Background: an optimization exercise with open tools, aiming at small area, a short achievable clock period and few clock cycles. Do not read the settings as production practice. Function was checked by simulation only, so behaviour that the tests miss may differ from the original. The series may have gaps, and a smaller design here may also do less where the tests do not look. Power figures rest on the tool's default switching activity, not on a simulated workload.

==> constraint.sdc <==
create_clock -name core_clock -period 8.0 [get_ports {clk}]
set_input_delay 1.6000 -clock core_clock [delete_from_list [all_inputs] [get_ports {clk}]]
set_output_delay 1.6000 -clock core_clock [all_outputs]
set_load 0.01 [all_outputs]
==> run.sh <==
#!/bin/bash
# synth_recipe.tcl (not shown) runs the flow's synth.tcl, then flattens the netlist and writes it again
# the make line also repeats each setting of config.mk as NAME=value (left out here)
make -C /OpenROAD-flow-scripts/flow DESIGN_CONFIG=/design/flow/config.mk WORK_HOME=/design/flow/orfs CLKGATE_MAP_FILE= SYNTH_SCRIPT=/design/flow/synth_recipe.tcl finish
==> config.mk <==
export PLATFORM = sky130hd
export DESIGN_NAME = mips_top
export DESIGN_NICKNAME = mips_top
export VERILOG_FILES = /design/flow/design.v
export SDC_FILE = /design/flow/constraint.sdc
export NUM_CORES = 4
export LEC_CHECK = 0
export CAP_MARGIN = 20
export CORE_MARGIN = 2
export CORE_UTILIZATION = 40
export PLACE_DENSITY = 0.6
export SLEW_MARGIN = 20
==> design.v <==
`timescale 1ns/1ns
module IF (
    input           clk,rst,sel,
    input   [31:0]  Shift_address,
    output  [31:0]  PC,
    output  [31:0]  PC_out);
    wire [31:0] PC1;
    assign PC_out = PC + 32'd1;
    mux2_1 mux (PC_out, Shift_address,sel,PC1);
    D_32 d1(PC1,PC,clk,rst);
endmodule
module IF_ID (
    input   [31:0]  in1,in2,
    input           clk,rst,flush,
    output  [31:0]  out1,out2);
    reg [31:0] instr;
    D_32 d1(in1,out1,clk,rst);
    always @ (posedge clk or posedge rst)
    begin
    if(rst==1)
    instr<=32'hFC000000;
    else if(flush)
    instr<=32'hFC000000;
    else
    instr<=in2;
    end
    assign out2 = instr;
endmodule
module ID (
    input       [31:0]  in1,WriteData,
    input               clk,rst,RegWrite,
    input       [4:0]   Destination,
    output      [31:0]  Data1,Data2,
    output      [31:0]  extend,
    output      [4:0]   Rd,Rs,Rt);
    assign extend = {{16{in1[15]}}, in1[15:0]};
    assign Rd = in1[15:11];
    assign Rs = in1[25:21];
    assign Rt = in1[20:16];
    RegFile File (clk,rst,RegWrite,in1[25:21],in1[20:16],Destination,WriteData,Data1,Data2);
endmodule
module control( Instruction, WB,MEM,EX);
    input [31:0] Instruction;
    output       MEM,WB;
    output [3:0] EX;
    reg     [1:0]   ALUOp;
    reg             ALUSrc,Branch,RegWrite,RegDst;
    always @(*) begin
        case(Instruction[31:26])
            6'b000000: begin
                ALUOp = 2'b10;
                ALUSrc = 0;
                Branch = 0;
                RegWrite = 1;
                RegDst = 1;
            end
            6'b000100: begin
                ALUOp = 2'b01;
                ALUSrc = 0;
                Branch = 1;
                RegWrite = 0;
                RegDst = 0;
            end
            6'b001000: begin
                ALUOp = 2'b00;
                ALUSrc = 1;
                Branch = 0;
                RegWrite = 1;
                RegDst = 0;
            end
            default: begin
                ALUOp = 2'b00;
                ALUSrc = 0;
                Branch = 0;
                RegWrite = 0;
                RegDst = 0;
            end
        endcase
    end
    assign WB = RegWrite;
    assign MEM = Branch;
    assign EX = {RegDst,ALUOp,ALUSrc};
endmodule
module RegFile(
    input           clk,reset,RegWrite,
    input   [4:0]   ReadReg1,ReadReg2,WriteReg,
    input   [31:0]  WriteData,
    output  [31:0]  ReadData1,ReadData2);
    wire [31:0] r[31:0];
    wire [31:0] enable;
    wire [31:0] out1,out2;
    genvar i;
    decoder d(WriteReg,enable);
    generate
    for(i=0;i<32;i=i+1) begin : regs
    dff_reg f(clk,reset,RegWrite & enable[i],WriteData,r[i]);
    end
    endgenerate
    assign out1 = r[ReadReg1];
    assign out2 = r[ReadReg2];
    assign ReadData1 = (RegWrite && WriteReg == ReadReg1) ? WriteData : out1;
    assign ReadData2 = (RegWrite && WriteReg == ReadReg2) ? WriteData : out2;
endmodule
module ID_EX (
    input   [31:0]  in1, in2, in3, in4,
    input   [4:0]   in5,in6,in7,
    input   [3:0]   ex_in,
    input           clk,rst,flush,mem_in,wb_in,
    output  [4:0]   Rd,Rs,Rt,
    output  [31:0]  A,B,Address,extend,
    output          mem_out,wb_out,ALUSrc,RegDst,
    output  [1:0]   ALUOp);
    D_32 d1(in1,A,clk,rst);
    D_32 d2(in2,B,clk,rst);
    D_32 d3(in3,Address,clk,rst);
    D_32 d4(in4,extend,clk,rst);
    D_5 d5(in5,Rd,clk,rst);
    D_5 d6(in6,Rs,clk,rst);
    D_5 d7(in7,Rt,clk,rst);
    d_ff     ff1     (.clk(clk),.rst(rst),.d(wb_in & ~flush),.q(wb_out));
    d_ff     ff3     (.clk(clk),.rst(rst),.d(mem_in & ~flush),.q(mem_out));
    d_ff     ff6     (.clk(clk),.rst(rst),.d(ex_in[0]),.q(ALUSrc));
    d_ff     ff8     (.clk(clk),.rst(rst),.d(ex_in[1]),.q(ALUOp[0]));
    d_ff     ff9     (.clk(clk),.rst(rst),.d(ex_in[2]),.q(ALUOp[1]));
    d_ff     ff10    (.clk(clk),.rst(rst),.d(ex_in[3]),.q(RegDst));
endmodule
module EX(
    input   [31:0]  pc,extended,reg1,reg2,data,wbdata,
    input           ALUSrc,RegDst,
    input   [1:0]   ALUOp,
    input   [4:0]   Rd,Rt,
    input   [1:0]   A,B,
    output  [31:0]  pc_in,alu_result,
    output  [4:0]   dst,
    output          zero);
    wire [31:0] ALUIn1,ALUIn2,ALUIn2_temp;
    wire op0,op1,op2;
    bit32ADD pc_add      (.in1(pc),.in2(extended<<2),.out(pc_in));
    mux2_1   mux_alu     (.in1(ALUIn2_temp),.in2(extended),.sel(ALUSrc),.out(ALUIn2));
    mux3_1   mux_alu_2   (.in1(reg2),.in2(data),.in3(wbdata),.sel(B),.out(ALUIn2_temp));
    mux3_1   mux_alu_1   (.in1(reg1),.in2(data),.in3(wbdata),.sel(A),.out(ALUIn1));
    MyALU    alu         (.in1(ALUIn1),.in2(ALUIn2),.op({op0|op2,op1}),.alu_result(alu_result),.zero(zero));
    ALU_ctrl ctrl        (.func(extended[5:0]),.alu_op0(ALUOp[0]),.alu_op1(ALUOp[1]),.op({op2,op1,op0}));
    assign dst = RegDst ? Rd : Rt;
endmodule
module MyALU(
    input [31:0] in1,in2,
    input [1:0] op,
    output [31:0] alu_result,
    output zero);
    wire [31:0] and_wire, or_wire, add_wire, sub_wire;
    bit32AND  and_op    (.in1(in1),.in2(in2),.out(and_wire));
    bit32OR   or_op     (.in1(in1),.in2(in2),.out(or_wire));
    bit32ADD  add_op    (.in1(in1),.in2(in2),.out(add_wire));
    bit32SUB  sub_op    (.in1(in1),.in2(in2),.out(sub_wire));
    bit32_4to1mux mux (.in1(and_wire),.in2(add_wire),.in3(or_wire),.in4(sub_wire),.sel(op),.out(alu_result));
    assign zero = (alu_result == 32'b0);
endmodule
module ALU_ctrl (func,alu_op0,alu_op1,op);
    input alu_op0,alu_op1;
    input [5:0] func;
    output [2:0] op;
    assign op[0] = (~alu_op1 & alu_op0) | (alu_op1 & func[1]);
    assign op[1] = (~func[2]) | (~alu_op1);
    assign op[2] = (func[1] & alu_op1) | alu_op0;
endmodule
module EX_MEM(
    input   [31:0]  pc_in,alu_result_in,
    input   [4:0]   dstreg_in,
    input           zero_in,clk,rst,flush,wb_in,mem_in,
    output  [31:0]  pc_out,alu_result_out,
    output  [4:0]   dstreg_out,
    output          zero_out,mem_out,wb_out);
    D_32   pc_reg              (.in(pc_in),.clk(clk),.rst(rst),.out(pc_out));
    D_32   alu_result_reg      (.in(alu_result_in),.clk(clk),.rst(rst),.out(alu_result_out));
    D_5    dstreg_reg          (.in(dstreg_in),.clk(clk),.rst(rst),.out(dstreg_out));
    d_ff   zero_reg            (.d(zero_in),.clk(clk),.rst(rst),.q(zero_out));
    d_ff   RegWrite_reg        (.d(wb_in & ~flush),.clk(clk),.rst(rst),.q(wb_out));
    d_ff   branch_reg          (.d(mem_in & ~flush),.clk(clk),.rst(rst),.q(mem_out));
endmodule
module MEM(
    input           branch,zero,
    output          PCSrc);
    and     g1          (PCSrc,branch,zero);
endmodule
module MEM_WB(
    input   [31:0]  alu_result_in,
    input   [4:0]   dstreg_in,
    input           clk,rst,wb_in,
    output  [31:0]  alu_result_out,
    output  [4:0]   dstreg_out,
    output          RegWrite);
    D_32   alu_result  (.in(alu_result_in),.clk(clk),.rst(rst),.out(alu_result_out));
    D_5    dstreg_reg  (.in(dstreg_in),.clk(clk),.rst(rst),.out(dstreg_out));
    d_ff   wb_reg      (.d(wb_in),.clk(clk),.rst(rst),.q(RegWrite));
endmodule
module WB(
    input   [31:0]  alu_result,
    output  [31:0]  write_data);
    assign write_data = alu_result;
endmodule
module hazard(input [4:0] Rs,Rt,Rd_mem,Rd_wb,
    input wb_mem,wb_wb,
    output reg [1:0] A,B);
    always @(*) begin
        if (wb_mem && Rs == Rd_mem)     A = 2'd1;
        else if (wb_wb && Rs == Rd_wb)  A = 2'd2;
        else                            A = 2'd0;
        if (wb_mem && Rt == Rd_mem)     B = 2'd1;
        else if (wb_wb && Rt == Rd_wb)  B = 2'd2;
        else                            B = 2'd0;
    end
endmodule
module mux2_1(in1,in2,sel,out);
    input [31:0] in1,in2;
    input sel;
    output reg [31:0]out;
    always @*
    begin
    case (sel)
    1'b0: out=in1;
    1'b1: out=in2;
    endcase
    end
endmodule
module mux3_1(in1,in2,in3,sel,out);
    input [31:0] in1,in2,in3;
    input [1:0] sel;
    output reg [31:0]out;
    always @*
    begin
    case (sel)
    2'd1: out=in2;
    2'd2: out=in3;
    default: out=in1;
    endcase
    end
endmodule
module bit32_4to1mux(
    output [31:0] out,
    input [31:0] in1,in2,in3,in4,
    input [1:0] sel);
    wire [31:0] out1,out2;
    mux2_1 mux1(.out(out1),.sel(sel[0]),.in1(in1),.in2(in2));
    mux2_1 mux2(.out(out2),.sel(sel[0]),.in1(in3),.in2(in4));
    mux2_1 mux3(.out(out),.sel(sel[1]),.in1(out1),.in2(out2));
endmodule
module bit32AND (
    output [31:0] out,
    input [31:0] in1,in2);
    assign {out}=in1 & in2;
endmodule
module bit32OR (
    output [31:0] out,
    input [31:0] in1,in2);
    assign {out}=in1 | in2;
endmodule
module bit32ADD (
    output [31:0] out,
    input [31:0] in1,in2);
    assign {out}=in1 + in2;
endmodule
module bit32SUB (
    output [31:0] out,
    input [31:0] in1,in2);
    assign {out}=in1 + (~in2) + 1;
endmodule
module d_ff(
    input d,clk,rst,
    output reg q);
    always @(posedge clk or posedge rst) begin
        if(rst)
            q <= 1'b0;
        else
            q <= d;
    end
endmodule
module D_32(in,out,clk,rst);
    input[31:0] in;
    input clk,rst;
    output reg [31:0] out;
    always @ (posedge clk or posedge rst)
    begin
    if(rst==1)
    out<=0;
    else
    out<=in;
    end
endmodule
module dff_reg(clk,rst,en,D,Q);
    input [31:0] D;
    input clk,rst,en;
    output reg [31:0]Q;
    always @(posedge clk or posedge rst)
    begin
    if(rst==1)
    Q<=32'd0;
    else if(en)
    Q<=D;
    end
endmodule
module D_5(in,out,clk,rst);
    input[4:0] in;
    input clk,rst;
    output reg [4:0] out;
    always @ (posedge clk or posedge rst)
    begin
    if(rst==1)
    out<=0;
    else
    out<=in;
    end
endmodule
module decoder(in,out);
    input [4:0] in;
    output [31:0] out;
    assign out = 32'd1 << in;
endmodule
module mips_top (
    input           clk,
    input           rst,
    output  [31:0]  imem_addr,
    input   [31:0]  imem_data,
    output          wb_en,
    output  [4:0]   wb_reg,
    output  [31:0]  wb_data);
    wire            flush;
    wire            PCSrc,RegWrite,ALUSrc,RegDst,zero_EXOut,zero_MEMIn,branch;
    wire    [1:0]   ALUOp;
    wire    [3:0]   EX_ctrl;
    wire            MEM_ctrl,MEM_ctrl1;
    wire            WB_ctrl,WB_ctrl1,WB_ctrl2;
    wire    [31:0]  Shift_address,WriteData;
    wire    [31:0]  Rs_IDOut,Rt_IDOut,Rs_EXIn,Rt_EXIn;
    wire    [31:0]  extended_IDOut,extended_EXIn;
    wire    [31:0]  instr_IDIn;
    wire    [31:0]  PC_IFOut,PC_IDIn,PC_EXIn,PC_EXOut;
    wire    [31:0]  ALUResult_EXOut,ALUResult_MEMIn,ALUResult_WBIn;
    wire    [1:0]   a,b;
    wire    [4:0]   WriteReg,Rs_out,Rt_out,Rd_addr_IDOut,Rs_Addr_ID_out,Rt_Addr_ID_out,Rd_addr_EXIn,Dst_EXOut,Rd_addr_MEMIn;
    IF      fetch   (.clk(clk),.rst(rst),.sel(PCSrc),.Shift_address(Shift_address),.PC_out(PC_IFOut),.PC(imem_addr));
    IF_ID   if_id   (.clk(clk),.rst(rst),.flush(flush),.in1(PC_IFOut),.in2(imem_data),.out1(PC_IDIn),.out2(instr_IDIn));
    ID      decode  (.clk(clk),.rst(rst),.in1(instr_IDIn),.WriteData(WriteData),.RegWrite(RegWrite),
                     .Destination(WriteReg),.Data1(Rs_IDOut),.Data2(Rt_IDOut),.extend(extended_IDOut),
                     .Rd(Rd_addr_IDOut),.Rs(Rs_out),.Rt(Rt_out));
    control ctrl    (.Instruction(instr_IDIn),.EX(EX_ctrl),.MEM(MEM_ctrl),.WB(WB_ctrl));
    ID_EX   id_ex   (.clk(clk),.rst(rst),.flush(flush),.in1(Rs_IDOut),.in2(Rt_IDOut),.in3(PC_IDIn),.in4(extended_IDOut),
                     .in5(Rd_addr_IDOut),.in6(Rs_out),.in7(Rt_out),.ex_in(EX_ctrl),.mem_in(MEM_ctrl),.wb_in(WB_ctrl),
                     .Rd(Rd_addr_EXIn),.A(Rs_EXIn),.B(Rt_EXIn),.Address(PC_EXIn),.extend(extended_EXIn),
                     .wb_out(WB_ctrl1),.mem_out(MEM_ctrl1),.ALUSrc(ALUSrc),.RegDst(RegDst),.ALUOp(ALUOp),
                     .Rs(Rs_Addr_ID_out),.Rt(Rt_Addr_ID_out));
    EX      execute (.pc(PC_EXIn),.extended(extended_EXIn),.reg1(Rs_EXIn),.reg2(Rt_EXIn),.ALUSrc(ALUSrc),.RegDst(RegDst),
                     .ALUOp(ALUOp),.Rd(Rd_addr_EXIn),.Rt(Rt_Addr_ID_out),.dst(Dst_EXOut),
                     .pc_in(PC_EXOut),.alu_result(ALUResult_EXOut),.zero(zero_EXOut),
                     .data(ALUResult_MEMIn),.wbdata(WriteData),.A(a),.B(b));
    EX_MEM  ex_mem  (.clk(clk),.rst(rst),.flush(flush),.pc_in(PC_EXOut),.alu_result_in(ALUResult_EXOut),.dstreg_in(Dst_EXOut),
                     .zero_in(zero_EXOut),.wb_in(WB_ctrl1),.mem_in(MEM_ctrl1),.pc_out(Shift_address),
                     .alu_result_out(ALUResult_MEMIn),.dstreg_out(Rd_addr_MEMIn),.zero_out(zero_MEMIn),.mem_out(branch),
                     .wb_out(WB_ctrl2));
    MEM     mem     (.PCSrc(PCSrc),.branch(branch),.zero(zero_MEMIn));
    MEM_WB  mem_wb  (.clk(clk),.rst(rst),.alu_result_in(ALUResult_MEMIn),.dstreg_in(Rd_addr_MEMIn),.wb_in(WB_ctrl2),
                     .alu_result_out(ALUResult_WBIn),.dstreg_out(WriteReg),.RegWrite(RegWrite));
    WB      WriteBack (.alu_result(ALUResult_WBIn),.write_data(WriteData));
    hazard  hz      (.Rs(Rs_Addr_ID_out),.Rt(Rt_Addr_ID_out),.Rd_mem(Rd_addr_MEMIn),.Rd_wb(WriteReg),
                     .wb_mem(WB_ctrl2),.wb_wb(RegWrite),.A(a),.B(b));
    assign flush = PCSrc;
    assign wb_en   = RegWrite;
    assign wb_reg  = WriteReg;
    assign wb_data = WriteData;
endmodule
Figure 1. Met2 routing (run 1).
Drawn at 1 px/um. Cells faint in the background.
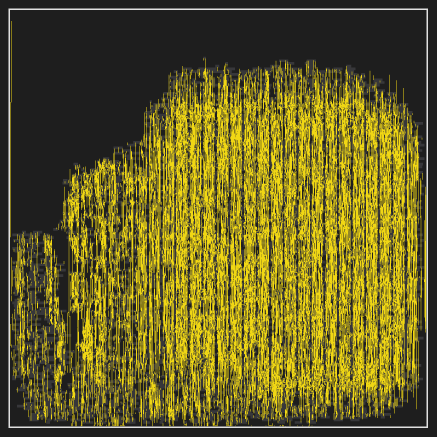
share of all routed wire = 40%
longest straight run = 152 um
nets with wire on the layer = 5,070
wire length on this layer = 124 mm
vias: 57,100
total wire length: 310 mm
met2 Use GR: 48.5%

Figure 2. Routing congestion map (run 1).
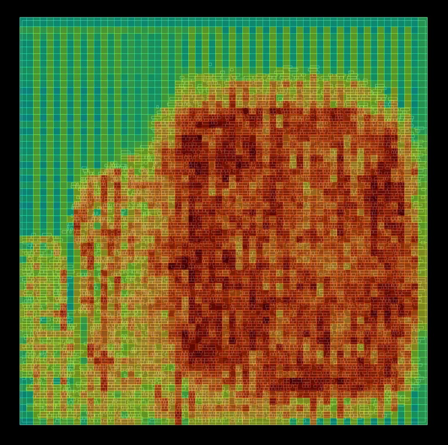
busiest layer in global routing: met2
met1 Use GR: 44.2%

==> key figures, run 1 <==
Place
  • Dpl hpwl: between 150 and 200 mm
  • Dpl ws: 1.47 ns

Critical path
  • Cell at the slowest stage of the critical path: dfrtp_1
  • R2R Path Start: mem_wb.dstreg_reg.out[2]
  • Required @ worst endpoint: 8.69 ns
  • Crit path cell chain: xor2_1 -> nor4_1 -> and3_2 -> buf_4 -> mux2i_1 -> o21ai_0 -> inv_1 -> ha_1 -> fa_1 -> nor2_1 -> o31a_1 -> o22ai_2 -> nor4_4 -> o31ai_1 -> o211ai_1 -> a31oi_1 -> or4_1 -> or4_1 -> nor4_1 -> nand4b_1 -> nor4_2
  • Worst EP arrival: approximately 7.3 ns
  • R2R setup slack: around 1.4 ns
  • Max incr delay on CP: approximately 0.81 ns
  • Critical Path Stages: 21
  • Reg2reg path depth: 21
  • CP Class: register to register
  • R2r endpoint: ex_mem.zero_reg.q

Synth
  • Mapped Nets: 5,970
  • Share of the synthesized area in the top cell type: 49.7%
  • Yosys warns: 10
  • Post-synthesis async set-or-reset flop share: 100%
  • Yosys top cell by area: dfrtp_1
  • Synth Register Bits: 1,358

Clocking
  • Root buf cell: clkbuf_16
  • # resized after CTS: 0
  • Clock buffer depth: 3
  • Worst-path clk slew: ~0.060 ns
  • CTS tree: built
  • CTS H-tree lvls: 4

STA
  • Rel. slew slack: roughly 15%
  • FMAX: about 150 MHz
  • Final setup vio count: 0
  • Unrepaired setup endpoints after global routing: false

Global routing
  • Initial antenna violation count: 19
  • Grt ovf: 0
  • Global-route usage over all layers: between 30% and 40%
  • Vias in the first global route: 55,000

Worst hold path
  • Hold Crit Depth: 0
  • Hold Path Class: register to register
  • WHS Endpoint: id_ex.d3.out[23]
  • Critical hold path startpoint: if_id.d1.out[23]

Final layout
  • Layout Area Growth over Synthesis: 13.4%
  • Max FFs per register: between 1,000 and 1,500
  • Commonest non-fill, non-tap cell in the layout: dfrtp_1
  • Final Util: between 40% and 50%
  • Share of layout cells above drive strength 1: around 28%
  • Most frequent cells in the layout: dfrtp_1 (1,345), mux2_2 (1,061), a221oi_1 (329), a22oi_1 (322), a22o_1 (320)

Floorplan
  • FP Rows: ~150
  • Area of the core: 0.169 sq mm
  • Chip Width: about 420 um

Drt
  • Drt drc: 0
  • First-pass DRT Iterations: 8
  • Final antenna-violating net count: 0
  • Avg Vias per Cell: 7.09

Power
  • VDD IR max: between 150 and 200 uV

Run
  • Number of max-cap violations: 0

Run status
  • Outcome: complete, no violations
Testbench counts for the RTL of run 1, summed over its fixed seeds: cycles 22,818.
Figure 3. I/O nets highlighted (run 1).
Drawn at 1.5 px/um.
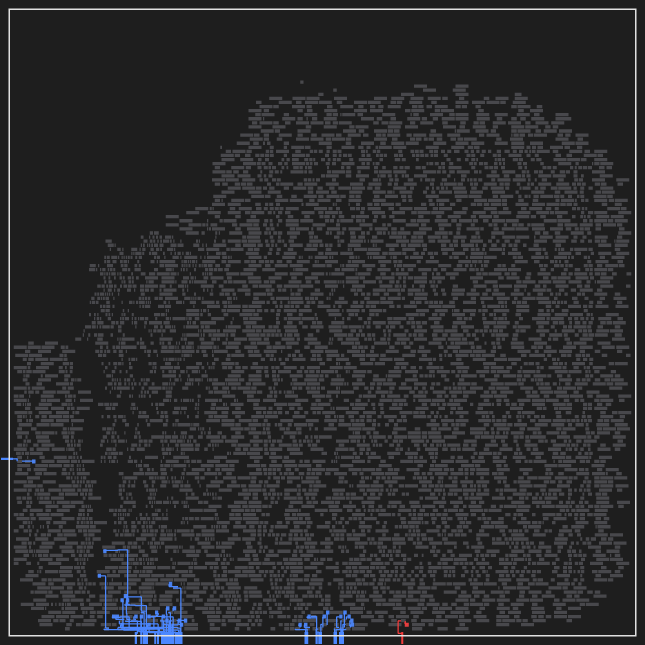
imem_data -> blue  # bits 32, direction input, edge 31 bottom, 1 left, end cells 32, buffers 32, wire 883 um
rst -> red  # bits 1, direction input, edge bottom, end cells 1, buffers 1, wire 15.4 um
I/O Buffers: 103
I/O pin cnt: 104

==> run 1: per-layer routing <==
metal	up-vias	track usage [%]	part of all wire, %	routed length, um
li1	21900	-	-	-
met1	28800	44.2	37	113000
met2	4817	48.5	40	124000
met3	1589	14.9	15	46100
met4	16	22.9	8.5	26200
met5	-	0.139	0.050	155
==> run 1: synth_stat cells, types with 5 or more instances <==
library cell     n
nand4_1        139
a31oi_1         10
a21oi_1        166
xor2_1          41
nor4_1          15
nand2_1        181
buf_2            7
a22oi_1        322
o41ai_1          5
buf_1           82
nand3b_1         8
nand4b_1         5
a2111o_1         5
a211oi_1        64
nand2b_1        29
a21boi_0         5
mux2i_1         70
o21ai_0        142
dfstp_2          6
o21bai_1        13
o21a_1          14
o31a_1           6
o22ai_1          6
nand3_1         93
or2_2            8
a22o_1         320
o211a_1          5
a221oi_1       329
o211ai_1        14
nor2b_1          7
ha_1           126
nor2_1         227
xnor2_1         67
o31ai_1         14
and2_1          42
a21o_1          23
a211o_1          7
nor3_1          26
inv_1          118
o32ai_1         64
mux2_2        1061
dfrtp_1       1352
clkbuf_1       448
and3_1          17
or3_1           14
==> run 1: metrics by stage <==
stage / hold slack, ns / area (sq um) / cells / total power, uW
after floorplan: 0.331 / 68100 / 5808 / 8000
after global placement: 0.332 / 72100 / 7773 / 8490
after detailed placement: 0.335 / 72100 / 7774 / 8500
after CTS: 0.325 / 77200 / 8049 / 15600
after global routing: 0.336 / 77200 / 8051 / 16100
final: 0.323 / 77200 / 8055 / 15700
==> run 1: area by class of cell <==
class,instances,area (sq um),area share (%)
sequential,1358,34000,44.0
multi-input combinational,3786,32300,41.8
clock buffer,214,4290,5.56
tap,2218,2780,3.59
timing repair buffer,292,2630,3.40
clock inverter,61,805,1.04
inverter,121,458,0.593
antenna,5,12.5,0.0162
==> run 1: kinds of logic (layout without fill, tap and decap cells) <==
logic type      count (synthesis)  in the layout  synth area share, %
flops                        1358           1358                 49.9
other cells                     0              5                    0
simple gates                  839            839                 6.18
mux                          1132           1132                 18.6
xor+xnor                      108            108                 1.39
fa+ha+maj                     128            128                 2.37
buf+inv                       664            688                 3.72
compound gates               1579           1579                 17.8
==> run 1: power breakdown <==
part | switching (uW) | total [uW] | internal, uW
Clock | 3080 | 7250 | 4160
Combinational | 799 | 1180 | 381
Sequential | 174 | 7240 | 7070
Figure 4. The clock network (run 1).
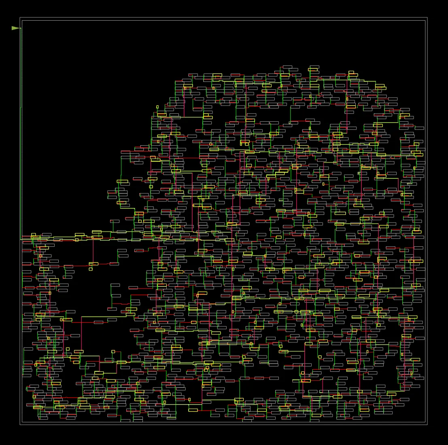

--- run 2 (diff from run 1) ---
==> design.v (replaced) <==
`timescale 1ns/1ns
module mips_top (
    input           clk,
    input           rst,
    output  [31:0]  imem_addr,
    input   [31:0]  imem_data,
    output          wb_en,
    output  [4:0]   wb_reg,
    output  [31:0]  wb_data);
    reg  [31:0] pc;
    reg         e_we, e_br;
    reg  [4:0]  e_dst;
    reg  [1:0]  e_op;            
    reg  [31:0] e_a, e_b, e_tgt;
    reg         e_fa, e_fb;      
    reg         w_en;
    reg  [4:0]  w_reg;
    reg  [31:0] w_data;
    reg  [31:0] rf [0:31];
    reg  [31:0] rf_v;
    wire [31:0] a = e_fa ? w_data : e_a;
    wire [31:0] b = e_fb ? w_data : e_b;
    wire [31:0] sum = a + ((e_op == 2'd1) ? ~b : b) + {31'd0, e_op == 2'd1};
    reg  [31:0] res;
    always @(*) begin
        case (e_op)
            2'd2:    res = a & b;
            2'd3:    res = a | b;
            default: res = sum;
        endcase
    end
    wire taken_e = e_br && (a == b);
    wire [31:0] ins = imem_data;
    wire [5:0]  op  = ins[31:26];
    wire [4:0]  rs  = ins[25:21];
    wire [4:0]  rt  = ins[20:16];
    wire [4:0]  rd  = ins[15:11];
    wire [31:0] imm = {{16{ins[15]}}, ins[15:0]};
    wire is_r    = (op == 6'b000000);
    wire is_addi = (op == 6'b001000);
    wire is_beq  = (op == 6'b000100);
    wire same    = (rs == rt);
    wire br_u    = is_beq && same;                           
    wire br_c    = is_beq && !same && (ins[15:0] != 16'd0);  
    wire [31:0] pc1 = pc + 32'd1;
    wire [31:0] tgt = pc1 + {imm[29:0], 2'b00};
    reg [31:0] ra, rb;
    integer k;
    always @(*) begin
        ra = 32'd0; rb = 32'd0;
        for (k = 0; k < 32; k = k + 1) begin
            ra = ra | (((rs == k) && rf_v[k]) ? rf[k] : 32'd0);
            rb = rb | (((rt == k) && rf_v[k]) ? rf[k] : 32'd0);
        end
    end
    wire [31:0] da = (w_en && w_reg == rs) ? w_data : ra;
    wire [31:0] db = (w_en && w_reg == rt) ? w_data : rb;
    always @(posedge clk or posedge rst) begin
        if (rst) begin
            pc   <= 32'd0;
            e_we <= 1'b0;
            e_br <= 1'b0;
            w_en <= 1'b0;
            rf_v <= 32'd0;
        end else begin
            pc   <= taken_e ? e_tgt : (br_u ? tgt : pc1);
            e_we <= !taken_e && (is_r || is_addi);
            e_br <= !taken_e && br_c;
            w_en <= e_we;
            if (w_en) rf_v[w_reg] <= 1'b1;
        end
    end
    always @(posedge clk) begin
        e_dst  <= is_r ? rd : rt;
        e_op   <= is_r ? ins[2:1] : 2'd0;
        e_a    <= da;
        e_b    <= is_addi ? imm : db;
        e_tgt  <= tgt;
        e_fa   <= e_we && (e_dst == rs);
        e_fb   <= e_we && (e_dst == rt) && !is_addi;
        w_reg  <= e_dst;
        w_data <= res;
        if (w_en) rf[w_reg] <= w_data;
    end
    assign imem_addr = pc;
    assign wb_en     = w_en;
    assign wb_reg    = w_reg;
    assign wb_data   = w_data;
endmodule
Figure 5. The clock network (run 2).
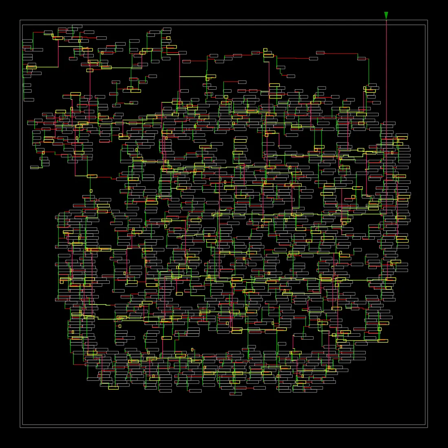
number of buffers created by CTS: 130
flip-flop and latch count: 1,233
Setup Skew: 0.0332 ns

Figure 6. Cells colored by class (run 2).
Drawn at 2 px/um. Fill, decap, tap and diode cells in gray.
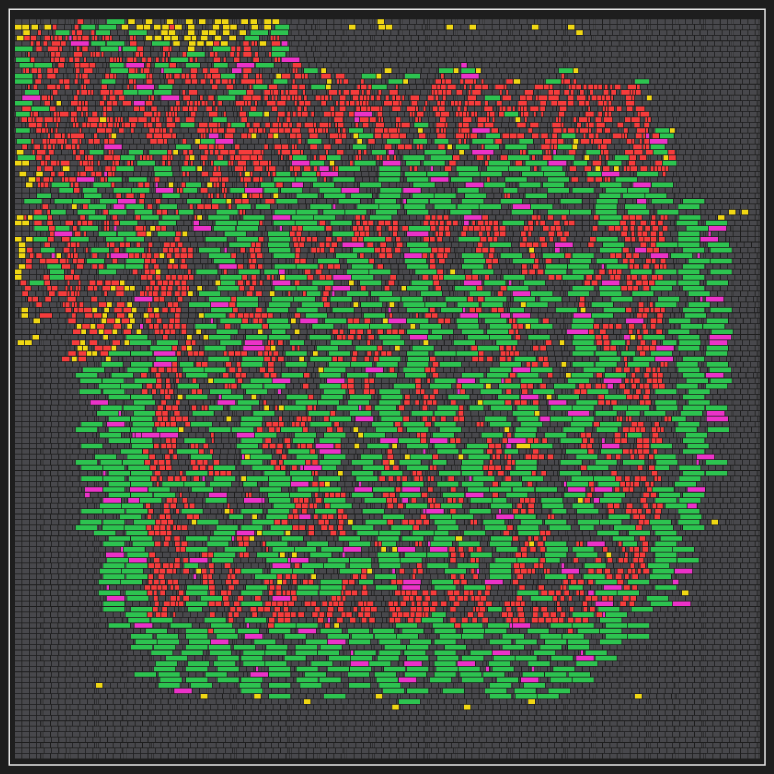
all other logic -> red  # cells 2,643, share of their area 32%
clock drivers and dummy loads -> magenta  # cells 236, share of their area 6.9%
other buffers and delay cells -> yellow  # cells 263, share of their area 3.7%
flops -> green  # cells 1,233, share of their area 58%

Figure 7. Met2 routing (run 2).
Drawn at 1 px/um. Cells faint in the background.
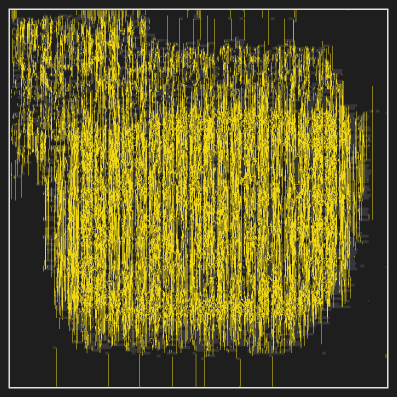
share of all routed wire = 39%
main direction = vertical
vias: 46,600
total wire length: 258 mm
met2 Use GR: 48.2%

==> run 2 against run 1 <==
Net effect:
- still clean
- maximum frequency increased by 31%
- cell count decreased by 23%
- non-clock buffer count decreased by 29
- flip-flop and latch count decreased by 125
- clock power decreased by 16%
- critical path type unchanged
==> key figures, run 2 <==
Critical path
  • Reg2reg path depth: 14 (was 21)
  • R2r endpoint: w_data[30] (was ex_mem.zero_reg.q)
  • Cell at the slowest stage of the critical path: a41oi_1 (was dfrtp_1)
  • Required @ worst endpoint: 8.70 ns (was 8.69 ns)
  • CP Class: register to register (unchanged)
  • Worst EP arrival: 5.74 ns (was 7.30 ns)
  • R2R setup slack: 2.97 ns (was 1.39 ns)

Synth
  • Synth Register Bits: 1,233 (was 1,358)
  • Yosys top cell by area: edfxtp_1 (was dfrtp_1)
  • Most frequent cell after synthesis: edfxtp_1 (was dfrtp_1)
  • Share of the synthesized area in the top cell type: 55.2% (was 49.7%)
  • Post-synth top cells: edfxtp_1 (1,024), a22oi_1 (448), a221oi_1 (289) (was dfrtp_1 (1,352), mux2_2 (1,061), clkbuf_1 (448))
  • Mapped Nets: 4,369 (was 5,970)
  • Post-synthesis async set-or-reset flop share: 5.43% (was 100%)
  • Yosys warns: 1 (was 10)

Drt
  • Final antenna-violating net count: 0 (unchanged)
  • Avg Vias per Cell: 7.54 (was 7.09)
  • Drt drc: 0 (unchanged)
  • First-pass DRT Iterations: 17 (was 8)

Worst hold path
  • WHS Endpoint: w_reg[3] (was id_ex.d3.out[23])
  • Hold Path Class: register to register (unchanged)
  • Critical hold path startpoint: e_dst[3] (was if_id.d1.out[23])
  • Hold Crit Depth: 0 (unchanged)

STA
  • Final setup vio count: 0 (unchanged)
  • FMAX: 199 MHz (was 151 MHz)
  • Unrepaired setup endpoints after global routing: false (unchanged)

Clocking
  • # resized after CTS: 0 (unchanged)
  • CTS H-tree lvls: 4 (unchanged)
  • Worst-path clk slew: 0.06 ns (about the same)
  • Clock buffer depth: 3 (unchanged)
  • CTS tree: built (unchanged)

Place
  • DP Area: 0.0592 sq mm (was 0.0721 sq mm)
  • Dpl hpwl: 142 mm (was 175 mm)
  • I/O Buffers: 103 (unchanged)

Global routing
  • Global-route usage over all layers: 35.5% (was 34.9%)
  • Grt ovf: 0 (unchanged)
  • Initial antenna violation count: 8 (was 19)
  • Vias in the first global route: 43,700 (was 55,000)

Final layout
  • Commonest non-fill, non-tap cell in the layout: edfxtp_1 (was dfrtp_1)
  • Most frequent cells in the layout: edfxtp_1 (1,024), a22oi_1 (448), a221oi_1 (289), a22o_1 (288), nand4_1 (191) (was dfrtp_1 (1,345), mux2_2 (1,061), a221oi_1 (329), a22oi_1 (322), a22o_1 (320))
  • Max FFs per register: 1,024 (unchanged)
  • Layout Area Growth over Synthesis: 13.9% (was 13.4%)
  • Final Util: 46.0% (was 45.6%)
  • Finished Cell Area: 0.0634 sq mm (was 0.0772 sq mm)
  • Share of layout cells above drive strength 1: 10.9% (was 28.3%)

Run
  • Number of max-cap violations: 0 (unchanged)

Floorplan
  • FP Rows: 136 (was 151)
  • Chip Width: 377 um (was 417 um)
  • Area of the core: 0.138 sq mm (was 0.169 sq mm)

Run status
  • Outcome: complete, no violations (unchanged)
Testbench counts for the RTL of run 2, summed over its fixed seeds: cycles 17,895.
## run 2: cell count changes after synthesis, sizes merged, moves of 126 or more
cell,before,now
dfrtp,1352,67
edfxtp,0,1024
a22oi,322,448
mux2,1061,7
dfxtp,0,142
clkbuf,448,204
## run 2: cell type report
type / instances / area, sq um
fillers: 12100 / 74400
flip-flops and latches: 1233 / 35300
multi-input cells: 2543 / 19000
clock buffers: 173 / 3550
repair buffers: 263 / 2240
well taps: 1794 / 2240
clock inverters: 63 / 669
inverters: 100 / 375
diodes: 13 / 32.5
## run 2: metal layers
metal | part of all wire, % | up-vias | routed length (um) | global-route usage [%]
met5 | 0.10 | - | 270 | 0.377
met4 | 9.0 | 20 | 23200 | 23.9
met3 | 18 | 1681 | 45700 | 16.8
met2 | 39 | 5402 | 101000 | 48.2
met1 | 34 | 22300 | 87900 | 44.4
li1 | - | 17300 | - | -
## run 2: metrics by stage
stage          power (uW)  worst slack [ns]  std cells  hold slack (ns)
2_1_floorplan        8550              3.93       4205            0.366
3_3_place_gp         9150              2.64       5933            0.395
3_5_place_dp         9180              2.65       5933            0.392
4_1_cts             15200              3.13       6169            0.400
5_1_grt             15600              2.65       6169            0.402
6_report            15200              2.97       6182            0.397
## run 2: how the worst max path moves through the flow
stage | slack [ns] | endpoint | cells past startpoint
floorplan | 3.93 | pc[24] | 11
global placement | 2.64 | e_b[4] | 11
detailed placement | 2.65 | e_b[4] | 11
CTS | 3.13 | w_data[30] | 14
global route | 2.65 | w_data[30] | 14
finish | 2.97 | w_data[30] | 14
## run 2: kinds of logic after synthesis
family	synth area share [%]
AO/OA/AOI/OAI	19.5
flip-flops	63.3
AND/OR/NAND/NOR	7.10
buffers and inverters	3.13
XOR/XNOR	2.23
adder cells (fa/ha/maj)	2.95
multiplexers	1.78
## run 2: power by group
group | total (uW) | switching (uW) | internal, uW
Sequential | 7410 | 187 | 7220
Combinational | 1670 | 988 | 681
Clock | 6110 | 2640 | 3470
Total | 15200 | 3820 | 11400
## run 2: worst register-to-register path: stages, from the launching register on
cell	delay, ns
dfxtp_2	0.32
buf_4	0.53
nor2b_4	0.31
buf_4	0.49
xnor2_1	0.24
fa_1	0.45
a21o_1	0.20
a21oi_1	0.30
o21ai_1	0.17
a21oi_1	0.44
o2111ai_1	0.36
a41oi_1	0.56
a31oi_1	0.20
o21a_1	0.21
o31ai_2	0.19
Figure 8. Routed metal, one color a layer (run 2).
Drawn at 1 px/um. Only two layers are drawn.
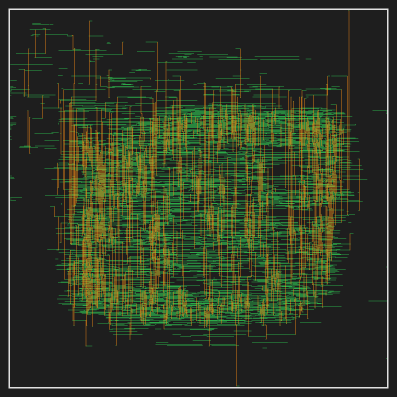

--- run 3 (diff from run 2) ---
==> design.v (replaced) <==
`timescale 1ns/1ns
module add_sk #(parameter W = 32, parameter L = 5) (
    input  [W-1:0] a, b,
    input          ci,
    output [W-1:0] s);
    wire [W-1:0] p = a ^ b;
    wire [W-1:0] g = {a[W-1:1] & b[W-1:1], (a[0] & b[0]) | (p[0] & ci)};
    wire [W-1:0] gg [0:L];
    wire [W-1:0] pp [0:L];
    assign gg[0] = g;
    assign pp[0] = p;
    genvar l, i;
    generate
        for (l = 0; l < L; l = l + 1) begin : lv
            for (i = 0; i < W; i = i + 1) begin : bt
                if ((i >> l) & 1) begin : m
                    assign gg[l+1][i] = gg[l][i] | (pp[l][i] & gg[l][((i >> l) << l) - 1]);
                    assign pp[l+1][i] = pp[l][i] & pp[l][((i >> l) << l) - 1];
                end else begin : k
                    assign gg[l+1][i] = gg[l][i];
                    assign pp[l+1][i] = pp[l][i];
                end
            end
        end
    endgenerate
    assign s = p ^ {gg[L][W-2:0], ci};
endmodule
module mips_top (
    input           clk,
    input           rst,
    output  [31:0]  imem_addr,
    input   [31:0]  imem_data,
    output          wb_en,
    output  [4:0]   wb_reg,
    output  [31:0]  wb_data);
    reg  [31:0] pc;
    reg         e_we, e_br;
    reg  [4:0]  e_dst;
    reg         e_sub, e_log, e_and;     
    reg  [31:0] e_a, e_b, e_tgt;
    reg         e_fa, e_fb;              
    reg         w_en;
    reg  [4:0]  w_reg;
    reg  [31:0] w_data;
    reg  [31:0] rf [0:31];
    reg  [31:0] rf_v;
    wire [31:0] a = e_fa ? w_data : e_a;
    wire [31:0] b = e_fb ? w_data : e_b;
    wire [31:0] sum;
    add_sk #(32, 5) alu_add (.a(a), .b(b ^ {32{e_sub}}), .ci(e_sub), .s(sum));
    wire [31:0] lres = e_and ? (a & b) : (a | b);
    wire [31:0] res  = e_log ? lres : sum;
    wire taken_e = e_br && (a == b);
    wire [31:0] ins = imem_data;
    wire [5:0]  op  = ins[31:26];
    wire [4:0]  rs  = ins[25:21];
    wire [4:0]  rt  = ins[20:16];
    wire [4:0]  rd  = ins[15:11];
    wire [31:0] imm = {{16{ins[15]}}, ins[15:0]};
    wire is_r    = (op == 6'b000000);
    wire is_addi = (op == 6'b001000);
    wire is_beq  = (op == 6'b000100);
    wire same    = (rs == rt);
    wire br_u    = is_beq && same;                           
    wire br_c    = is_beq && !same && (ins[15:0] != 16'd0);  
    wire [31:0] pc1 = pc + 32'd1;
    wire [13:0] hi_p = pc1[31:18] + 14'd1;
    wire [13:0] hi_m = pc1[31:18] - 14'd1;
    wire [16:0] lo;
    add_sk #(17, 5) tgt_add (.a({1'b0, pc1[17:2]}), .b({1'b0, ins[15:0]}), .ci(1'b0), .s(lo));
    wire [13:0] hi = ins[15] ? (lo[16] ? pc1[31:18] : hi_m)
                             : (lo[16] ? hi_p : pc1[31:18]);
    wire [31:0] tgt = {hi, lo[15:0], pc1[1:0]};
    wire [31:0] wsel = w_en ? (32'd1 << w_reg) : 32'd0;
    wire byp_a = w_en && (w_reg == rs);
    wire byp_b = w_en && (w_reg == rt) && !is_addi;
    reg [31:0] da, db;
    integer k;
    always @(*) begin
        da = byp_a ? w_data : 32'd0;
        db = (byp_b ? w_data : 32'd0) | (is_addi ? imm : 32'd0);
        for (k = 0; k < 32; k = k + 1) begin
            da = da | (((rs == k) && rf_v[k] && !wsel[k]) ? rf[k] : 32'd0);
            db = db | (((rt == k) && rf_v[k] && !wsel[k] && !is_addi) ? rf[k] : 32'd0);
        end
    end
    always @(posedge clk or posedge rst) begin
        if (rst) begin
            pc   <= 32'd0;
            e_we <= 1'b0;
            e_br <= 1'b0;
            w_en <= 1'b0;
            rf_v <= 32'd0;
        end else begin
            pc   <= taken_e ? e_tgt : (br_u ? tgt : pc1);
            e_we <= !taken_e && (is_r || is_addi);
            e_br <= !taken_e && br_c;
            w_en <= e_we;
            rf_v <= rf_v | wsel;
        end
    end
    always @(posedge clk) begin
        e_dst  <= is_r ? rd : rt;
        e_sub  <= is_r && (ins[2:1] == 2'd1);
        e_log  <= is_r && ins[2];
        e_and  <= !ins[1];
        e_a    <= da;
        e_b    <= db;
        e_tgt  <= tgt;
        e_fa   <= e_we && (e_dst == rs);
        e_fb   <= e_we && (e_dst == rt) && !is_addi;
        w_reg  <= e_dst;
        w_data <= res;
        if (w_en) rf[w_reg] <= w_data;
    end
    assign imem_addr = pc;
    assign wb_en     = w_en;
    assign wb_reg    = w_reg;
    assign wb_data   = w_data;
endmodule
--- a/config.mk
+++ b/config.mk
@@ -9,4 +9,5 @@
 export CORE_MARGIN = 2
 export CORE_UTILIZATION = 40
 export PLACE_DENSITY = 0.6
+export SETUP_SLACK_MARGIN = 4.0
 export SLEW_MARGIN = 20
Figure 9. Routed metal, one color a layer (run 3).
Drawn at 1 px/um. Only two layers are drawn.
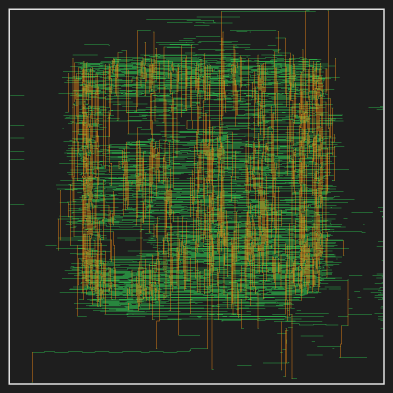
met3 -> green  # wire length 48.6 mm
met4 -> orange  # wire length 23.3 mm

Figure 10. The clock network (run 3).
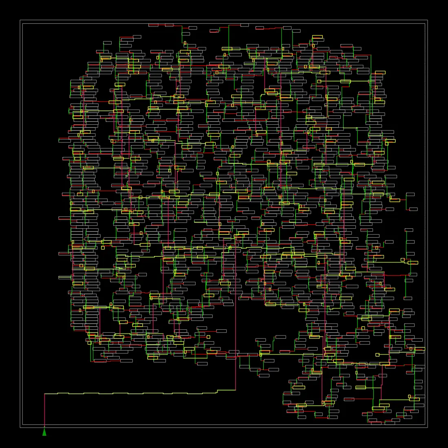
# clk buffers: 177
Setup Skew: 0.0244 ns
worst-skew pair later-pin latency: 0.80 ns

Figure 11. Met2 routing (run 3).
Drawn at 1 px/um. Cells faint in the background.
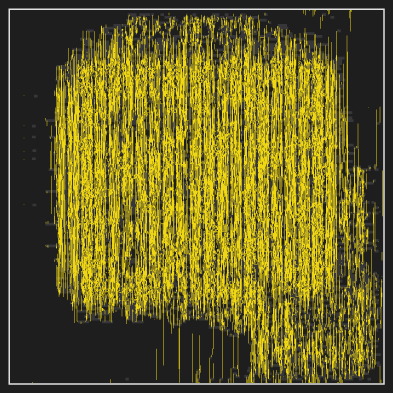
main direction = vertical
longest straight run = 224 um
nets with wire on the layer = 3,713
wire length on this layer = 103 mm

==> run 3 against run 2 <==
Net effect:
- critical path depth down 4
- die area down 2.1%
- first-iteration DRC count up 3.8%
- largest power group unchanged
- highest routed layer unchanged
==> key figures, run 3 <==
Run status
  • Outcome: complete, no violations (unchanged)

Drt
  • Vias: 46,000 (was 46,600)
  • Final antenna-violating net count: 0 (unchanged)
  • Avg Vias per Cell: 7.55 (was 7.54)
  • Total wire length: 260 mm (was 258 mm)

Power
  • Pint: 11,100 uW (was 11,400 uW)
  • Reg power frac: 49.4% (was 48.8%)
  • NetSw: 3430 uW (was 3820 uW)
  • P_seq: 7180 uW (was 7410 uW)
  • Gate power share: 7.8% (was 11.0%)

Place
  • Placed cells: 5,802 (was 5,933)
  • Dpl hpwl: 128 mm (was 142 mm)

Critical path
  • Max incr delay on CP: 0.64 ns (was 0.56 ns)
  • Required @ worst endpoint: 8.73 ns (was 8.70 ns)

Clocking
  • CTS tree: built (unchanged)
  • CTS H-tree lvls: 4 (unchanged)
  • Number of buffers created by CTS: 130 (unchanged)

Global routing
  • Grt ovf: 0 (unchanged)
  • Global-route usage over all layers: 35.9% (was 35.5%)
  • Initial antenna violation count: 13 (was 8)
  • Busiest layer in global routing: met2 (unchanged)
  • Met3 usage: 17.8% (was 16.8%)

STA
  • Rel. slew slack: 20.8% (was 12.0%)
  • Final setup vio count: 0 (unchanged)

Synth
  • Post-synthesis async set-or-reset flop share: 5.43% (about the same)

Floorplan
  • FP Rows: 135 (was 136)

Run
  • Number of max-cap violations: 0 (unchanged)

Final layout
  • Max FFs per register: 1,024 (unchanged)
Testbench counts for the RTL of run 3, summed over its fixed seeds: cycles 17,895.
run 3: cell count changes in the layout (fill, tap and decap cells not counted), sizes merged, moves of 32 or more:
cell and change:
a22o -47, nand2 +40, a222oi +79, buf +49, a21oi -36, o21bai -32, nand3 +45, o21ai -39
nand4 -40, and3 -66, a221oi -32, nor3 +49
run 3: worst max-delay path: cells and delay by family:
family,cells,cell delay (ns)
and+or+nand+nor,6,1.60
AOI/OAI and AO/OA,2,0.30
buffers and inverters,2,1.21
run 3: per-stage QoR:
step	area, sq um	total power (uW)	worst slack, ns	hold WS [ns]
6_report	63700	14500	3.96	0.389
3_3_place_gp	58500	8290	2.18	0.382
4_1_cts	63200	14400	3.98	0.390
5_1_grt	63700	14900	3.92	0.400
3_5_place_dp	58500	8310	2.20	0.383
2_1_floorplan	54500	7940	4.01	0.366
run 3: path summary, 6_finish.rpt:
| check | start | to | depth (start not counted) |
|---|---|---|---|
| hold / removal | e_dst[2] | w_reg[2] | 0 |
| max in group asynchronous | rst | pc[0] | 3 |
| hold reg to reg | e_dst[2] | w_reg[2] | 0 |
| min in group asynchronous | rst | rf_v[1] | 3 |
| setup reg to reg | w_reg[3] | e_a[24] | 10 |
| setup / recovery | imem_data[16] | e_b[21] | 10 |
run 3: cell type report:
cell class                      count  area, sq um  share of cell area (%)
Antenna cell                        8         20.0                  0.0314
Clock buffer                      177         3640                    5.71
Tap cell                         1781         2230                    3.50
Sequential cell                  1234        35300                    55.4
Inverter                          103          389                   0.611
Multi-Input combinational cell   2414        18600                    29.2
Timing Repair Buffer              313         2830                    4.44
Clock inverter                     62          664                    1.04
run 3: cells by family (layout without fill, tap and decap cells):
family | after synthesis | count (layout) | share of synthesized area [%]
mux | 78 | 78 | 1.45
fa+ha+maj | 120 | 120 | 2.88
flops | 1234 | 1234 | 64.7
buf+inv | 371 | 655 | 2.72
xor+xnor | 148 | 148 | 2.39
simple gates | 830 | 830 | 7.95
other cells | 0 | 8 | 0
compound gates | 1238 | 1238 | 17.9
run 3: timing repair:
| item | 4_1_cts | 5_1_grt |
|---|---|---|
| endpoints found under the hold margin | 0 | 0 |
| pin swaps | 5 | 21 |
| hold buffers | 0 | 0 |
| cloned | 0 | 1 |
| gates resized for setup | 75 | 75 |
| buffers inserted | 17 | 25 |
| endpoints found under the setup margin | 108 | 84 |
Figure 12. Routing congestion map (run 3).
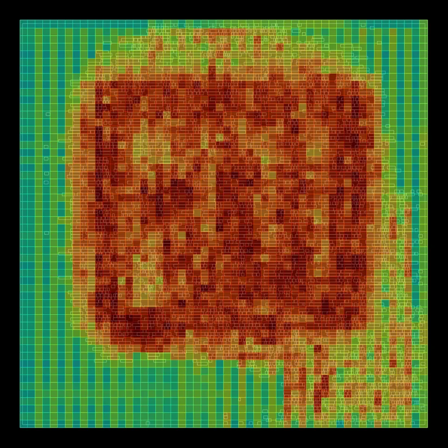

--- run 4 (diff from run 3) ---
--- a/design.v
+++ b/design.v
@@ -73,15 +73,15 @@
     wire [31:0] tgt = {hi, lo[15:0], pc1[1:0]};
     wire [31:0] wsel = w_en ? (32'd1 << w_reg) : 32'd0;
     wire byp_a = w_en && (w_reg == rs);
-    wire byp_b = w_en && (w_reg == rt) && !is_addi;
+    wire byp_b = w_en && (w_reg == rt);
     reg [31:0] da, db;
     integer k;
     always @(*) begin
         da = byp_a ? w_data : 32'd0;
-        db = (byp_b ? w_data : 32'd0) | (is_addi ? imm : 32'd0);
+        db = byp_b ? w_data : 32'd0;
         for (k = 0; k < 32; k = k + 1) begin
             da = da | (((rs == k) && rf_v[k] && !wsel[k]) ? rf[k] : 32'd0);
-            db = db | (((rt == k) && rf_v[k] && !wsel[k] && !is_addi) ? rf[k] : 32'd0);
+            db = db | (((rt == k) && rf_v[k] && !wsel[k]) ? rf[k] : 32'd0);
         end
     end
     always @(posedge clk or posedge rst) begin
@@ -105,7 +105,7 @@
         e_log  <= is_r && ins[2];
         e_and  <= !ins[1];
         e_a    <= da;
-        e_b    <= db;
+        e_b    <= is_addi ? imm : db;
         e_tgt  <= tgt;
         e_fa   <= e_we && (e_dst == rs);
         e_fb   <= e_we && (e_dst == rt) && !is_addi;
==> flow/run.sh (new file) <==
#!/bin/bash
# The standard layout (standard.sh: the standard flow's own synthesis, floorplan, power
# grid, placement, CTS and routing), with one change: the buffers that
# placement puts on every input and output port are sky130_fd_sc_hd__buf_4
# cells, which timing repair can resize, instead of the default delay-cell
# buffer. The make output goes to standard.log; each ORFS step keeps its own
# log under orfs/logs/.
set -euo pipefail
export BUFFER_PORTS_ARGS="-buffer_cell sky130_fd_sc_hd__buf_4"
bash standard.sh > standard.log 2>&1
==> standard.sh (new file) <==
#!/bin/bash
# synth_recipe.tcl (not shown) runs the flow's synth.tcl, then flattens the netlist and writes it again
# the make line also repeats each setting of config.mk as NAME=value (left out here)
make -C /OpenROAD-flow-scripts/flow DESIGN_CONFIG=/design/flow/config.mk WORK_HOME=/design/flow/orfs CLKGATE_MAP_FILE= SYNTH_SCRIPT=/design/flow/synth_recipe.tcl "${@:-finish}"
--- a/config.mk
+++ b/config.mk
@@ -8,6 +8,9 @@
 export CAP_MARGIN = 20
 export CORE_MARGIN = 2
 export CORE_UTILIZATION = 40
+export CTS_BUF_LIST = sky130_fd_sc_hd__clkbuf_16
+export CTS_CLUSTER_DIAMETER = 60
+export CTS_CLUSTER_SIZE = 20
 export PLACE_DENSITY = 0.6
-export SETUP_SLACK_MARGIN = 4.0
+export SETUP_SLACK_MARGIN = 4.5
 export SLEW_MARGIN = 20
removed: run.sh
Figure 13. Routing congestion map (run 4).
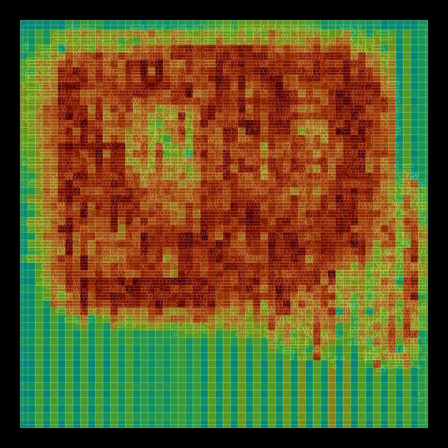
WL per Instance: 43.3 um
met2 Use GR: 50.3%
met1 Use GR: 44.7%
met3 usage: 18.0%

Figure 14. Met2 routing (run 4).
Drawn at 1 px/um. Cells faint in the background.
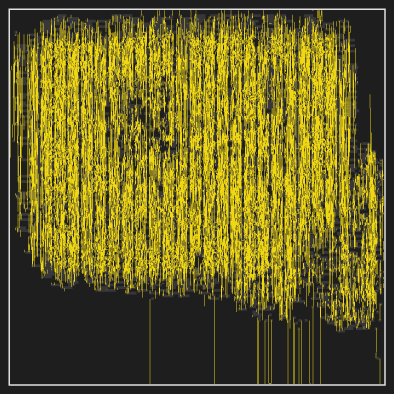
main direction = vertical
share of all routed wire = 40%
wire length on this layer = 105 mm

Figure 15. The clock network (run 4).
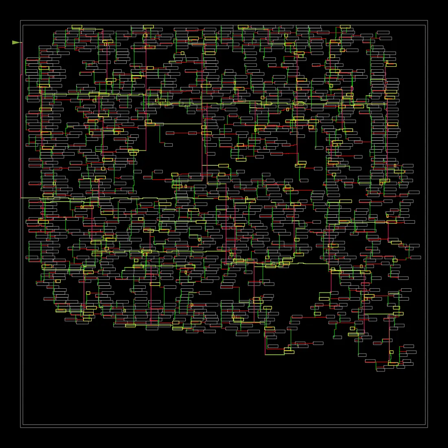
# clk buffers: 101
clock sink total: 1,234
Setup Skew: 0.0334 ns

==> run 4 against run 3 <==
Net effect:
- still clean
- sequential power increased by 3.2%
- non-clock buffer count increased by 23
- routed wire length increased by 1.7%
- register-to-register slack improved by 0.36 ns
- via count increased by 1.6%
- critical path depth increased by 1
==> key figures, run 4 <==
Synth
  • Share of the synthesized area in the top cell type: 56.1% (was 56.4%)
  • Mapped Nets: 4,215 (was 4,173)
  • Most frequent cell after synthesis: edfxtp_1 (unchanged)
  • Yosys top cell by area: edfxtp_1 (unchanged)
  • Post-synth cell types: 81 (unchanged)
  • Synth Register Bits: 1,234 (unchanged)
  • Post-synthesis async set-or-reset flop share: 5.43% (unchanged)

STA
  • Unrepaired setup endpoints after global routing: true (unchanged)
  • Final hold slack: 0.392 ns (was 0.389 ns)
  • Rel. slew slack: 15.7% (was 20.8%)
  • FMAX: 276 MHz (was 248 MHz)
  • Setup WS post-layout: 4.38 ns (was 3.96 ns)

Clocking
  • CTS H-tree lvls: 3 (was 4)
  • Clock buffer depth: 3 (unchanged)
  • CTS tree: built (unchanged)
  • Worst-skew pair later-pin latency: 0.73 ns (was 0.80 ns)
  • # hold bufs at CTS: 0 (unchanged)
  • Root buf cell: clkbuf_16 (unchanged)
  • Worst-path clk slew: 0.07 ns (was 0.06 ns)

Final layout
  • Max FFs per register: 1,024 (unchanged)
  • Final Util: 46.7% (was 47.1%)
  • Layout Area Growth over Synthesis: 15.6% (was 16.8%)
  • Finished Layout Cells: 6,101 (was 6,092)
  • Most frequent cells in the layout: edfxtp_1 (1,024), a22oi_1 (415), buf_4 (300), a22o_1 (291), a221oi_1 (289) (was edfxtp_1 (1,024), a22oi_1 (446), a221oi_1 (258), a22o_1 (240), nand2_1 (184))
  • Finished Cell Area: 0.0634 sq mm (was 0.0637 sq mm)

Drt
  • Met3 wire length: 47.6 mm (was 48.6 mm)
  • Vias: 46,700 (was 46,000)
  • First-pass DRT Iterations: 11 (was 14)
  • Avg Vias per Cell: 7.66 (was 7.55)
  • Max Used Layer: met5 (unchanged)
  • Final antenna-violating net count: 0 (unchanged)
  • Total wire length: 264 mm (was 260 mm)
  • Metal2 WL: 105 mm (was 103 mm)

Run status
  • Outcome: complete, no violations (unchanged)

Critical path
  • Family with the most delay on the worst path: buffers and inverters (was simple AND/OR/NAND/NOR gates)
  • Worst EP arrival: 4.22 ns (was 4.77 ns)
  • CP Class: input port to register (unchanged)
  • Cell at the slowest stage of the critical path: buf_4 (was buf_6)
  • Max incr delay on CP: 0.69 ns (was 0.64 ns)
  • Crit path cell chain: buf_4 -> nor2_1 -> nand2_1 -> nor3_2 -> buf_4 -> buf_4 -> a22o_1 -> a221oi_1 -> nand4_1 -> nor3_1 -> a31oi_1 (was clkdlybuf4s15_1 -> nand2b_1 -> or3b_2 -> nor3_2 -> buf_6 -> a22o_1 -> a221oi_1 -> nand4_1 -> nor3_1 -> nand2_1)

Place
  • I/O Buffers: 103 (unchanged)
  • Dpl hpwl: 135 mm (was 128 mm)
  • Placed cells: 5,862 (was 5,802)

Global routing
  • Busiest layer in global routing: met2 (unchanged)
  • Global-route usage over all layers: 36.3% (was 35.9%)
  • Vias in the first global route: 42,300 (was 42,200)
  • Initial antenna violation count: 12 (was 13)
  • Grt ovf: 0 (unchanged)

Worst hold path
  • Hold Path Class: register to register (unchanged)

Floorplan
  • I/O pin cnt: 104 (unchanged)
  • Chip Width: 374 um (was 373 um)
  • FP Rows: 135 (unchanged)
  • Area of the core: 0.136 sq mm (was 0.135 sq mm)

Run
  • Number of max-cap violations: 0 (unchanged)

Power
  • Total Power: 14,300 uW (was 14,500 uW)
  • VDD IR max: 185 uV (was 263 uV)
Testbench counts for the RTL of run 4, summed over its fixed seeds: cycles 17,895.
==> run 4: cell count changes after synthesis, sizes merged, moves of 10 or more <==
cell    delta
a222oi    -47
a31oi     +26
or2       +11
a22o      +50
a221oi    +32
clkbuf    -84
buf       +83
a22oi     -32
a21oi     +10
nor2      +19
or3       -14
==> run 4: kinds of logic (layout without fill, tap and decap cells) <==
kind of cell,Yosys count,in the layout,share of synthesized area (%)
DFF,1234,1234,64.3
other,0,12,0
muxes,85,85,1.57
xor gates and xnor gates,147,147,2.36
and+or+nand+nor,828,828,7.86
AOI/OAI and AO/OA,1278,1278,18.3
buffers and inverters,369,616,2.74
adders and majority gates,120,120,2.86
==> run 4: final timing paths <==
path / start / to / slack [ns] / cells past startpoint
max reg2reg: pc[1] / pc[30] / 4.43 / 15
min in group asynchronous: rst / pc[30] / 1.19 / 3
min: e_dst[3] / w_reg[3] / 0.39 / 0
min reg2reg: e_dst[3] / w_reg[3] / 0.39 / 0
max in group asynchronous: rst / pc[0] / 6.06 / 3
max: imem_data[16] / e_b[22] / 4.38 / 11
==> run 4: power by group <==
group / switching [uW] / internal (uW) / total, uW / leakage (uW)
Combinational: 948 / 666 / 1610 / 0.00876
Clock: 2630 / 2620 / 5260 / 0.00168
Sequential: 204 / 7210 / 7410 / 0.0115
Total: 3790 / 10500 / 14300 / 0.0219
==> run 4: cell type report <==
class                      count  area (sq um)
antenna                       12          30.0
clock buffer                 101          2530
clock inverter                77           872
fill                       12000         72400
inverter                     102           383
multi-input combinational   2458         19300
sequential                  1234         35300
tap                         1781          2230
timing repair buffer         336          2760
==> run 4: repair_timing <==
| action | in CTS | in global routing |
|---|---|---|
| setup endpoints to repair | 114 | 114 |
| pin swaps | 15 | 29 |
| buffers inserted | 23 | 23 |
| gates cloned | 1 | 0 |
| hold endpoints to repair | 0 | 0 |
| resized for setup | 60 | 122 |
==> run 4: worst register-to-register path, cell delays in order, from the launching register on <==
cell and delay [ns]:
dfrtp_1 0.40, ha_4 0.18, and3_2 0.29, nand3_1 0.16
xor2_2 0.24, inv_1 0.08, ha_1 0.27, o21ai_0 0.11
o21ai_1 0.21, nor3b_4 0.27, o22ai_4 0.15, nor3_2 0.40
nand2_1 0.18, a211oi_2 0.28, xnor2_1 0.14, a21oi_1 0.08
Figure 16. I/O nets highlighted (run 4).
Drawn at 2 px/um.
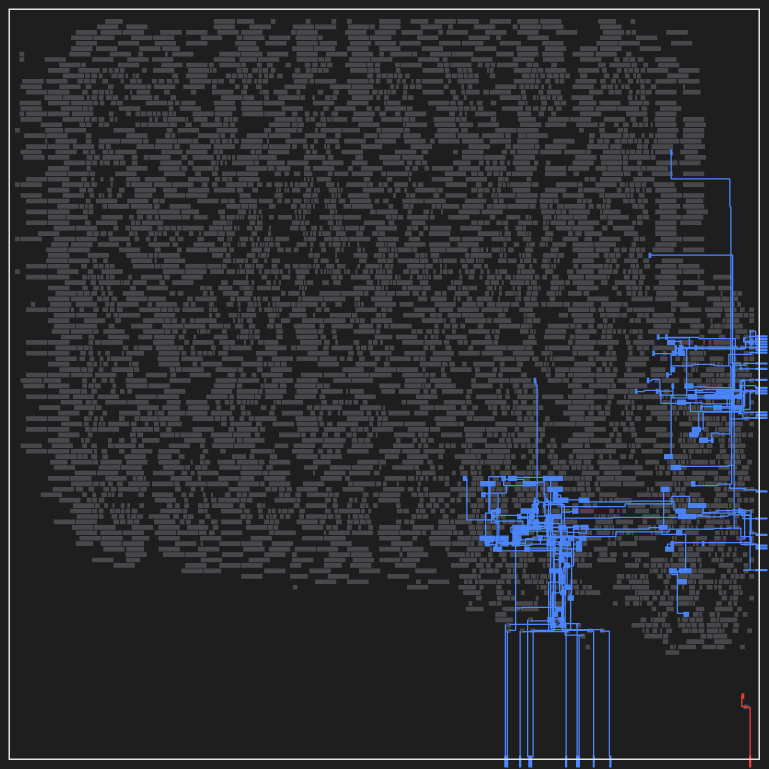

--- run 5 (diff from run 4) ---
--- a/config.mk
+++ b/config.mk
@@ -9,8 +9,8 @@
 export CORE_MARGIN = 2
 export CORE_UTILIZATION = 40
 export CTS_BUF_LIST = sky130_fd_sc_hd__clkbuf_16
-export CTS_CLUSTER_DIAMETER = 60
-export CTS_CLUSTER_SIZE = 20
+export CTS_CLUSTER_DIAMETER = 70
+export CTS_CLUSTER_SIZE = 25
 export PLACE_DENSITY = 0.6
 export SETUP_SLACK_MARGIN = 4.5
 export SLEW_MARGIN = 20
Figure 17. I/O nets highlighted (run 5).
Drawn at 2 px/um.
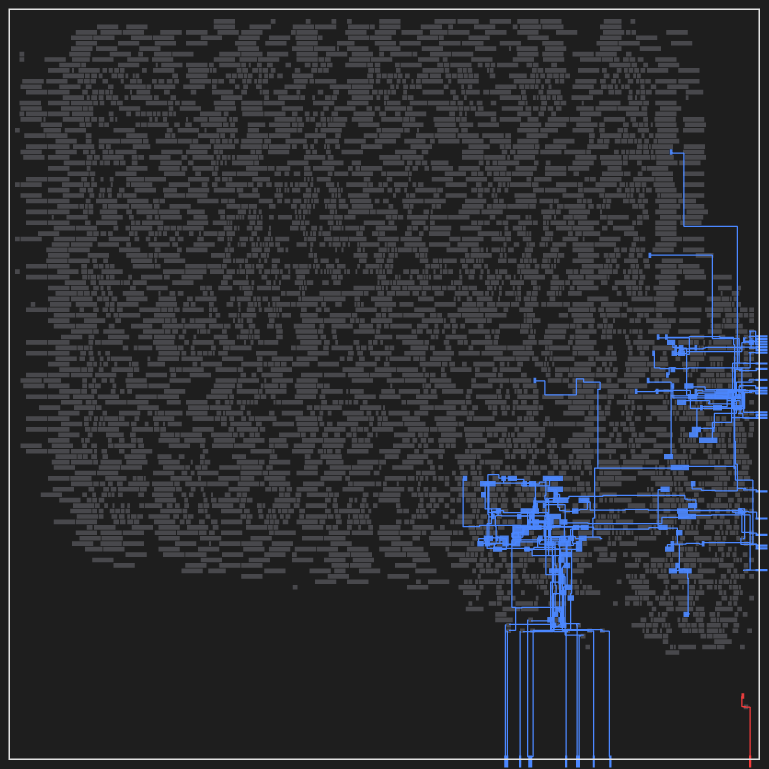
rst -> red  # bits 1, direction input, edge bottom, end cells 1, buffers 1, wire 35.5 um
imem_data -> blue  # bits 32, direction input, edge 22 right, 10 bottom, end cells 135, buffers 32, wire 4,520 um

Figure 18. Cells colored by class (run 5).
Drawn at 2 px/um. Fill, decap, tap and diode cells in gray.
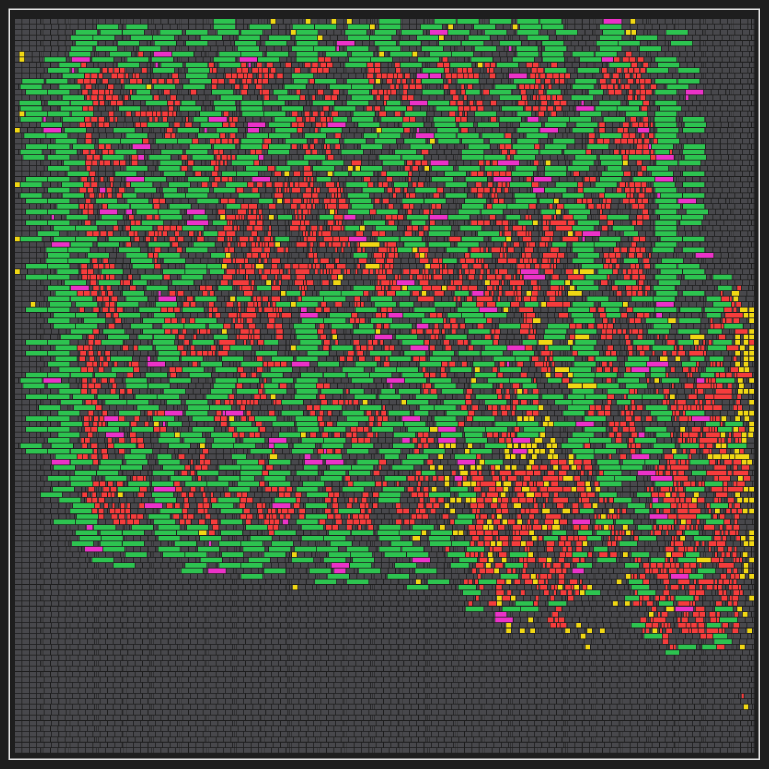
all other logic -> red  # cells 2,560, share of their area 33%
flops -> green  # cells 1,234, share of their area 59%
clock drivers and dummy loads -> magenta  # cells 133, share of their area 4.2%
other buffers and delay cells -> yellow  # cells 340, share of their area 4.7%

==> run 5 against run 4 <==
Net effect:
- total power is 5.9% lower
- non-clock buffer count increased by 4
- sequential power hardly changed
- largest power group unchanged
- register-to-register slack about the same
- cell count down 0.66%
- critical path depth down 3
- die area is the same
- clock power fell by 17%
==> key figures, run 5 <==
Run status
  • Outcome: complete, no violations (unchanged)

Synth
  • Yosys top cell by area: edfxtp_1 (unchanged)
  • Synth Register Bits: 1,234 (unchanged)
  • Mapped Cells: 4,061 (unchanged)
  • Yosys warns: 3 (unchanged)
  • Post-synth cell types: 81 (unchanged)
  • Share of the synthesized area in the top cell type: 56.1% (unchanged)
  • Most frequent cell after synthesis: edfxtp_1 (unchanged)
  • Mapped Nets: 4,215 (unchanged)
  • Post-synth top cells: edfxtp_1 (1,024), a22oi_1 (415), a22o_1 (291) (unchanged)

Drt
  • WL per Instance: 43.4 um (was 43.3 um)
  • Max Used Layer: met5 (unchanged)
  • Drt drc: 0 (unchanged)
  • Final antenna-violating net count: 0 (unchanged)
  • Avg Vias per Cell: 7.62 (was 7.66)
  • Met3 wire length: 47.4 mm (was 47.6 mm)
  • Met1 wire length: 87.4 mm (was 88.0 mm)

Critical path
  • R2R setup slack: 4.43 ns (about the same)
  • Required @ worst endpoint: 8.58 ns (was 8.60 ns)
  • CP Class: input port to register (unchanged)
  • Critical path origin: imem_data[27] (was imem_data[16])
  • Worst EP arrival: 4.20 ns (was 4.22 ns)

Final layout
  • Max FFs per register: 1,024 (unchanged)
  • Share of layout cells above drive strength 1: 17.1% (was 18.0%)
  • Most frequent cells in the layout: edfxtp_1 (1,024), a22oi_1 (414), buf_4 (303), a22o_1 (291), a221oi_1 (289) (was edfxtp_1 (1,024), a22oi_1 (415), buf_4 (300), a22o_1 (291), a221oi_1 (289))
  • Finished Cell Area: 0.0625 sq mm (was 0.0634 sq mm)
  • Commonest non-fill, non-tap cell in the layout: edfxtp_1 (unchanged)
  • Layout Area Growth over Synthesis: 14.0% (was 15.6%)

Floorplan
  • Chip Width: 374 um (unchanged)
  • Area of the core: 0.136 sq mm (unchanged)
  • FP Rows: 135 (unchanged)

Clocking
  • Clock sink total: 1,234 (unchanged)
  • Number of buffers created by CTS: 72 (was 97)
  • Clock buffer depth: 3 (unchanged)
  • # hold bufs at CTS: 0 (unchanged)
  • CTS tree: built (unchanged)
  • Worst-path clk slew: 0.10 ns (was 0.07 ns)
  • CTS H-tree lvls: 3 (unchanged)
  • Root buf cell: clkbuf_16 (unchanged)
  • Worst-skew pair later-pin latency: 0.75 ns (was 0.73 ns)

Worst hold path
  • Hold Path Class: register to register (unchanged)
  • Critical hold path startpoint: e_dst[3] (unchanged)

Power
  • Gate power share: 12.3% (was 11.3%)
  • Reg power frac: 55.1% (was 51.9%)
  • Pint: 9870 uW (was 10,500 uW)
  • Sw frac: 26.6% (was 26.5%)

STA
  • Setup Skew: 0.0355 ns (was 0.0334 ns)
  • Unrepaired setup endpoints after global routing: true (unchanged)
  • Final setup vio count: 0 (unchanged)
  • FMAX: 276 MHz (about the same)
  • Rel. slew slack: 15.6% (was 15.7%)

Global routing
  • Initial antenna violation count: 9 (was 12)

Place
  • I/O Buffers: 103 (unchanged)
  • GPL Wtd Cong: 0.952 (unchanged)
Figure 19. Met2 routing (run 5).
Drawn at 1 px/um. Cells faint in the background.
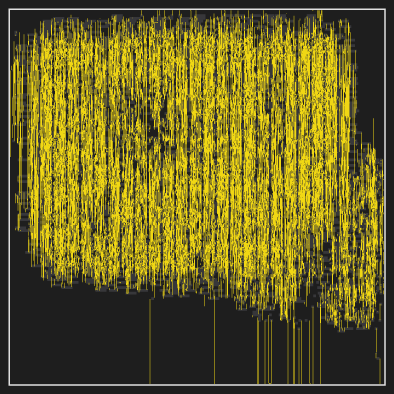
vias: 46,200
total wire length: 263 mm
met2 Use GR: 50.2%

-- run 5: changes by cell type in the layout (fill, tap and decap cells not counted), moves of 5 or more --
cell / before / now
clkbuf_16: 101 / 74
inv_8: 15 / 3
mux2i_2: 5 / 12
inv_1: 104 / 110
o21ai_1: 18 / 23
mux2i_4: 13 / 8
clkinvlp_4: 9 / 2
-- run 5: timing repair --
| item | CTS | global route |
|---|---|---|
| buffers inserted | 24 | 26 |
| cloned | 1 | 0 |
| pin swaps | 18 | 25 |
| setup endpoints to repair | 112 | 117 |
| resized for setup | 72 | 102 |
-- run 5: per-layer routing --
layer	vias up	track usage, %
met5	-	1.65
met4	18	22.8
met3	1609	17.6
met2	5338	50.2
met1	22300	44.8
li1	16900	-
-- run 5: cell type report --
cell class / count / area (sq um)
antenna: 13 / 32.5
sequential: 1234 / 35300
inverter: 102 / 383
fill: 12000 / 73300
multi-input combinational: 2458 / 19200
clock buffer: 74 / 1850
timing repair buffer: 340 / 2810
tap: 1781 / 2230
clock inverter: 59 / 674
-- run 5: worst max-delay path, stage by stage --
cell,delay [ns]
buf_4,0.10
or4_1,0.64
nor2_1,0.26
nand2_4,0.36
buf_6,0.43
nor2_2,0.18
buf_6,0.41
a31oi_1,0.15
-- run 5: power groups by stage --
stage | combinational [uW] | sequential, uW | clock (uW)
after detailed placement | 1430 | 7530 | 0
after global placement | 1410 | 7530 | 0
final | 1660 | 7410 | 4380
after global routing | 1790 | 7430 | 4570
after floorplan | 832 | 7590 | 0
after CTS | 1520 | 7400 | 4350
-- run 5: kinds of logic after synthesis --
group,share of synthesized area [%]
flops,64.3
simple gates,7.86
mux,1.57
xor+xnor,2.36
buf+inv,2.74
compound gates,18.3
fa+ha+maj,2.86
-- run 5: through the flow --
step	util (%)	worst slack [ns]	std cells	hold slack [ns]	total power, uW
after global routing	46.0	4.30	6048	0.407	13800
after CTS	45.5	4.40	6020	0.402	13300
after floorplan	-	4.22	4061	0.359	8420
after detailed placement	43.3	3.49	5862	0.390	8960
final	46.1	4.38	6061	0.397	13400
after global placement	43.3	3.24	5862	0.392	8940
-- run 5: worst paths after layout --
kind	endpoint	depth (start not counted)
max	e_b[28]	8
max in group asynchronous	pc[0]	3
min in group asynchronous	pc[30]	3
max reg2reg	pc[30]	15
min reg2reg	w_reg[3]	0
min	w_reg[3]	0
Figure 20. Routing congestion map (run 5).
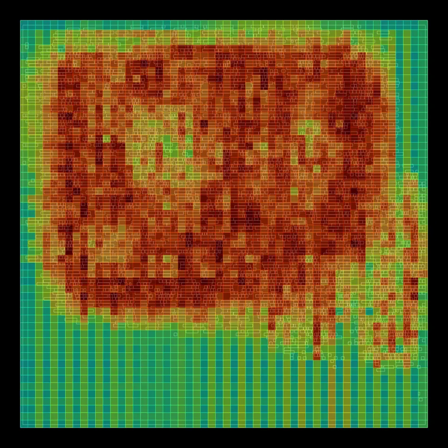

--- run 6 (diff from run 5) ---
--- a/config.mk
+++ b/config.mk
@@ -12,5 +12,5 @@
 export CTS_CLUSTER_DIAMETER = 70
 export CTS_CLUSTER_SIZE = 25
 export PLACE_DENSITY = 0.6
-export SETUP_SLACK_MARGIN = 4.5
+export SETUP_SLACK_MARGIN = 4.7
 export SLEW_MARGIN = 20
Figure 21. Routing congestion map (run 6).
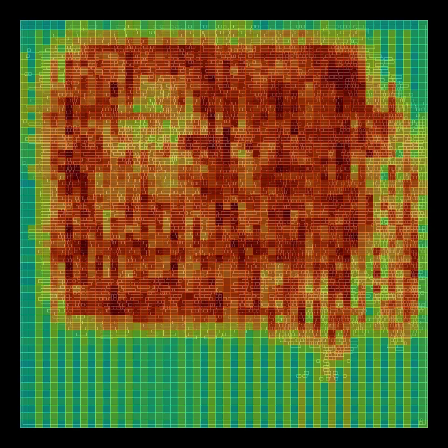
met3 usage: 18.9%
met2 Use GR: 51.2%
WL per Instance: 44.2 um

Figure 22. Routed metal, one color a layer (run 6).
Drawn at 1 px/um. Only two layers are drawn.
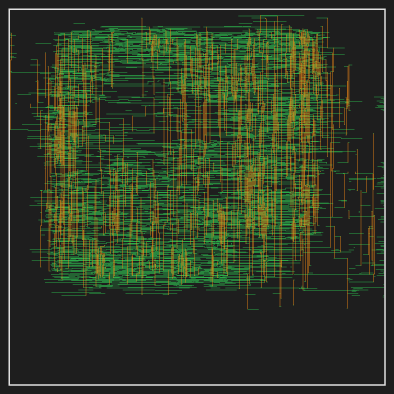
met3 -> green  # wire length 50.5 mm
met4 -> orange  # wire length 22.6 mm
vias: 46,700
global-route usage over all layers: 36.8%
total wire length: 270 mm

Figure 23. I/O nets highlighted (run 6).
Drawn at 2 px/um.
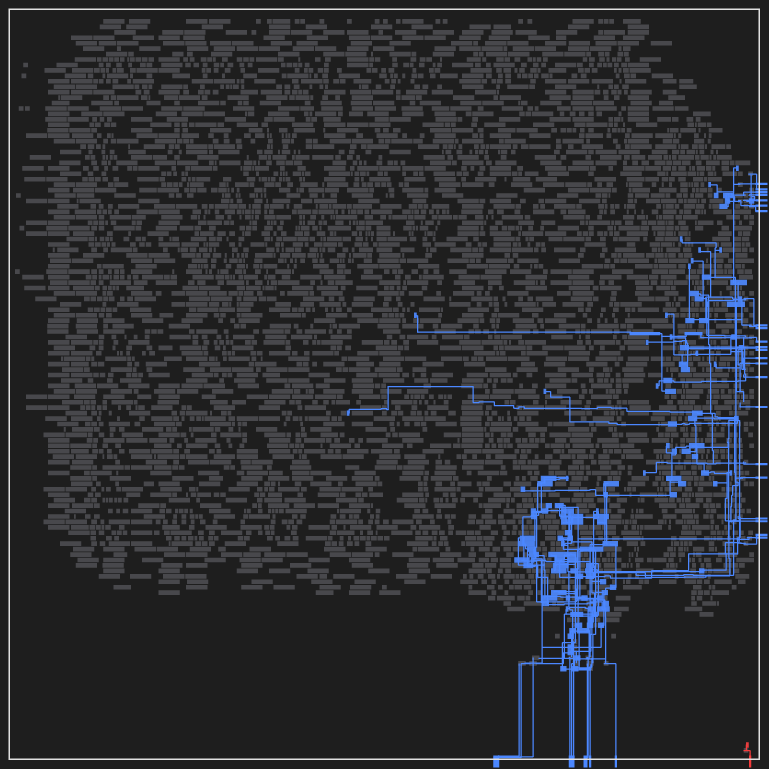
rst -> red  # bits 1, direction input, edge bottom, end cells 1, buffers 1, wire 9.50 um
imem_data -> blue  # bits 32, direction input, edge 22 right, 10 bottom, end cells 135, buffers 33, wire 5,040 um

==> run 6 against run 5 <==
Net effect:
- flip-flop and latch count did not move
- synthesized cell count did not move
- clock skew rose by 0.018 ns
- critical endpoint is now w_data[16]
- critical path type is now register to register
- global-route usage rose by 0.62 points
- highest routed layer unchanged
- worst hold slack got worse by 0.0048 ns
- setup slack improved by 0.028 ns
==> key figures, run 6 <==
Critical path
  • R2R Path Start: e_fb (was pc[0])
  • Required @ worst endpoint: 8.55 ns (was 8.58 ns)
  • R2R setup slack: 4.41 ns (was 4.43 ns)
  • Worst setup path end: w_data[16] (was e_b[28])
  • Max incr delay on CP: 0.46 ns (was 0.64 ns)
  • CP Class: register to register (was input port to register)
  • Critical path origin: e_fb (was imem_data[27])
  • R2r endpoint: w_data[16] (was pc[30])

Global routing
  • Initial antenna violation count: 10 (was 9)
  • Met1 Use GR: 45.0% (was 44.8%)
  • Grt ovf: 0 (unchanged)
  • Busiest layer in global routing: met2 (unchanged)

Final layout
  • Commonest non-fill, non-tap cell in the layout: edfxtp_1 (unchanged)
  • Multi-input logic area: 0.0203 sq mm (was 0.0192 sq mm)
  • Final Util: 47.6% (was 46.1%)
  • Register area: 0.0353 sq mm (about the same)

Clocking
  • Number of buffers created by CTS: 70 (was 72)
  • Clock sink total: 1,234 (unchanged)
  • Worst-path clk slew: 0.10 ns (about the same)
  • CTS tree: built (unchanged)
  • # hold bufs at CTS: 0 (unchanged)
  • Clock buffer depth: 3 (unchanged)
  • Root buf cell: clkbuf_16 (unchanged)

STA
  • Unrepaired setup endpoints after global routing: true (unchanged)
  • FMAX: 279 MHz (was 276 MHz)
  • Setup Skew: 0.0535 ns (was 0.0355 ns)

Floorplan
  • Chip Width: 374 um (unchanged)
  • Area of the core: 0.136 sq mm (unchanged)
  • I/O pin cnt: 104 (unchanged)

Place
  • I/O Buffers: 103 (unchanged)

Synth
  • Share of the synthesized area in the top cell type: 56.1% (unchanged)
  • Mapped Cells: 4,061 (unchanged)
  • Post-synth top cells: edfxtp_1 (1,024), a22oi_1 (415), a22o_1 (291) (unchanged)
  • Post-synth cell types: 81 (unchanged)
  • Mapped Nets: 4,215 (unchanged)
  • Yosys top cell by area: edfxtp_1 (unchanged)
  • Post-synthesis async set-or-reset flop share: 5.43% (unchanged)
  • Synth Register Bits: 1,234 (unchanged)
  • Yosys warns: 3 (unchanged)

Worst hold path
  • Hold Path Class: register to register (unchanged)

Drt
  • First-pass DRT Iterations: 10 (was 12)
  • Avg Vias per Cell: 7.63 (was 7.62)
  • Final antenna-violating net count: 0 (unchanged)

Run status
  • Outcome: complete, no violations (unchanged)

Power
  • VDD IR max: 162 uV (was 175 uV)
-- run 6: per-layer routing --
| metal | wire, um | vias up | part of all wire (%) |
|---|---|---|---|
| met5 | 382 | - | 0.14 |
| met2 | 108000 | 5446 | 40 |
| met3 | 50500 | 1584 | 19 |
| li1 | - | 17000 | - |
| met4 | 22600 | 24 | 8.4 |
| met1 | 88400 | 22600 | 33 |
-- run 6: cells by family after synthesis --
family | share of synthesized area [%]
buffers and inverters | 2.74
XOR/XNOR | 2.36
flip-flops | 64.3
adder cells (fa/ha/maj) | 2.86
AND/OR/NAND/NOR | 7.86
multiplexers | 1.57
AO/OA/AOI/OAI | 18.3
-- run 6: stage by stage --
step	worst slack, ns	hold slack [ns]	std cells	area (sq um)	total power [uW]
after global routing	4.24	0.409	6112	64600	13800
final	4.41	0.392	6119	64600	13400
after floorplan	4.22	0.359	4061	55500	8440
after CTS	4.48	0.394	6046	63100	13200
after detailed placement	3.08	0.383	5846	59000	8970
after global placement	2.85	0.385	5844	59000	8940
-- run 6: what timing repair did --
action	4_1_cts	5_1_grt
resized for setup	255	207
buffers inserted	66	58
pin swaps	54	61
setup endpoints to repair	149	127
gates cloned	4	7
-- run 6: final cells by class --
cell class	instances	share of cell area, %
diodes	8	0.0310
clock buffers	74	2.87
clock inverters	56	0.806
inverters	102	0.593
multi-input cells	2458	31.5
flip-flops and latches	1234	54.7
well taps	1781	3.45
repair buffers	406	6.07
-- run 6: where the power goes --
part,internal (uW),switching (uW)
combinational,749,990
clock,1850,2400
sequential,7210,240
total,9810,3620
-- run 6: worst min-delay path by stage --
| stage | slack, ns | end | start | depth (start not counted) |
|---|---|---|---|---|
| floorplan | 0.36 | w_en | e_we | 0 |
| global placement | 0.38 | w_reg[1] | e_dst[1] | 0 |
| detailed placement | 0.38 | w_reg[1] | e_dst[1] | 0 |
| CTS | 0.39 | w_reg[4] | e_dst[4] | 0 |
| global route | 0.41 | w_reg[0] | e_dst[0] | 0 |
| finish | 0.39 | w_reg[0] | e_dst[0] | 0 |
Figure 24. Cells colored by class (run 6).
Drawn at 2 px/um. Fill, decap, tap and diode cells in gray.
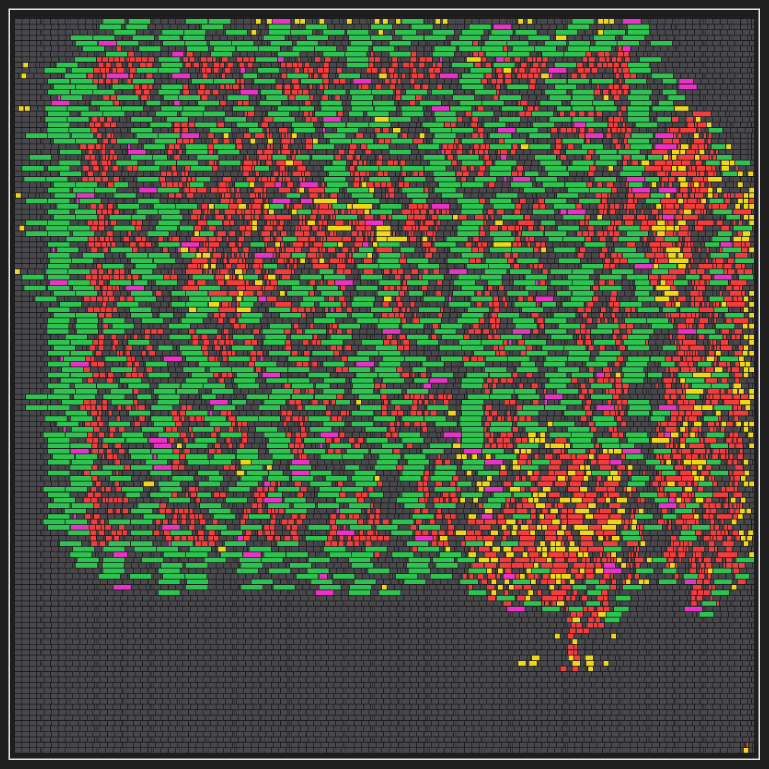

--- run 7 (diff from run 6) ---
--- a/config.mk
+++ b/config.mk
@@ -7,10 +7,10 @@
 export LEC_CHECK = 0
 export CAP_MARGIN = 20
 export CORE_MARGIN = 2
-export CORE_UTILIZATION = 40
+export CORE_UTILIZATION = 55
 export CTS_BUF_LIST = sky130_fd_sc_hd__clkbuf_16
 export CTS_CLUSTER_DIAMETER = 70
 export CTS_CLUSTER_SIZE = 25
-export PLACE_DENSITY = 0.6
-export SETUP_SLACK_MARGIN = 4.7
+export PLACE_DENSITY = 0.7
+export SETUP_SLACK_MARGIN = 4.6
 export SLEW_MARGIN = 20
Figure 25. Cells colored by class (run 7).
Drawn at 2 px/um. Fill, decap, tap and diode cells in gray.
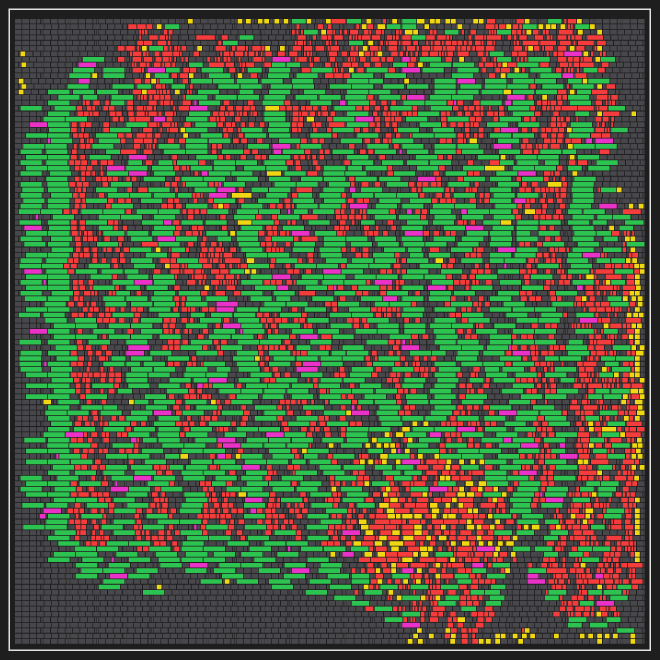
all other logic -> red  # cells 2,561, share of their area 33%
other buffers and delay cells -> yellow  # cells 348, share of their area 4.9%
flops -> green  # cells 1,234, share of their area 58%
clock drivers and dummy loads -> magenta  # cells 129, share of their area 3.9%
Finished Cell Area: 0.0626 sq mm
FP Rows: 115
area of the core: 0.0986 sq mm
Final Util: 63.5%
fraction of area in registers: 56.5%

Figure 26. Routing congestion map (run 7).
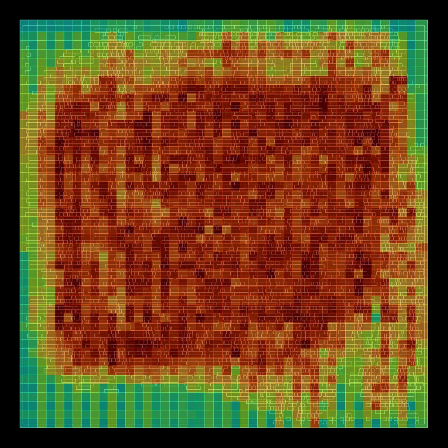
global-route usage over all layers: 48.0%
met3 usage: 24.6%
met1 Use GR: 57.0%
WL per Instance: 45.1 um

==> run 7 against run 6 <==
Net effect:
- critical path depth is 1 lower
- non-clock buffer count is 58 lower
- clock-buffer cell count stayed put
- clock skew is 0.025 ns lower
- sequential power hardly changed
- total power is 0.38% lower
- first-iteration DRC count is 5.4% higher
- die area is 27% lower
- cell count is 8.9% lower
==> key figures, run 7 <==
Power
  • Clk network pwr share: 31.6% (about the same)
  • Total Power: 13,400 uW (about the same)
  • Pint: 9820 uW (was 9810 uW)
  • Reg power frac: 55.5% (about the same)
  • VDD IR max: 234 uV (was 162 uV)

Place
  • DP Area: 0.0582 sq mm (was 0.0590 sq mm)
  • GPL Wtd Cong: 0.958 (was 0.936)
  • Dpl hpwl: 122 mm (was 131 mm)

STA
  • FMAX: 275 MHz (was 279 MHz)
  • Setup Skew: 0.0280 ns (was 0.0535 ns)
  • Final setup vio count: 0 (unchanged)
  • Unrepaired setup endpoints after global routing: true (unchanged)
  • Rel. slew slack: 20.2% (was 14.6%)

Final layout
  • Share of layout cells above drive strength 1: 18.3% (was 20.8%)

Clocking
  • # hold bufs at CTS: 0 (unchanged)
  • Worst-skew pair later-pin latency: 0.71 ns (was 0.74 ns)
  • Clock buffer depth: 3 (unchanged)
  • Number of buffers created by CTS: 70 (unchanged)
  • CTS tree: built (unchanged)
  • Clock sink total: 1,234 (unchanged)
  • Root buf cell: clkbuf_16 (unchanged)

Synth
  • Post-synth top cells: edfxtp_1 (1,024), a22oi_1 (415), a22o_1 (291) (unchanged)
  • Share of the synthesized area in the top cell type: 56.1% (unchanged)
  • Post-synthesis async set-or-reset flop share: 5.43% (unchanged)
  • Mapped Cells: 4,061 (unchanged)
  • Most frequent cell after synthesis: edfxtp_1 (unchanged)
  • Yosys top cell by area: edfxtp_1 (unchanged)
  • Yosys warns: 3 (unchanged)

Critical path
  • Reg2reg path depth: 16 (was 17)
  • R2R setup slack: 4.36 ns (was 4.41 ns)
  • Required @ worst endpoint: 8.57 ns (was 8.55 ns)

Global routing
  • Grt ovf: 0 (unchanged)
  • Vias in the first global route: 42,800 (was 42,600)
  • Initial antenna violation count: 13 (was 10)
  • Busiest layer in global routing: met2 (unchanged)

Drt
  • Avg Vias per Cell: 8.38 (was 7.63)
  • Drt drc: 0 (unchanged)
  • First-pass DRT Iterations: 17 (was 10)

Worst hold path
  • Hold Path Class: register to register (unchanged)

Run status
  • Outcome: complete, no violations (unchanged)

Run
  • Number of max-cap violations: 0 (unchanged)

Floorplan
  • I/O pin cnt: 104 (unchanged)
Figure 27. Met2 routing (run 7).
Drawn at 1 px/um. Cells faint in the background.
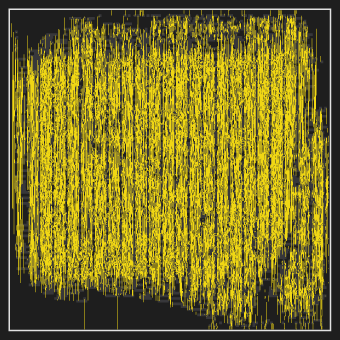
met2 Use GR: 65.0%
total wire length: 251 mm
vias: 46,700

-- run 7: cell counts after synthesis --
Identical to the previous run, type by type.
-- run 7: logic make-up after synthesis --
kind of cell,after synthesis,share of synthesized area (%)
xor+xnor,147,2.36
buf+inv,369,2.74
compound gates,1278,18.3
mux,85,1.57
fa+ha+maj,120,2.86
flops,1234,64.3
simple gates,828,7.86
-- run 7: through the flow --
step	util [%]	setup slack, ns	cells
after floorplan	-	4.22	4061
after global placement	59.1	3.36	5341
after detailed placement	59.1	3.21	5341
after CTS	62.5	4.49	5516
after global routing	63.4	4.23	5560
final	63.5	4.36	5575
-- run 7: critical path: stages, from the launching register on --
cell and delay [ns]:
dfrtp_2 0.41, buf_4 0.14, and4_4 0.30, nand2_4 0.11
nor2_1 0.17, xor2_1 0.28, ha_1 0.25, nand3_1 0.17
nor3b_4 0.40, o22ai_4 0.16, buf_4 0.16, buf_6 0.11
nor3_4 0.26, nand2_2 0.13, a211oi_2 0.25, xnor2_1 0.14
a21oi_1 0.08
-- run 7: metal layers --
metal / routed length, um / share of wire [%]
met4: 28400 / 11
met3: 48700 / 19
met1: 76100 / 30
met2: 97900 / 39
met5: 388 / 0.15
-- run 7: power groups by stage --
stage / Combinational [uW] / Sequential [uW] / Clock (uW)
after floorplan: 839 / 7590 / 0
after global placement: 1380 / 7540 / 0
after detailed placement: 1410 / 7550 / 0
after CTS: 1630 / 7410 / 4150
after global routing: 1860 / 7450 / 4380
final: 1730 / 7420 / 4230
-- run 7: final timing paths --
path,from,end
setup reg to reg,pc[0],pc[30]
max in group asynchronous,rst,pc[0]
setup / recovery,pc[0],pc[30]
hold / removal,e_dst[4],w_reg[4]
hold reg to reg,e_dst[4],w_reg[4]
min in group asynchronous,rst,pc[26]
-- run 7: final cells by class --
| type | count | area [sq um] |
|---|---|---|
| sequential | 1234 | 35300 |
| antenna | 16 | 40.0 |
| timing repair buffer | 348 | 2960 |
| tap | 1287 | 1610 |
| clock buffer | 74 | 1850 |
| clock inverter | 55 | 539 |
| multi-input combinational | 2459 | 19800 |
| inverter | 102 | 384 |
| fill | 7179 | 36000 |
-- run 7: timing repair --
item                       in CTS  in global routing
buffers inserted               44                 43
resized for setup             160                129
pin swaps                      38                 31
setup endpoints to repair     150                123
cloned                          2                  0
Figure 28. Routed metal, one color a layer (run 7).
Drawn at 1.5 px/um. Only two layers are drawn.
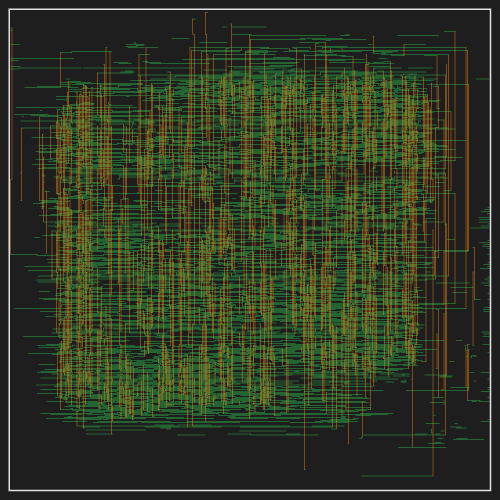

--- run 8 (diff from run 7) ---
--- a/design.v
+++ b/design.v
@@ -50,7 +50,9 @@
     add_sk #(32, 5) alu_add (.a(a), .b(b ^ {32{e_sub}}), .ci(e_sub), .s(sum));
     wire [31:0] lres = e_and ? (a & b) : (a | b);
     wire [31:0] res  = e_log ? lres : sum;
-    wire taken_e = e_br && (a == b);
+    wire eq = (e_fa && e_fb) || (!e_fa && !e_fb && (e_a == e_b)) ||
+              (e_fa && !e_fb && (w_data == e_b)) || (!e_fa && e_fb && (e_a == w_data));
+    wire taken_e = e_br && eq;
     wire [31:0] ins = imem_data;
     wire [5:0]  op  = ins[31:26];
     wire [4:0]  rs  = ins[25:21];
@@ -64,13 +66,14 @@
     wire br_u    = is_beq && same;                           
     wire br_c    = is_beq && !same && (ins[15:0] != 16'd0);  
     wire [31:0] pc1 = pc + 32'd1;
-    wire [13:0] hi_p = pc1[31:18] + 14'd1;
-    wire [13:0] hi_m = pc1[31:18] - 14'd1;
+    wire [13:0] hi_0 = pc[31:18];
+    wire [13:0] hi_p = pc[31:18] + 14'd1;
+    wire [13:0] hi_m = pc[31:18] - 14'd1;
     wire [16:0] lo;
-    add_sk #(17, 5) tgt_add (.a({1'b0, pc1[17:2]}), .b({1'b0, ins[15:0]}), .ci(1'b0), .s(lo));
-    wire [13:0] hi = ins[15] ? (lo[16] ? pc1[31:18] : hi_m)
-                             : (lo[16] ? hi_p : pc1[31:18]);
-    wire [31:0] tgt = {hi, lo[15:0], pc1[1:0]};
+    add_sk #(17, 5) tgt_add (.a({1'b0, pc[17:2]}), .b({1'b0, ins[15:0]}), .ci(pc[1] & pc[0]), .s(lo));
+    wire [13:0] hi = ins[15] ? (lo[16] ? hi_0 : hi_m)
+                             : (lo[16] ? hi_p : hi_0);
+    wire [31:0] tgt = {hi, lo[15:0], pc[1] ^ pc[0], ~pc[0]};
     wire [31:0] wsel = w_en ? (32'd1 << w_reg) : 32'd0;
     wire byp_a = w_en && (w_reg == rs);
     wire byp_b = w_en && (w_reg == rt);
--- a/config.mk
+++ b/config.mk
@@ -7,10 +7,10 @@
 export LEC_CHECK = 0
 export CAP_MARGIN = 20
 export CORE_MARGIN = 2
-export CORE_UTILIZATION = 55
+export CORE_UTILIZATION = 40
 export CTS_BUF_LIST = sky130_fd_sc_hd__clkbuf_16
 export CTS_CLUSTER_DIAMETER = 70
 export CTS_CLUSTER_SIZE = 25
-export PLACE_DENSITY = 0.7
-export SETUP_SLACK_MARGIN = 4.6
+export PLACE_DENSITY = 0.6
+export SETUP_SLACK_MARGIN = 4.5
 export SLEW_MARGIN = 20
Figure 29. Routed metal, one color a layer (run 8).
Drawn at 1 px/um. Only two layers are drawn.
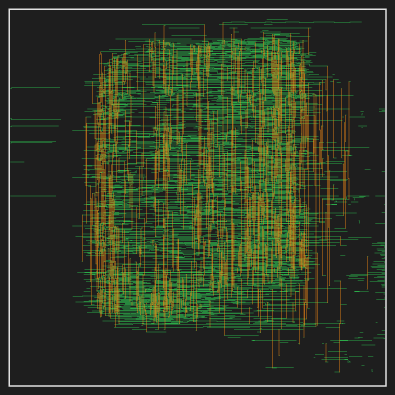
met4 -> orange  # wire length 23.6 mm
met3 -> green  # wire length 48.4 mm
vias: 46,300
WL per Instance: 43.5 um
total wire length: 265 mm

Figure 30. The clock network (run 8).
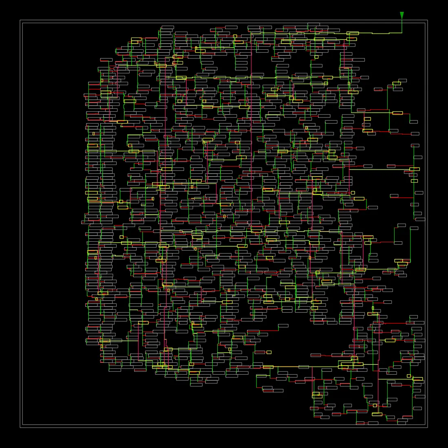
flip-flop and latch count: 1,234
Setup Skew: 0.0529 ns

Figure 31. I/O nets highlighted (run 8).
Drawn at 2 px/um.
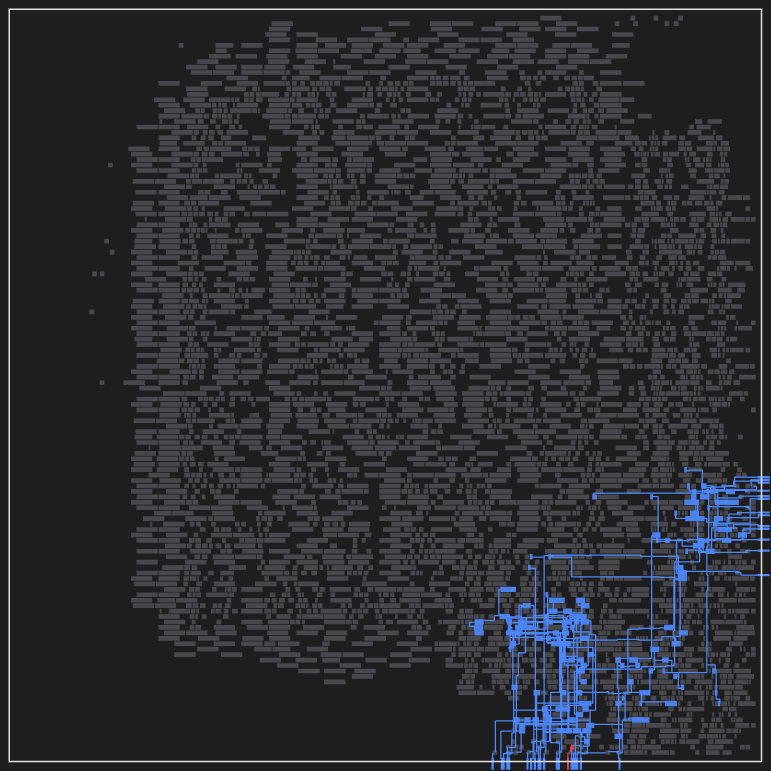

==> run 8 against run 7 <==
Net effect:
- combinational power fell by about 40%
- still clean on timing, DRC and antenna
- synthesized cell count is 0.74% higher
- clock skew is 0.025 ns higher
- worst hold slack worse by 0.024 ns
- die area increased by 38%
- critical endpoint is now e_b[21]
- routed wire length is 5.2% higher
- setup slack worse by 0.043 ns
- critical path type is now input port to register
- total power fell by 5.9%
- flip-flop and latch count unchanged
==> key figures, run 8 <==
Floorplan
  • FP Rows: 136 (was 115)
  • Area of the core: 0.137 sq mm (was 0.0986 sq mm)
  • Chip Width: 375 um (was 320 um)
  • I/O pin cnt: 104 (unchanged)

Place
  • GPL Wtd Cong: 0.950 (was 0.958)
  • Dpl hpwl: 136 mm (was 122 mm)
  • I/O Buffers: 103 (unchanged)

Synth
  • Yosys top cell by area: edfxtp_1 (unchanged)
  • Mapped Nets: 4,181 (was 4,215)
  • Number of synthesized flops with an enable pin: 1,024 (unchanged)
  • Post-synth cell types: 85 (was 81)
  • Post-synthesis async set-or-reset flop share: 5.43% (unchanged)
  • Most frequent cell after synthesis: edfxtp_1 (unchanged)
  • Share of the synthesized area in the top cell type: 55.7% (was 56.1%)
  • Mapped Cells: 4,091 (was 4,061)
  • Synth Register Bits: 1,234 (unchanged)

STA
  • Unrepaired setup endpoints after global routing: true (unchanged)
  • Final setup vio count: 0 (unchanged)
  • FMAX: 272 MHz (was 275 MHz)
  • Rel. slew slack: 17.4% (was 20.2%)

Clocking
  • Worst-path clk slew: 0.09 ns (about the same)
  • Clock sink total: 1,234 (unchanged)
  • # hold bufs at CTS: 0 (unchanged)
  • Number of buffers created by CTS: 73 (was 70)
  • Root buf cell: clkbuf_16 (unchanged)
  • CTS tree: built (unchanged)
  • Worst-skew pair later-pin latency: 0.76 ns (was 0.71 ns)
  • CTS H-tree lvls: 3 (unchanged)
  • Clock buffer depth: 3 (unchanged)

Global routing
  • Grt ovf: 0 (unchanged)
  • Global-route usage over all layers: 36.1% (was 48.0%)
  • Initial antenna violation count: 10 (was 13)

Final layout
  • Max FFs per register: 1,024 (unchanged)
  • Layout Area Growth over Synthesis: 14.3% (was 14.1%)

Drt
  • DR iter-0 viols: 11,700 (was 12,800)
  • Avg Vias per Cell: 7.61 (was 8.38)
  • Final antenna-violating net count: 0 (unchanged)
  • First-pass DRT Iterations: 13 (was 17)

Critical path
  • Required @ worst endpoint: 8.61 ns (was 8.57 ns)
  • Worst EP arrival: 4.29 ns (was 4.21 ns)
  • CP Class: input port to register (was register to register)

Power
  • VDD IR max: 160 uV (was 234 uV)
  • Total Power: 12,600 uW (was 13,400 uW)

Run status
  • Outcome: complete, no violations (unchanged)

Worst hold path
  • Hold Path Class: register to register (unchanged)
Testbench counts for the RTL of run 8, summed over its fixed seeds: cycles 17,895.
-- run 8: power breakdown --
group          total, uW  switching (uW)  leakage [uW]  internal, uW
logic               1040             572       0.00794           472
clock network       4370            2460       0.00128          1910
registers           7180             163        0.0138          7020
total              12600            3190        0.0230          9400
-- run 8: final timing paths --
check / startpoint / endpoint / slack [ns] / depth (start not counted)
hold reg to reg: e_dst[3] / w_reg[3] / 0.36 / 0
setup reg to reg: pc[0] / pc[21] / 4.47 / 14
setup / recovery: imem_data[20] / e_b[21] / 4.32 / 10
min in group asynchronous: rst / pc[4] / 1.19 / 3
max in group asynchronous: rst / w_en / 6.15 / 3
hold / removal: e_dst[3] / w_reg[3] / 0.36 / 0
-- run 8: cells by family (layout without fill, tap and decap cells) --
family,Yosys count,count (layout),synth area share [%]
AO/OA/AOI/OAI,1282,1282,18.3
buffers and inverters,337,528,2.72
XOR/XNOR,210,210,3.33
AND/OR/NAND/NOR,867,867,8.33
adder cells (fa/ha/maj),64,64,1.55
multiplexers,97,97,1.83
other,0,8,0
flip-flops,1234,1234,64.0
-- run 8: final cells by class --
cell class                      instances  area (sq um)  area share, %
Antenna cell                            8          20.0         0.0317
Multi-Input combinational cell       2520         19700           31.2
Tap cell                             1794          2240           3.56
Clock inverter                         59           651           1.03
Timing Repair Buffer                  355          3140           4.98
Clock buffer                           74          1850           2.94
Sequential cell                      1234         35300           56.0
Inverter                               40           163          0.258
-- run 8: worst max-delay path, cell delays in order --
cell and delay, ns:
buf_4 0.24, nand3_1 0.32, nor3_2 0.26, buf_4 0.59, buf_4 0.43, a22o_1 0.20
a221oi_1 0.06, nand4_1 0.15, nor3_1 0.07, a31oi_1 0.32
-- run 8: metrics by stage --
step	utilization (%)	cell area, sq um	instances	setup slack (ns)	hold WS [ns]
after global placement	43.0	58900	5871	2.78	0.378
after detailed placement	43.0	58900	5871	2.74	0.384
after CTS	45.4	62300	6050	4.44	0.365
final	46.0	63100	6084	4.32	0.361
after floorplan	-	55300	4091	3.94	0.359
after global routing	46.0	63000	6076	4.31	0.364
-- run 8: layer usage --
layer,GRT usage [%],share of wire (%)
met5,0.823,0.13
met4,23.4,8.9
met3,18.4,18
met2,50.9,40
met1,43.3,32
-- run 8: repair_timing --
action / 4_1_cts / 5_1_grt
gates resized for setup: 112 / 102
endpoints found under the setup margin: 131 / 75
gates cloned: 3 / 2
setup buffers: 43 / 24
pin swaps: 23 / 27

## separate check: timing with driven ports
The flow's constraints put no driver on any port. The routed layouts listed below were extracted and timed again, unchanged, in two steps.
Step 1, drivers: a clkbuf_16 drives clk and a buf_2 each remaining input, both assumed.
Step 2 adds t to the input delays and takes it off the output delays; t is the mean of the earliest and latest rising clock arrival at the registers after step 1. Input paths then give back, and output paths get back, about the clock's delay inside the block.
Slacks: ideal / step 1 / step 2; pairs: ideal / step 1.
run | shift t [ns] | setup WS [ns] | worst setup path at the end | worst slew at a driven data input, ns
run 1 | 0.885 | 1.388 / 1.388 / 1.388 | register to register | 0.07
run 2 | 0.871 | 2.967 / 2.967 / 2.178 | input to register | 0.04
run 3 | 0.860 | 3.961 / 4.010 / 3.150 | input to register | 0.04
run 4 | 0.786 | 4.377 / 4.408 / 3.623 | input to register | 0.06
run 5 | 0.807 | 4.382 / 4.429 / 3.632 | input to register | 0.06
run 6 | 0.788 | 4.410 / 4.410 / 3.721 | input to register | 0.07
run 7 | 0.774 | 4.363 / 4.363 / 3.789 | input to register | 0.04
run 8 | 0.811 | 4.321 / 4.375 / 3.563 | input to register | 0.06
After both steps every run listed still meets setup and hold. For run 3, which loses most, drivers alone change the setup slack by +0.049 ns; drivers and shift together by -0.811 ns.
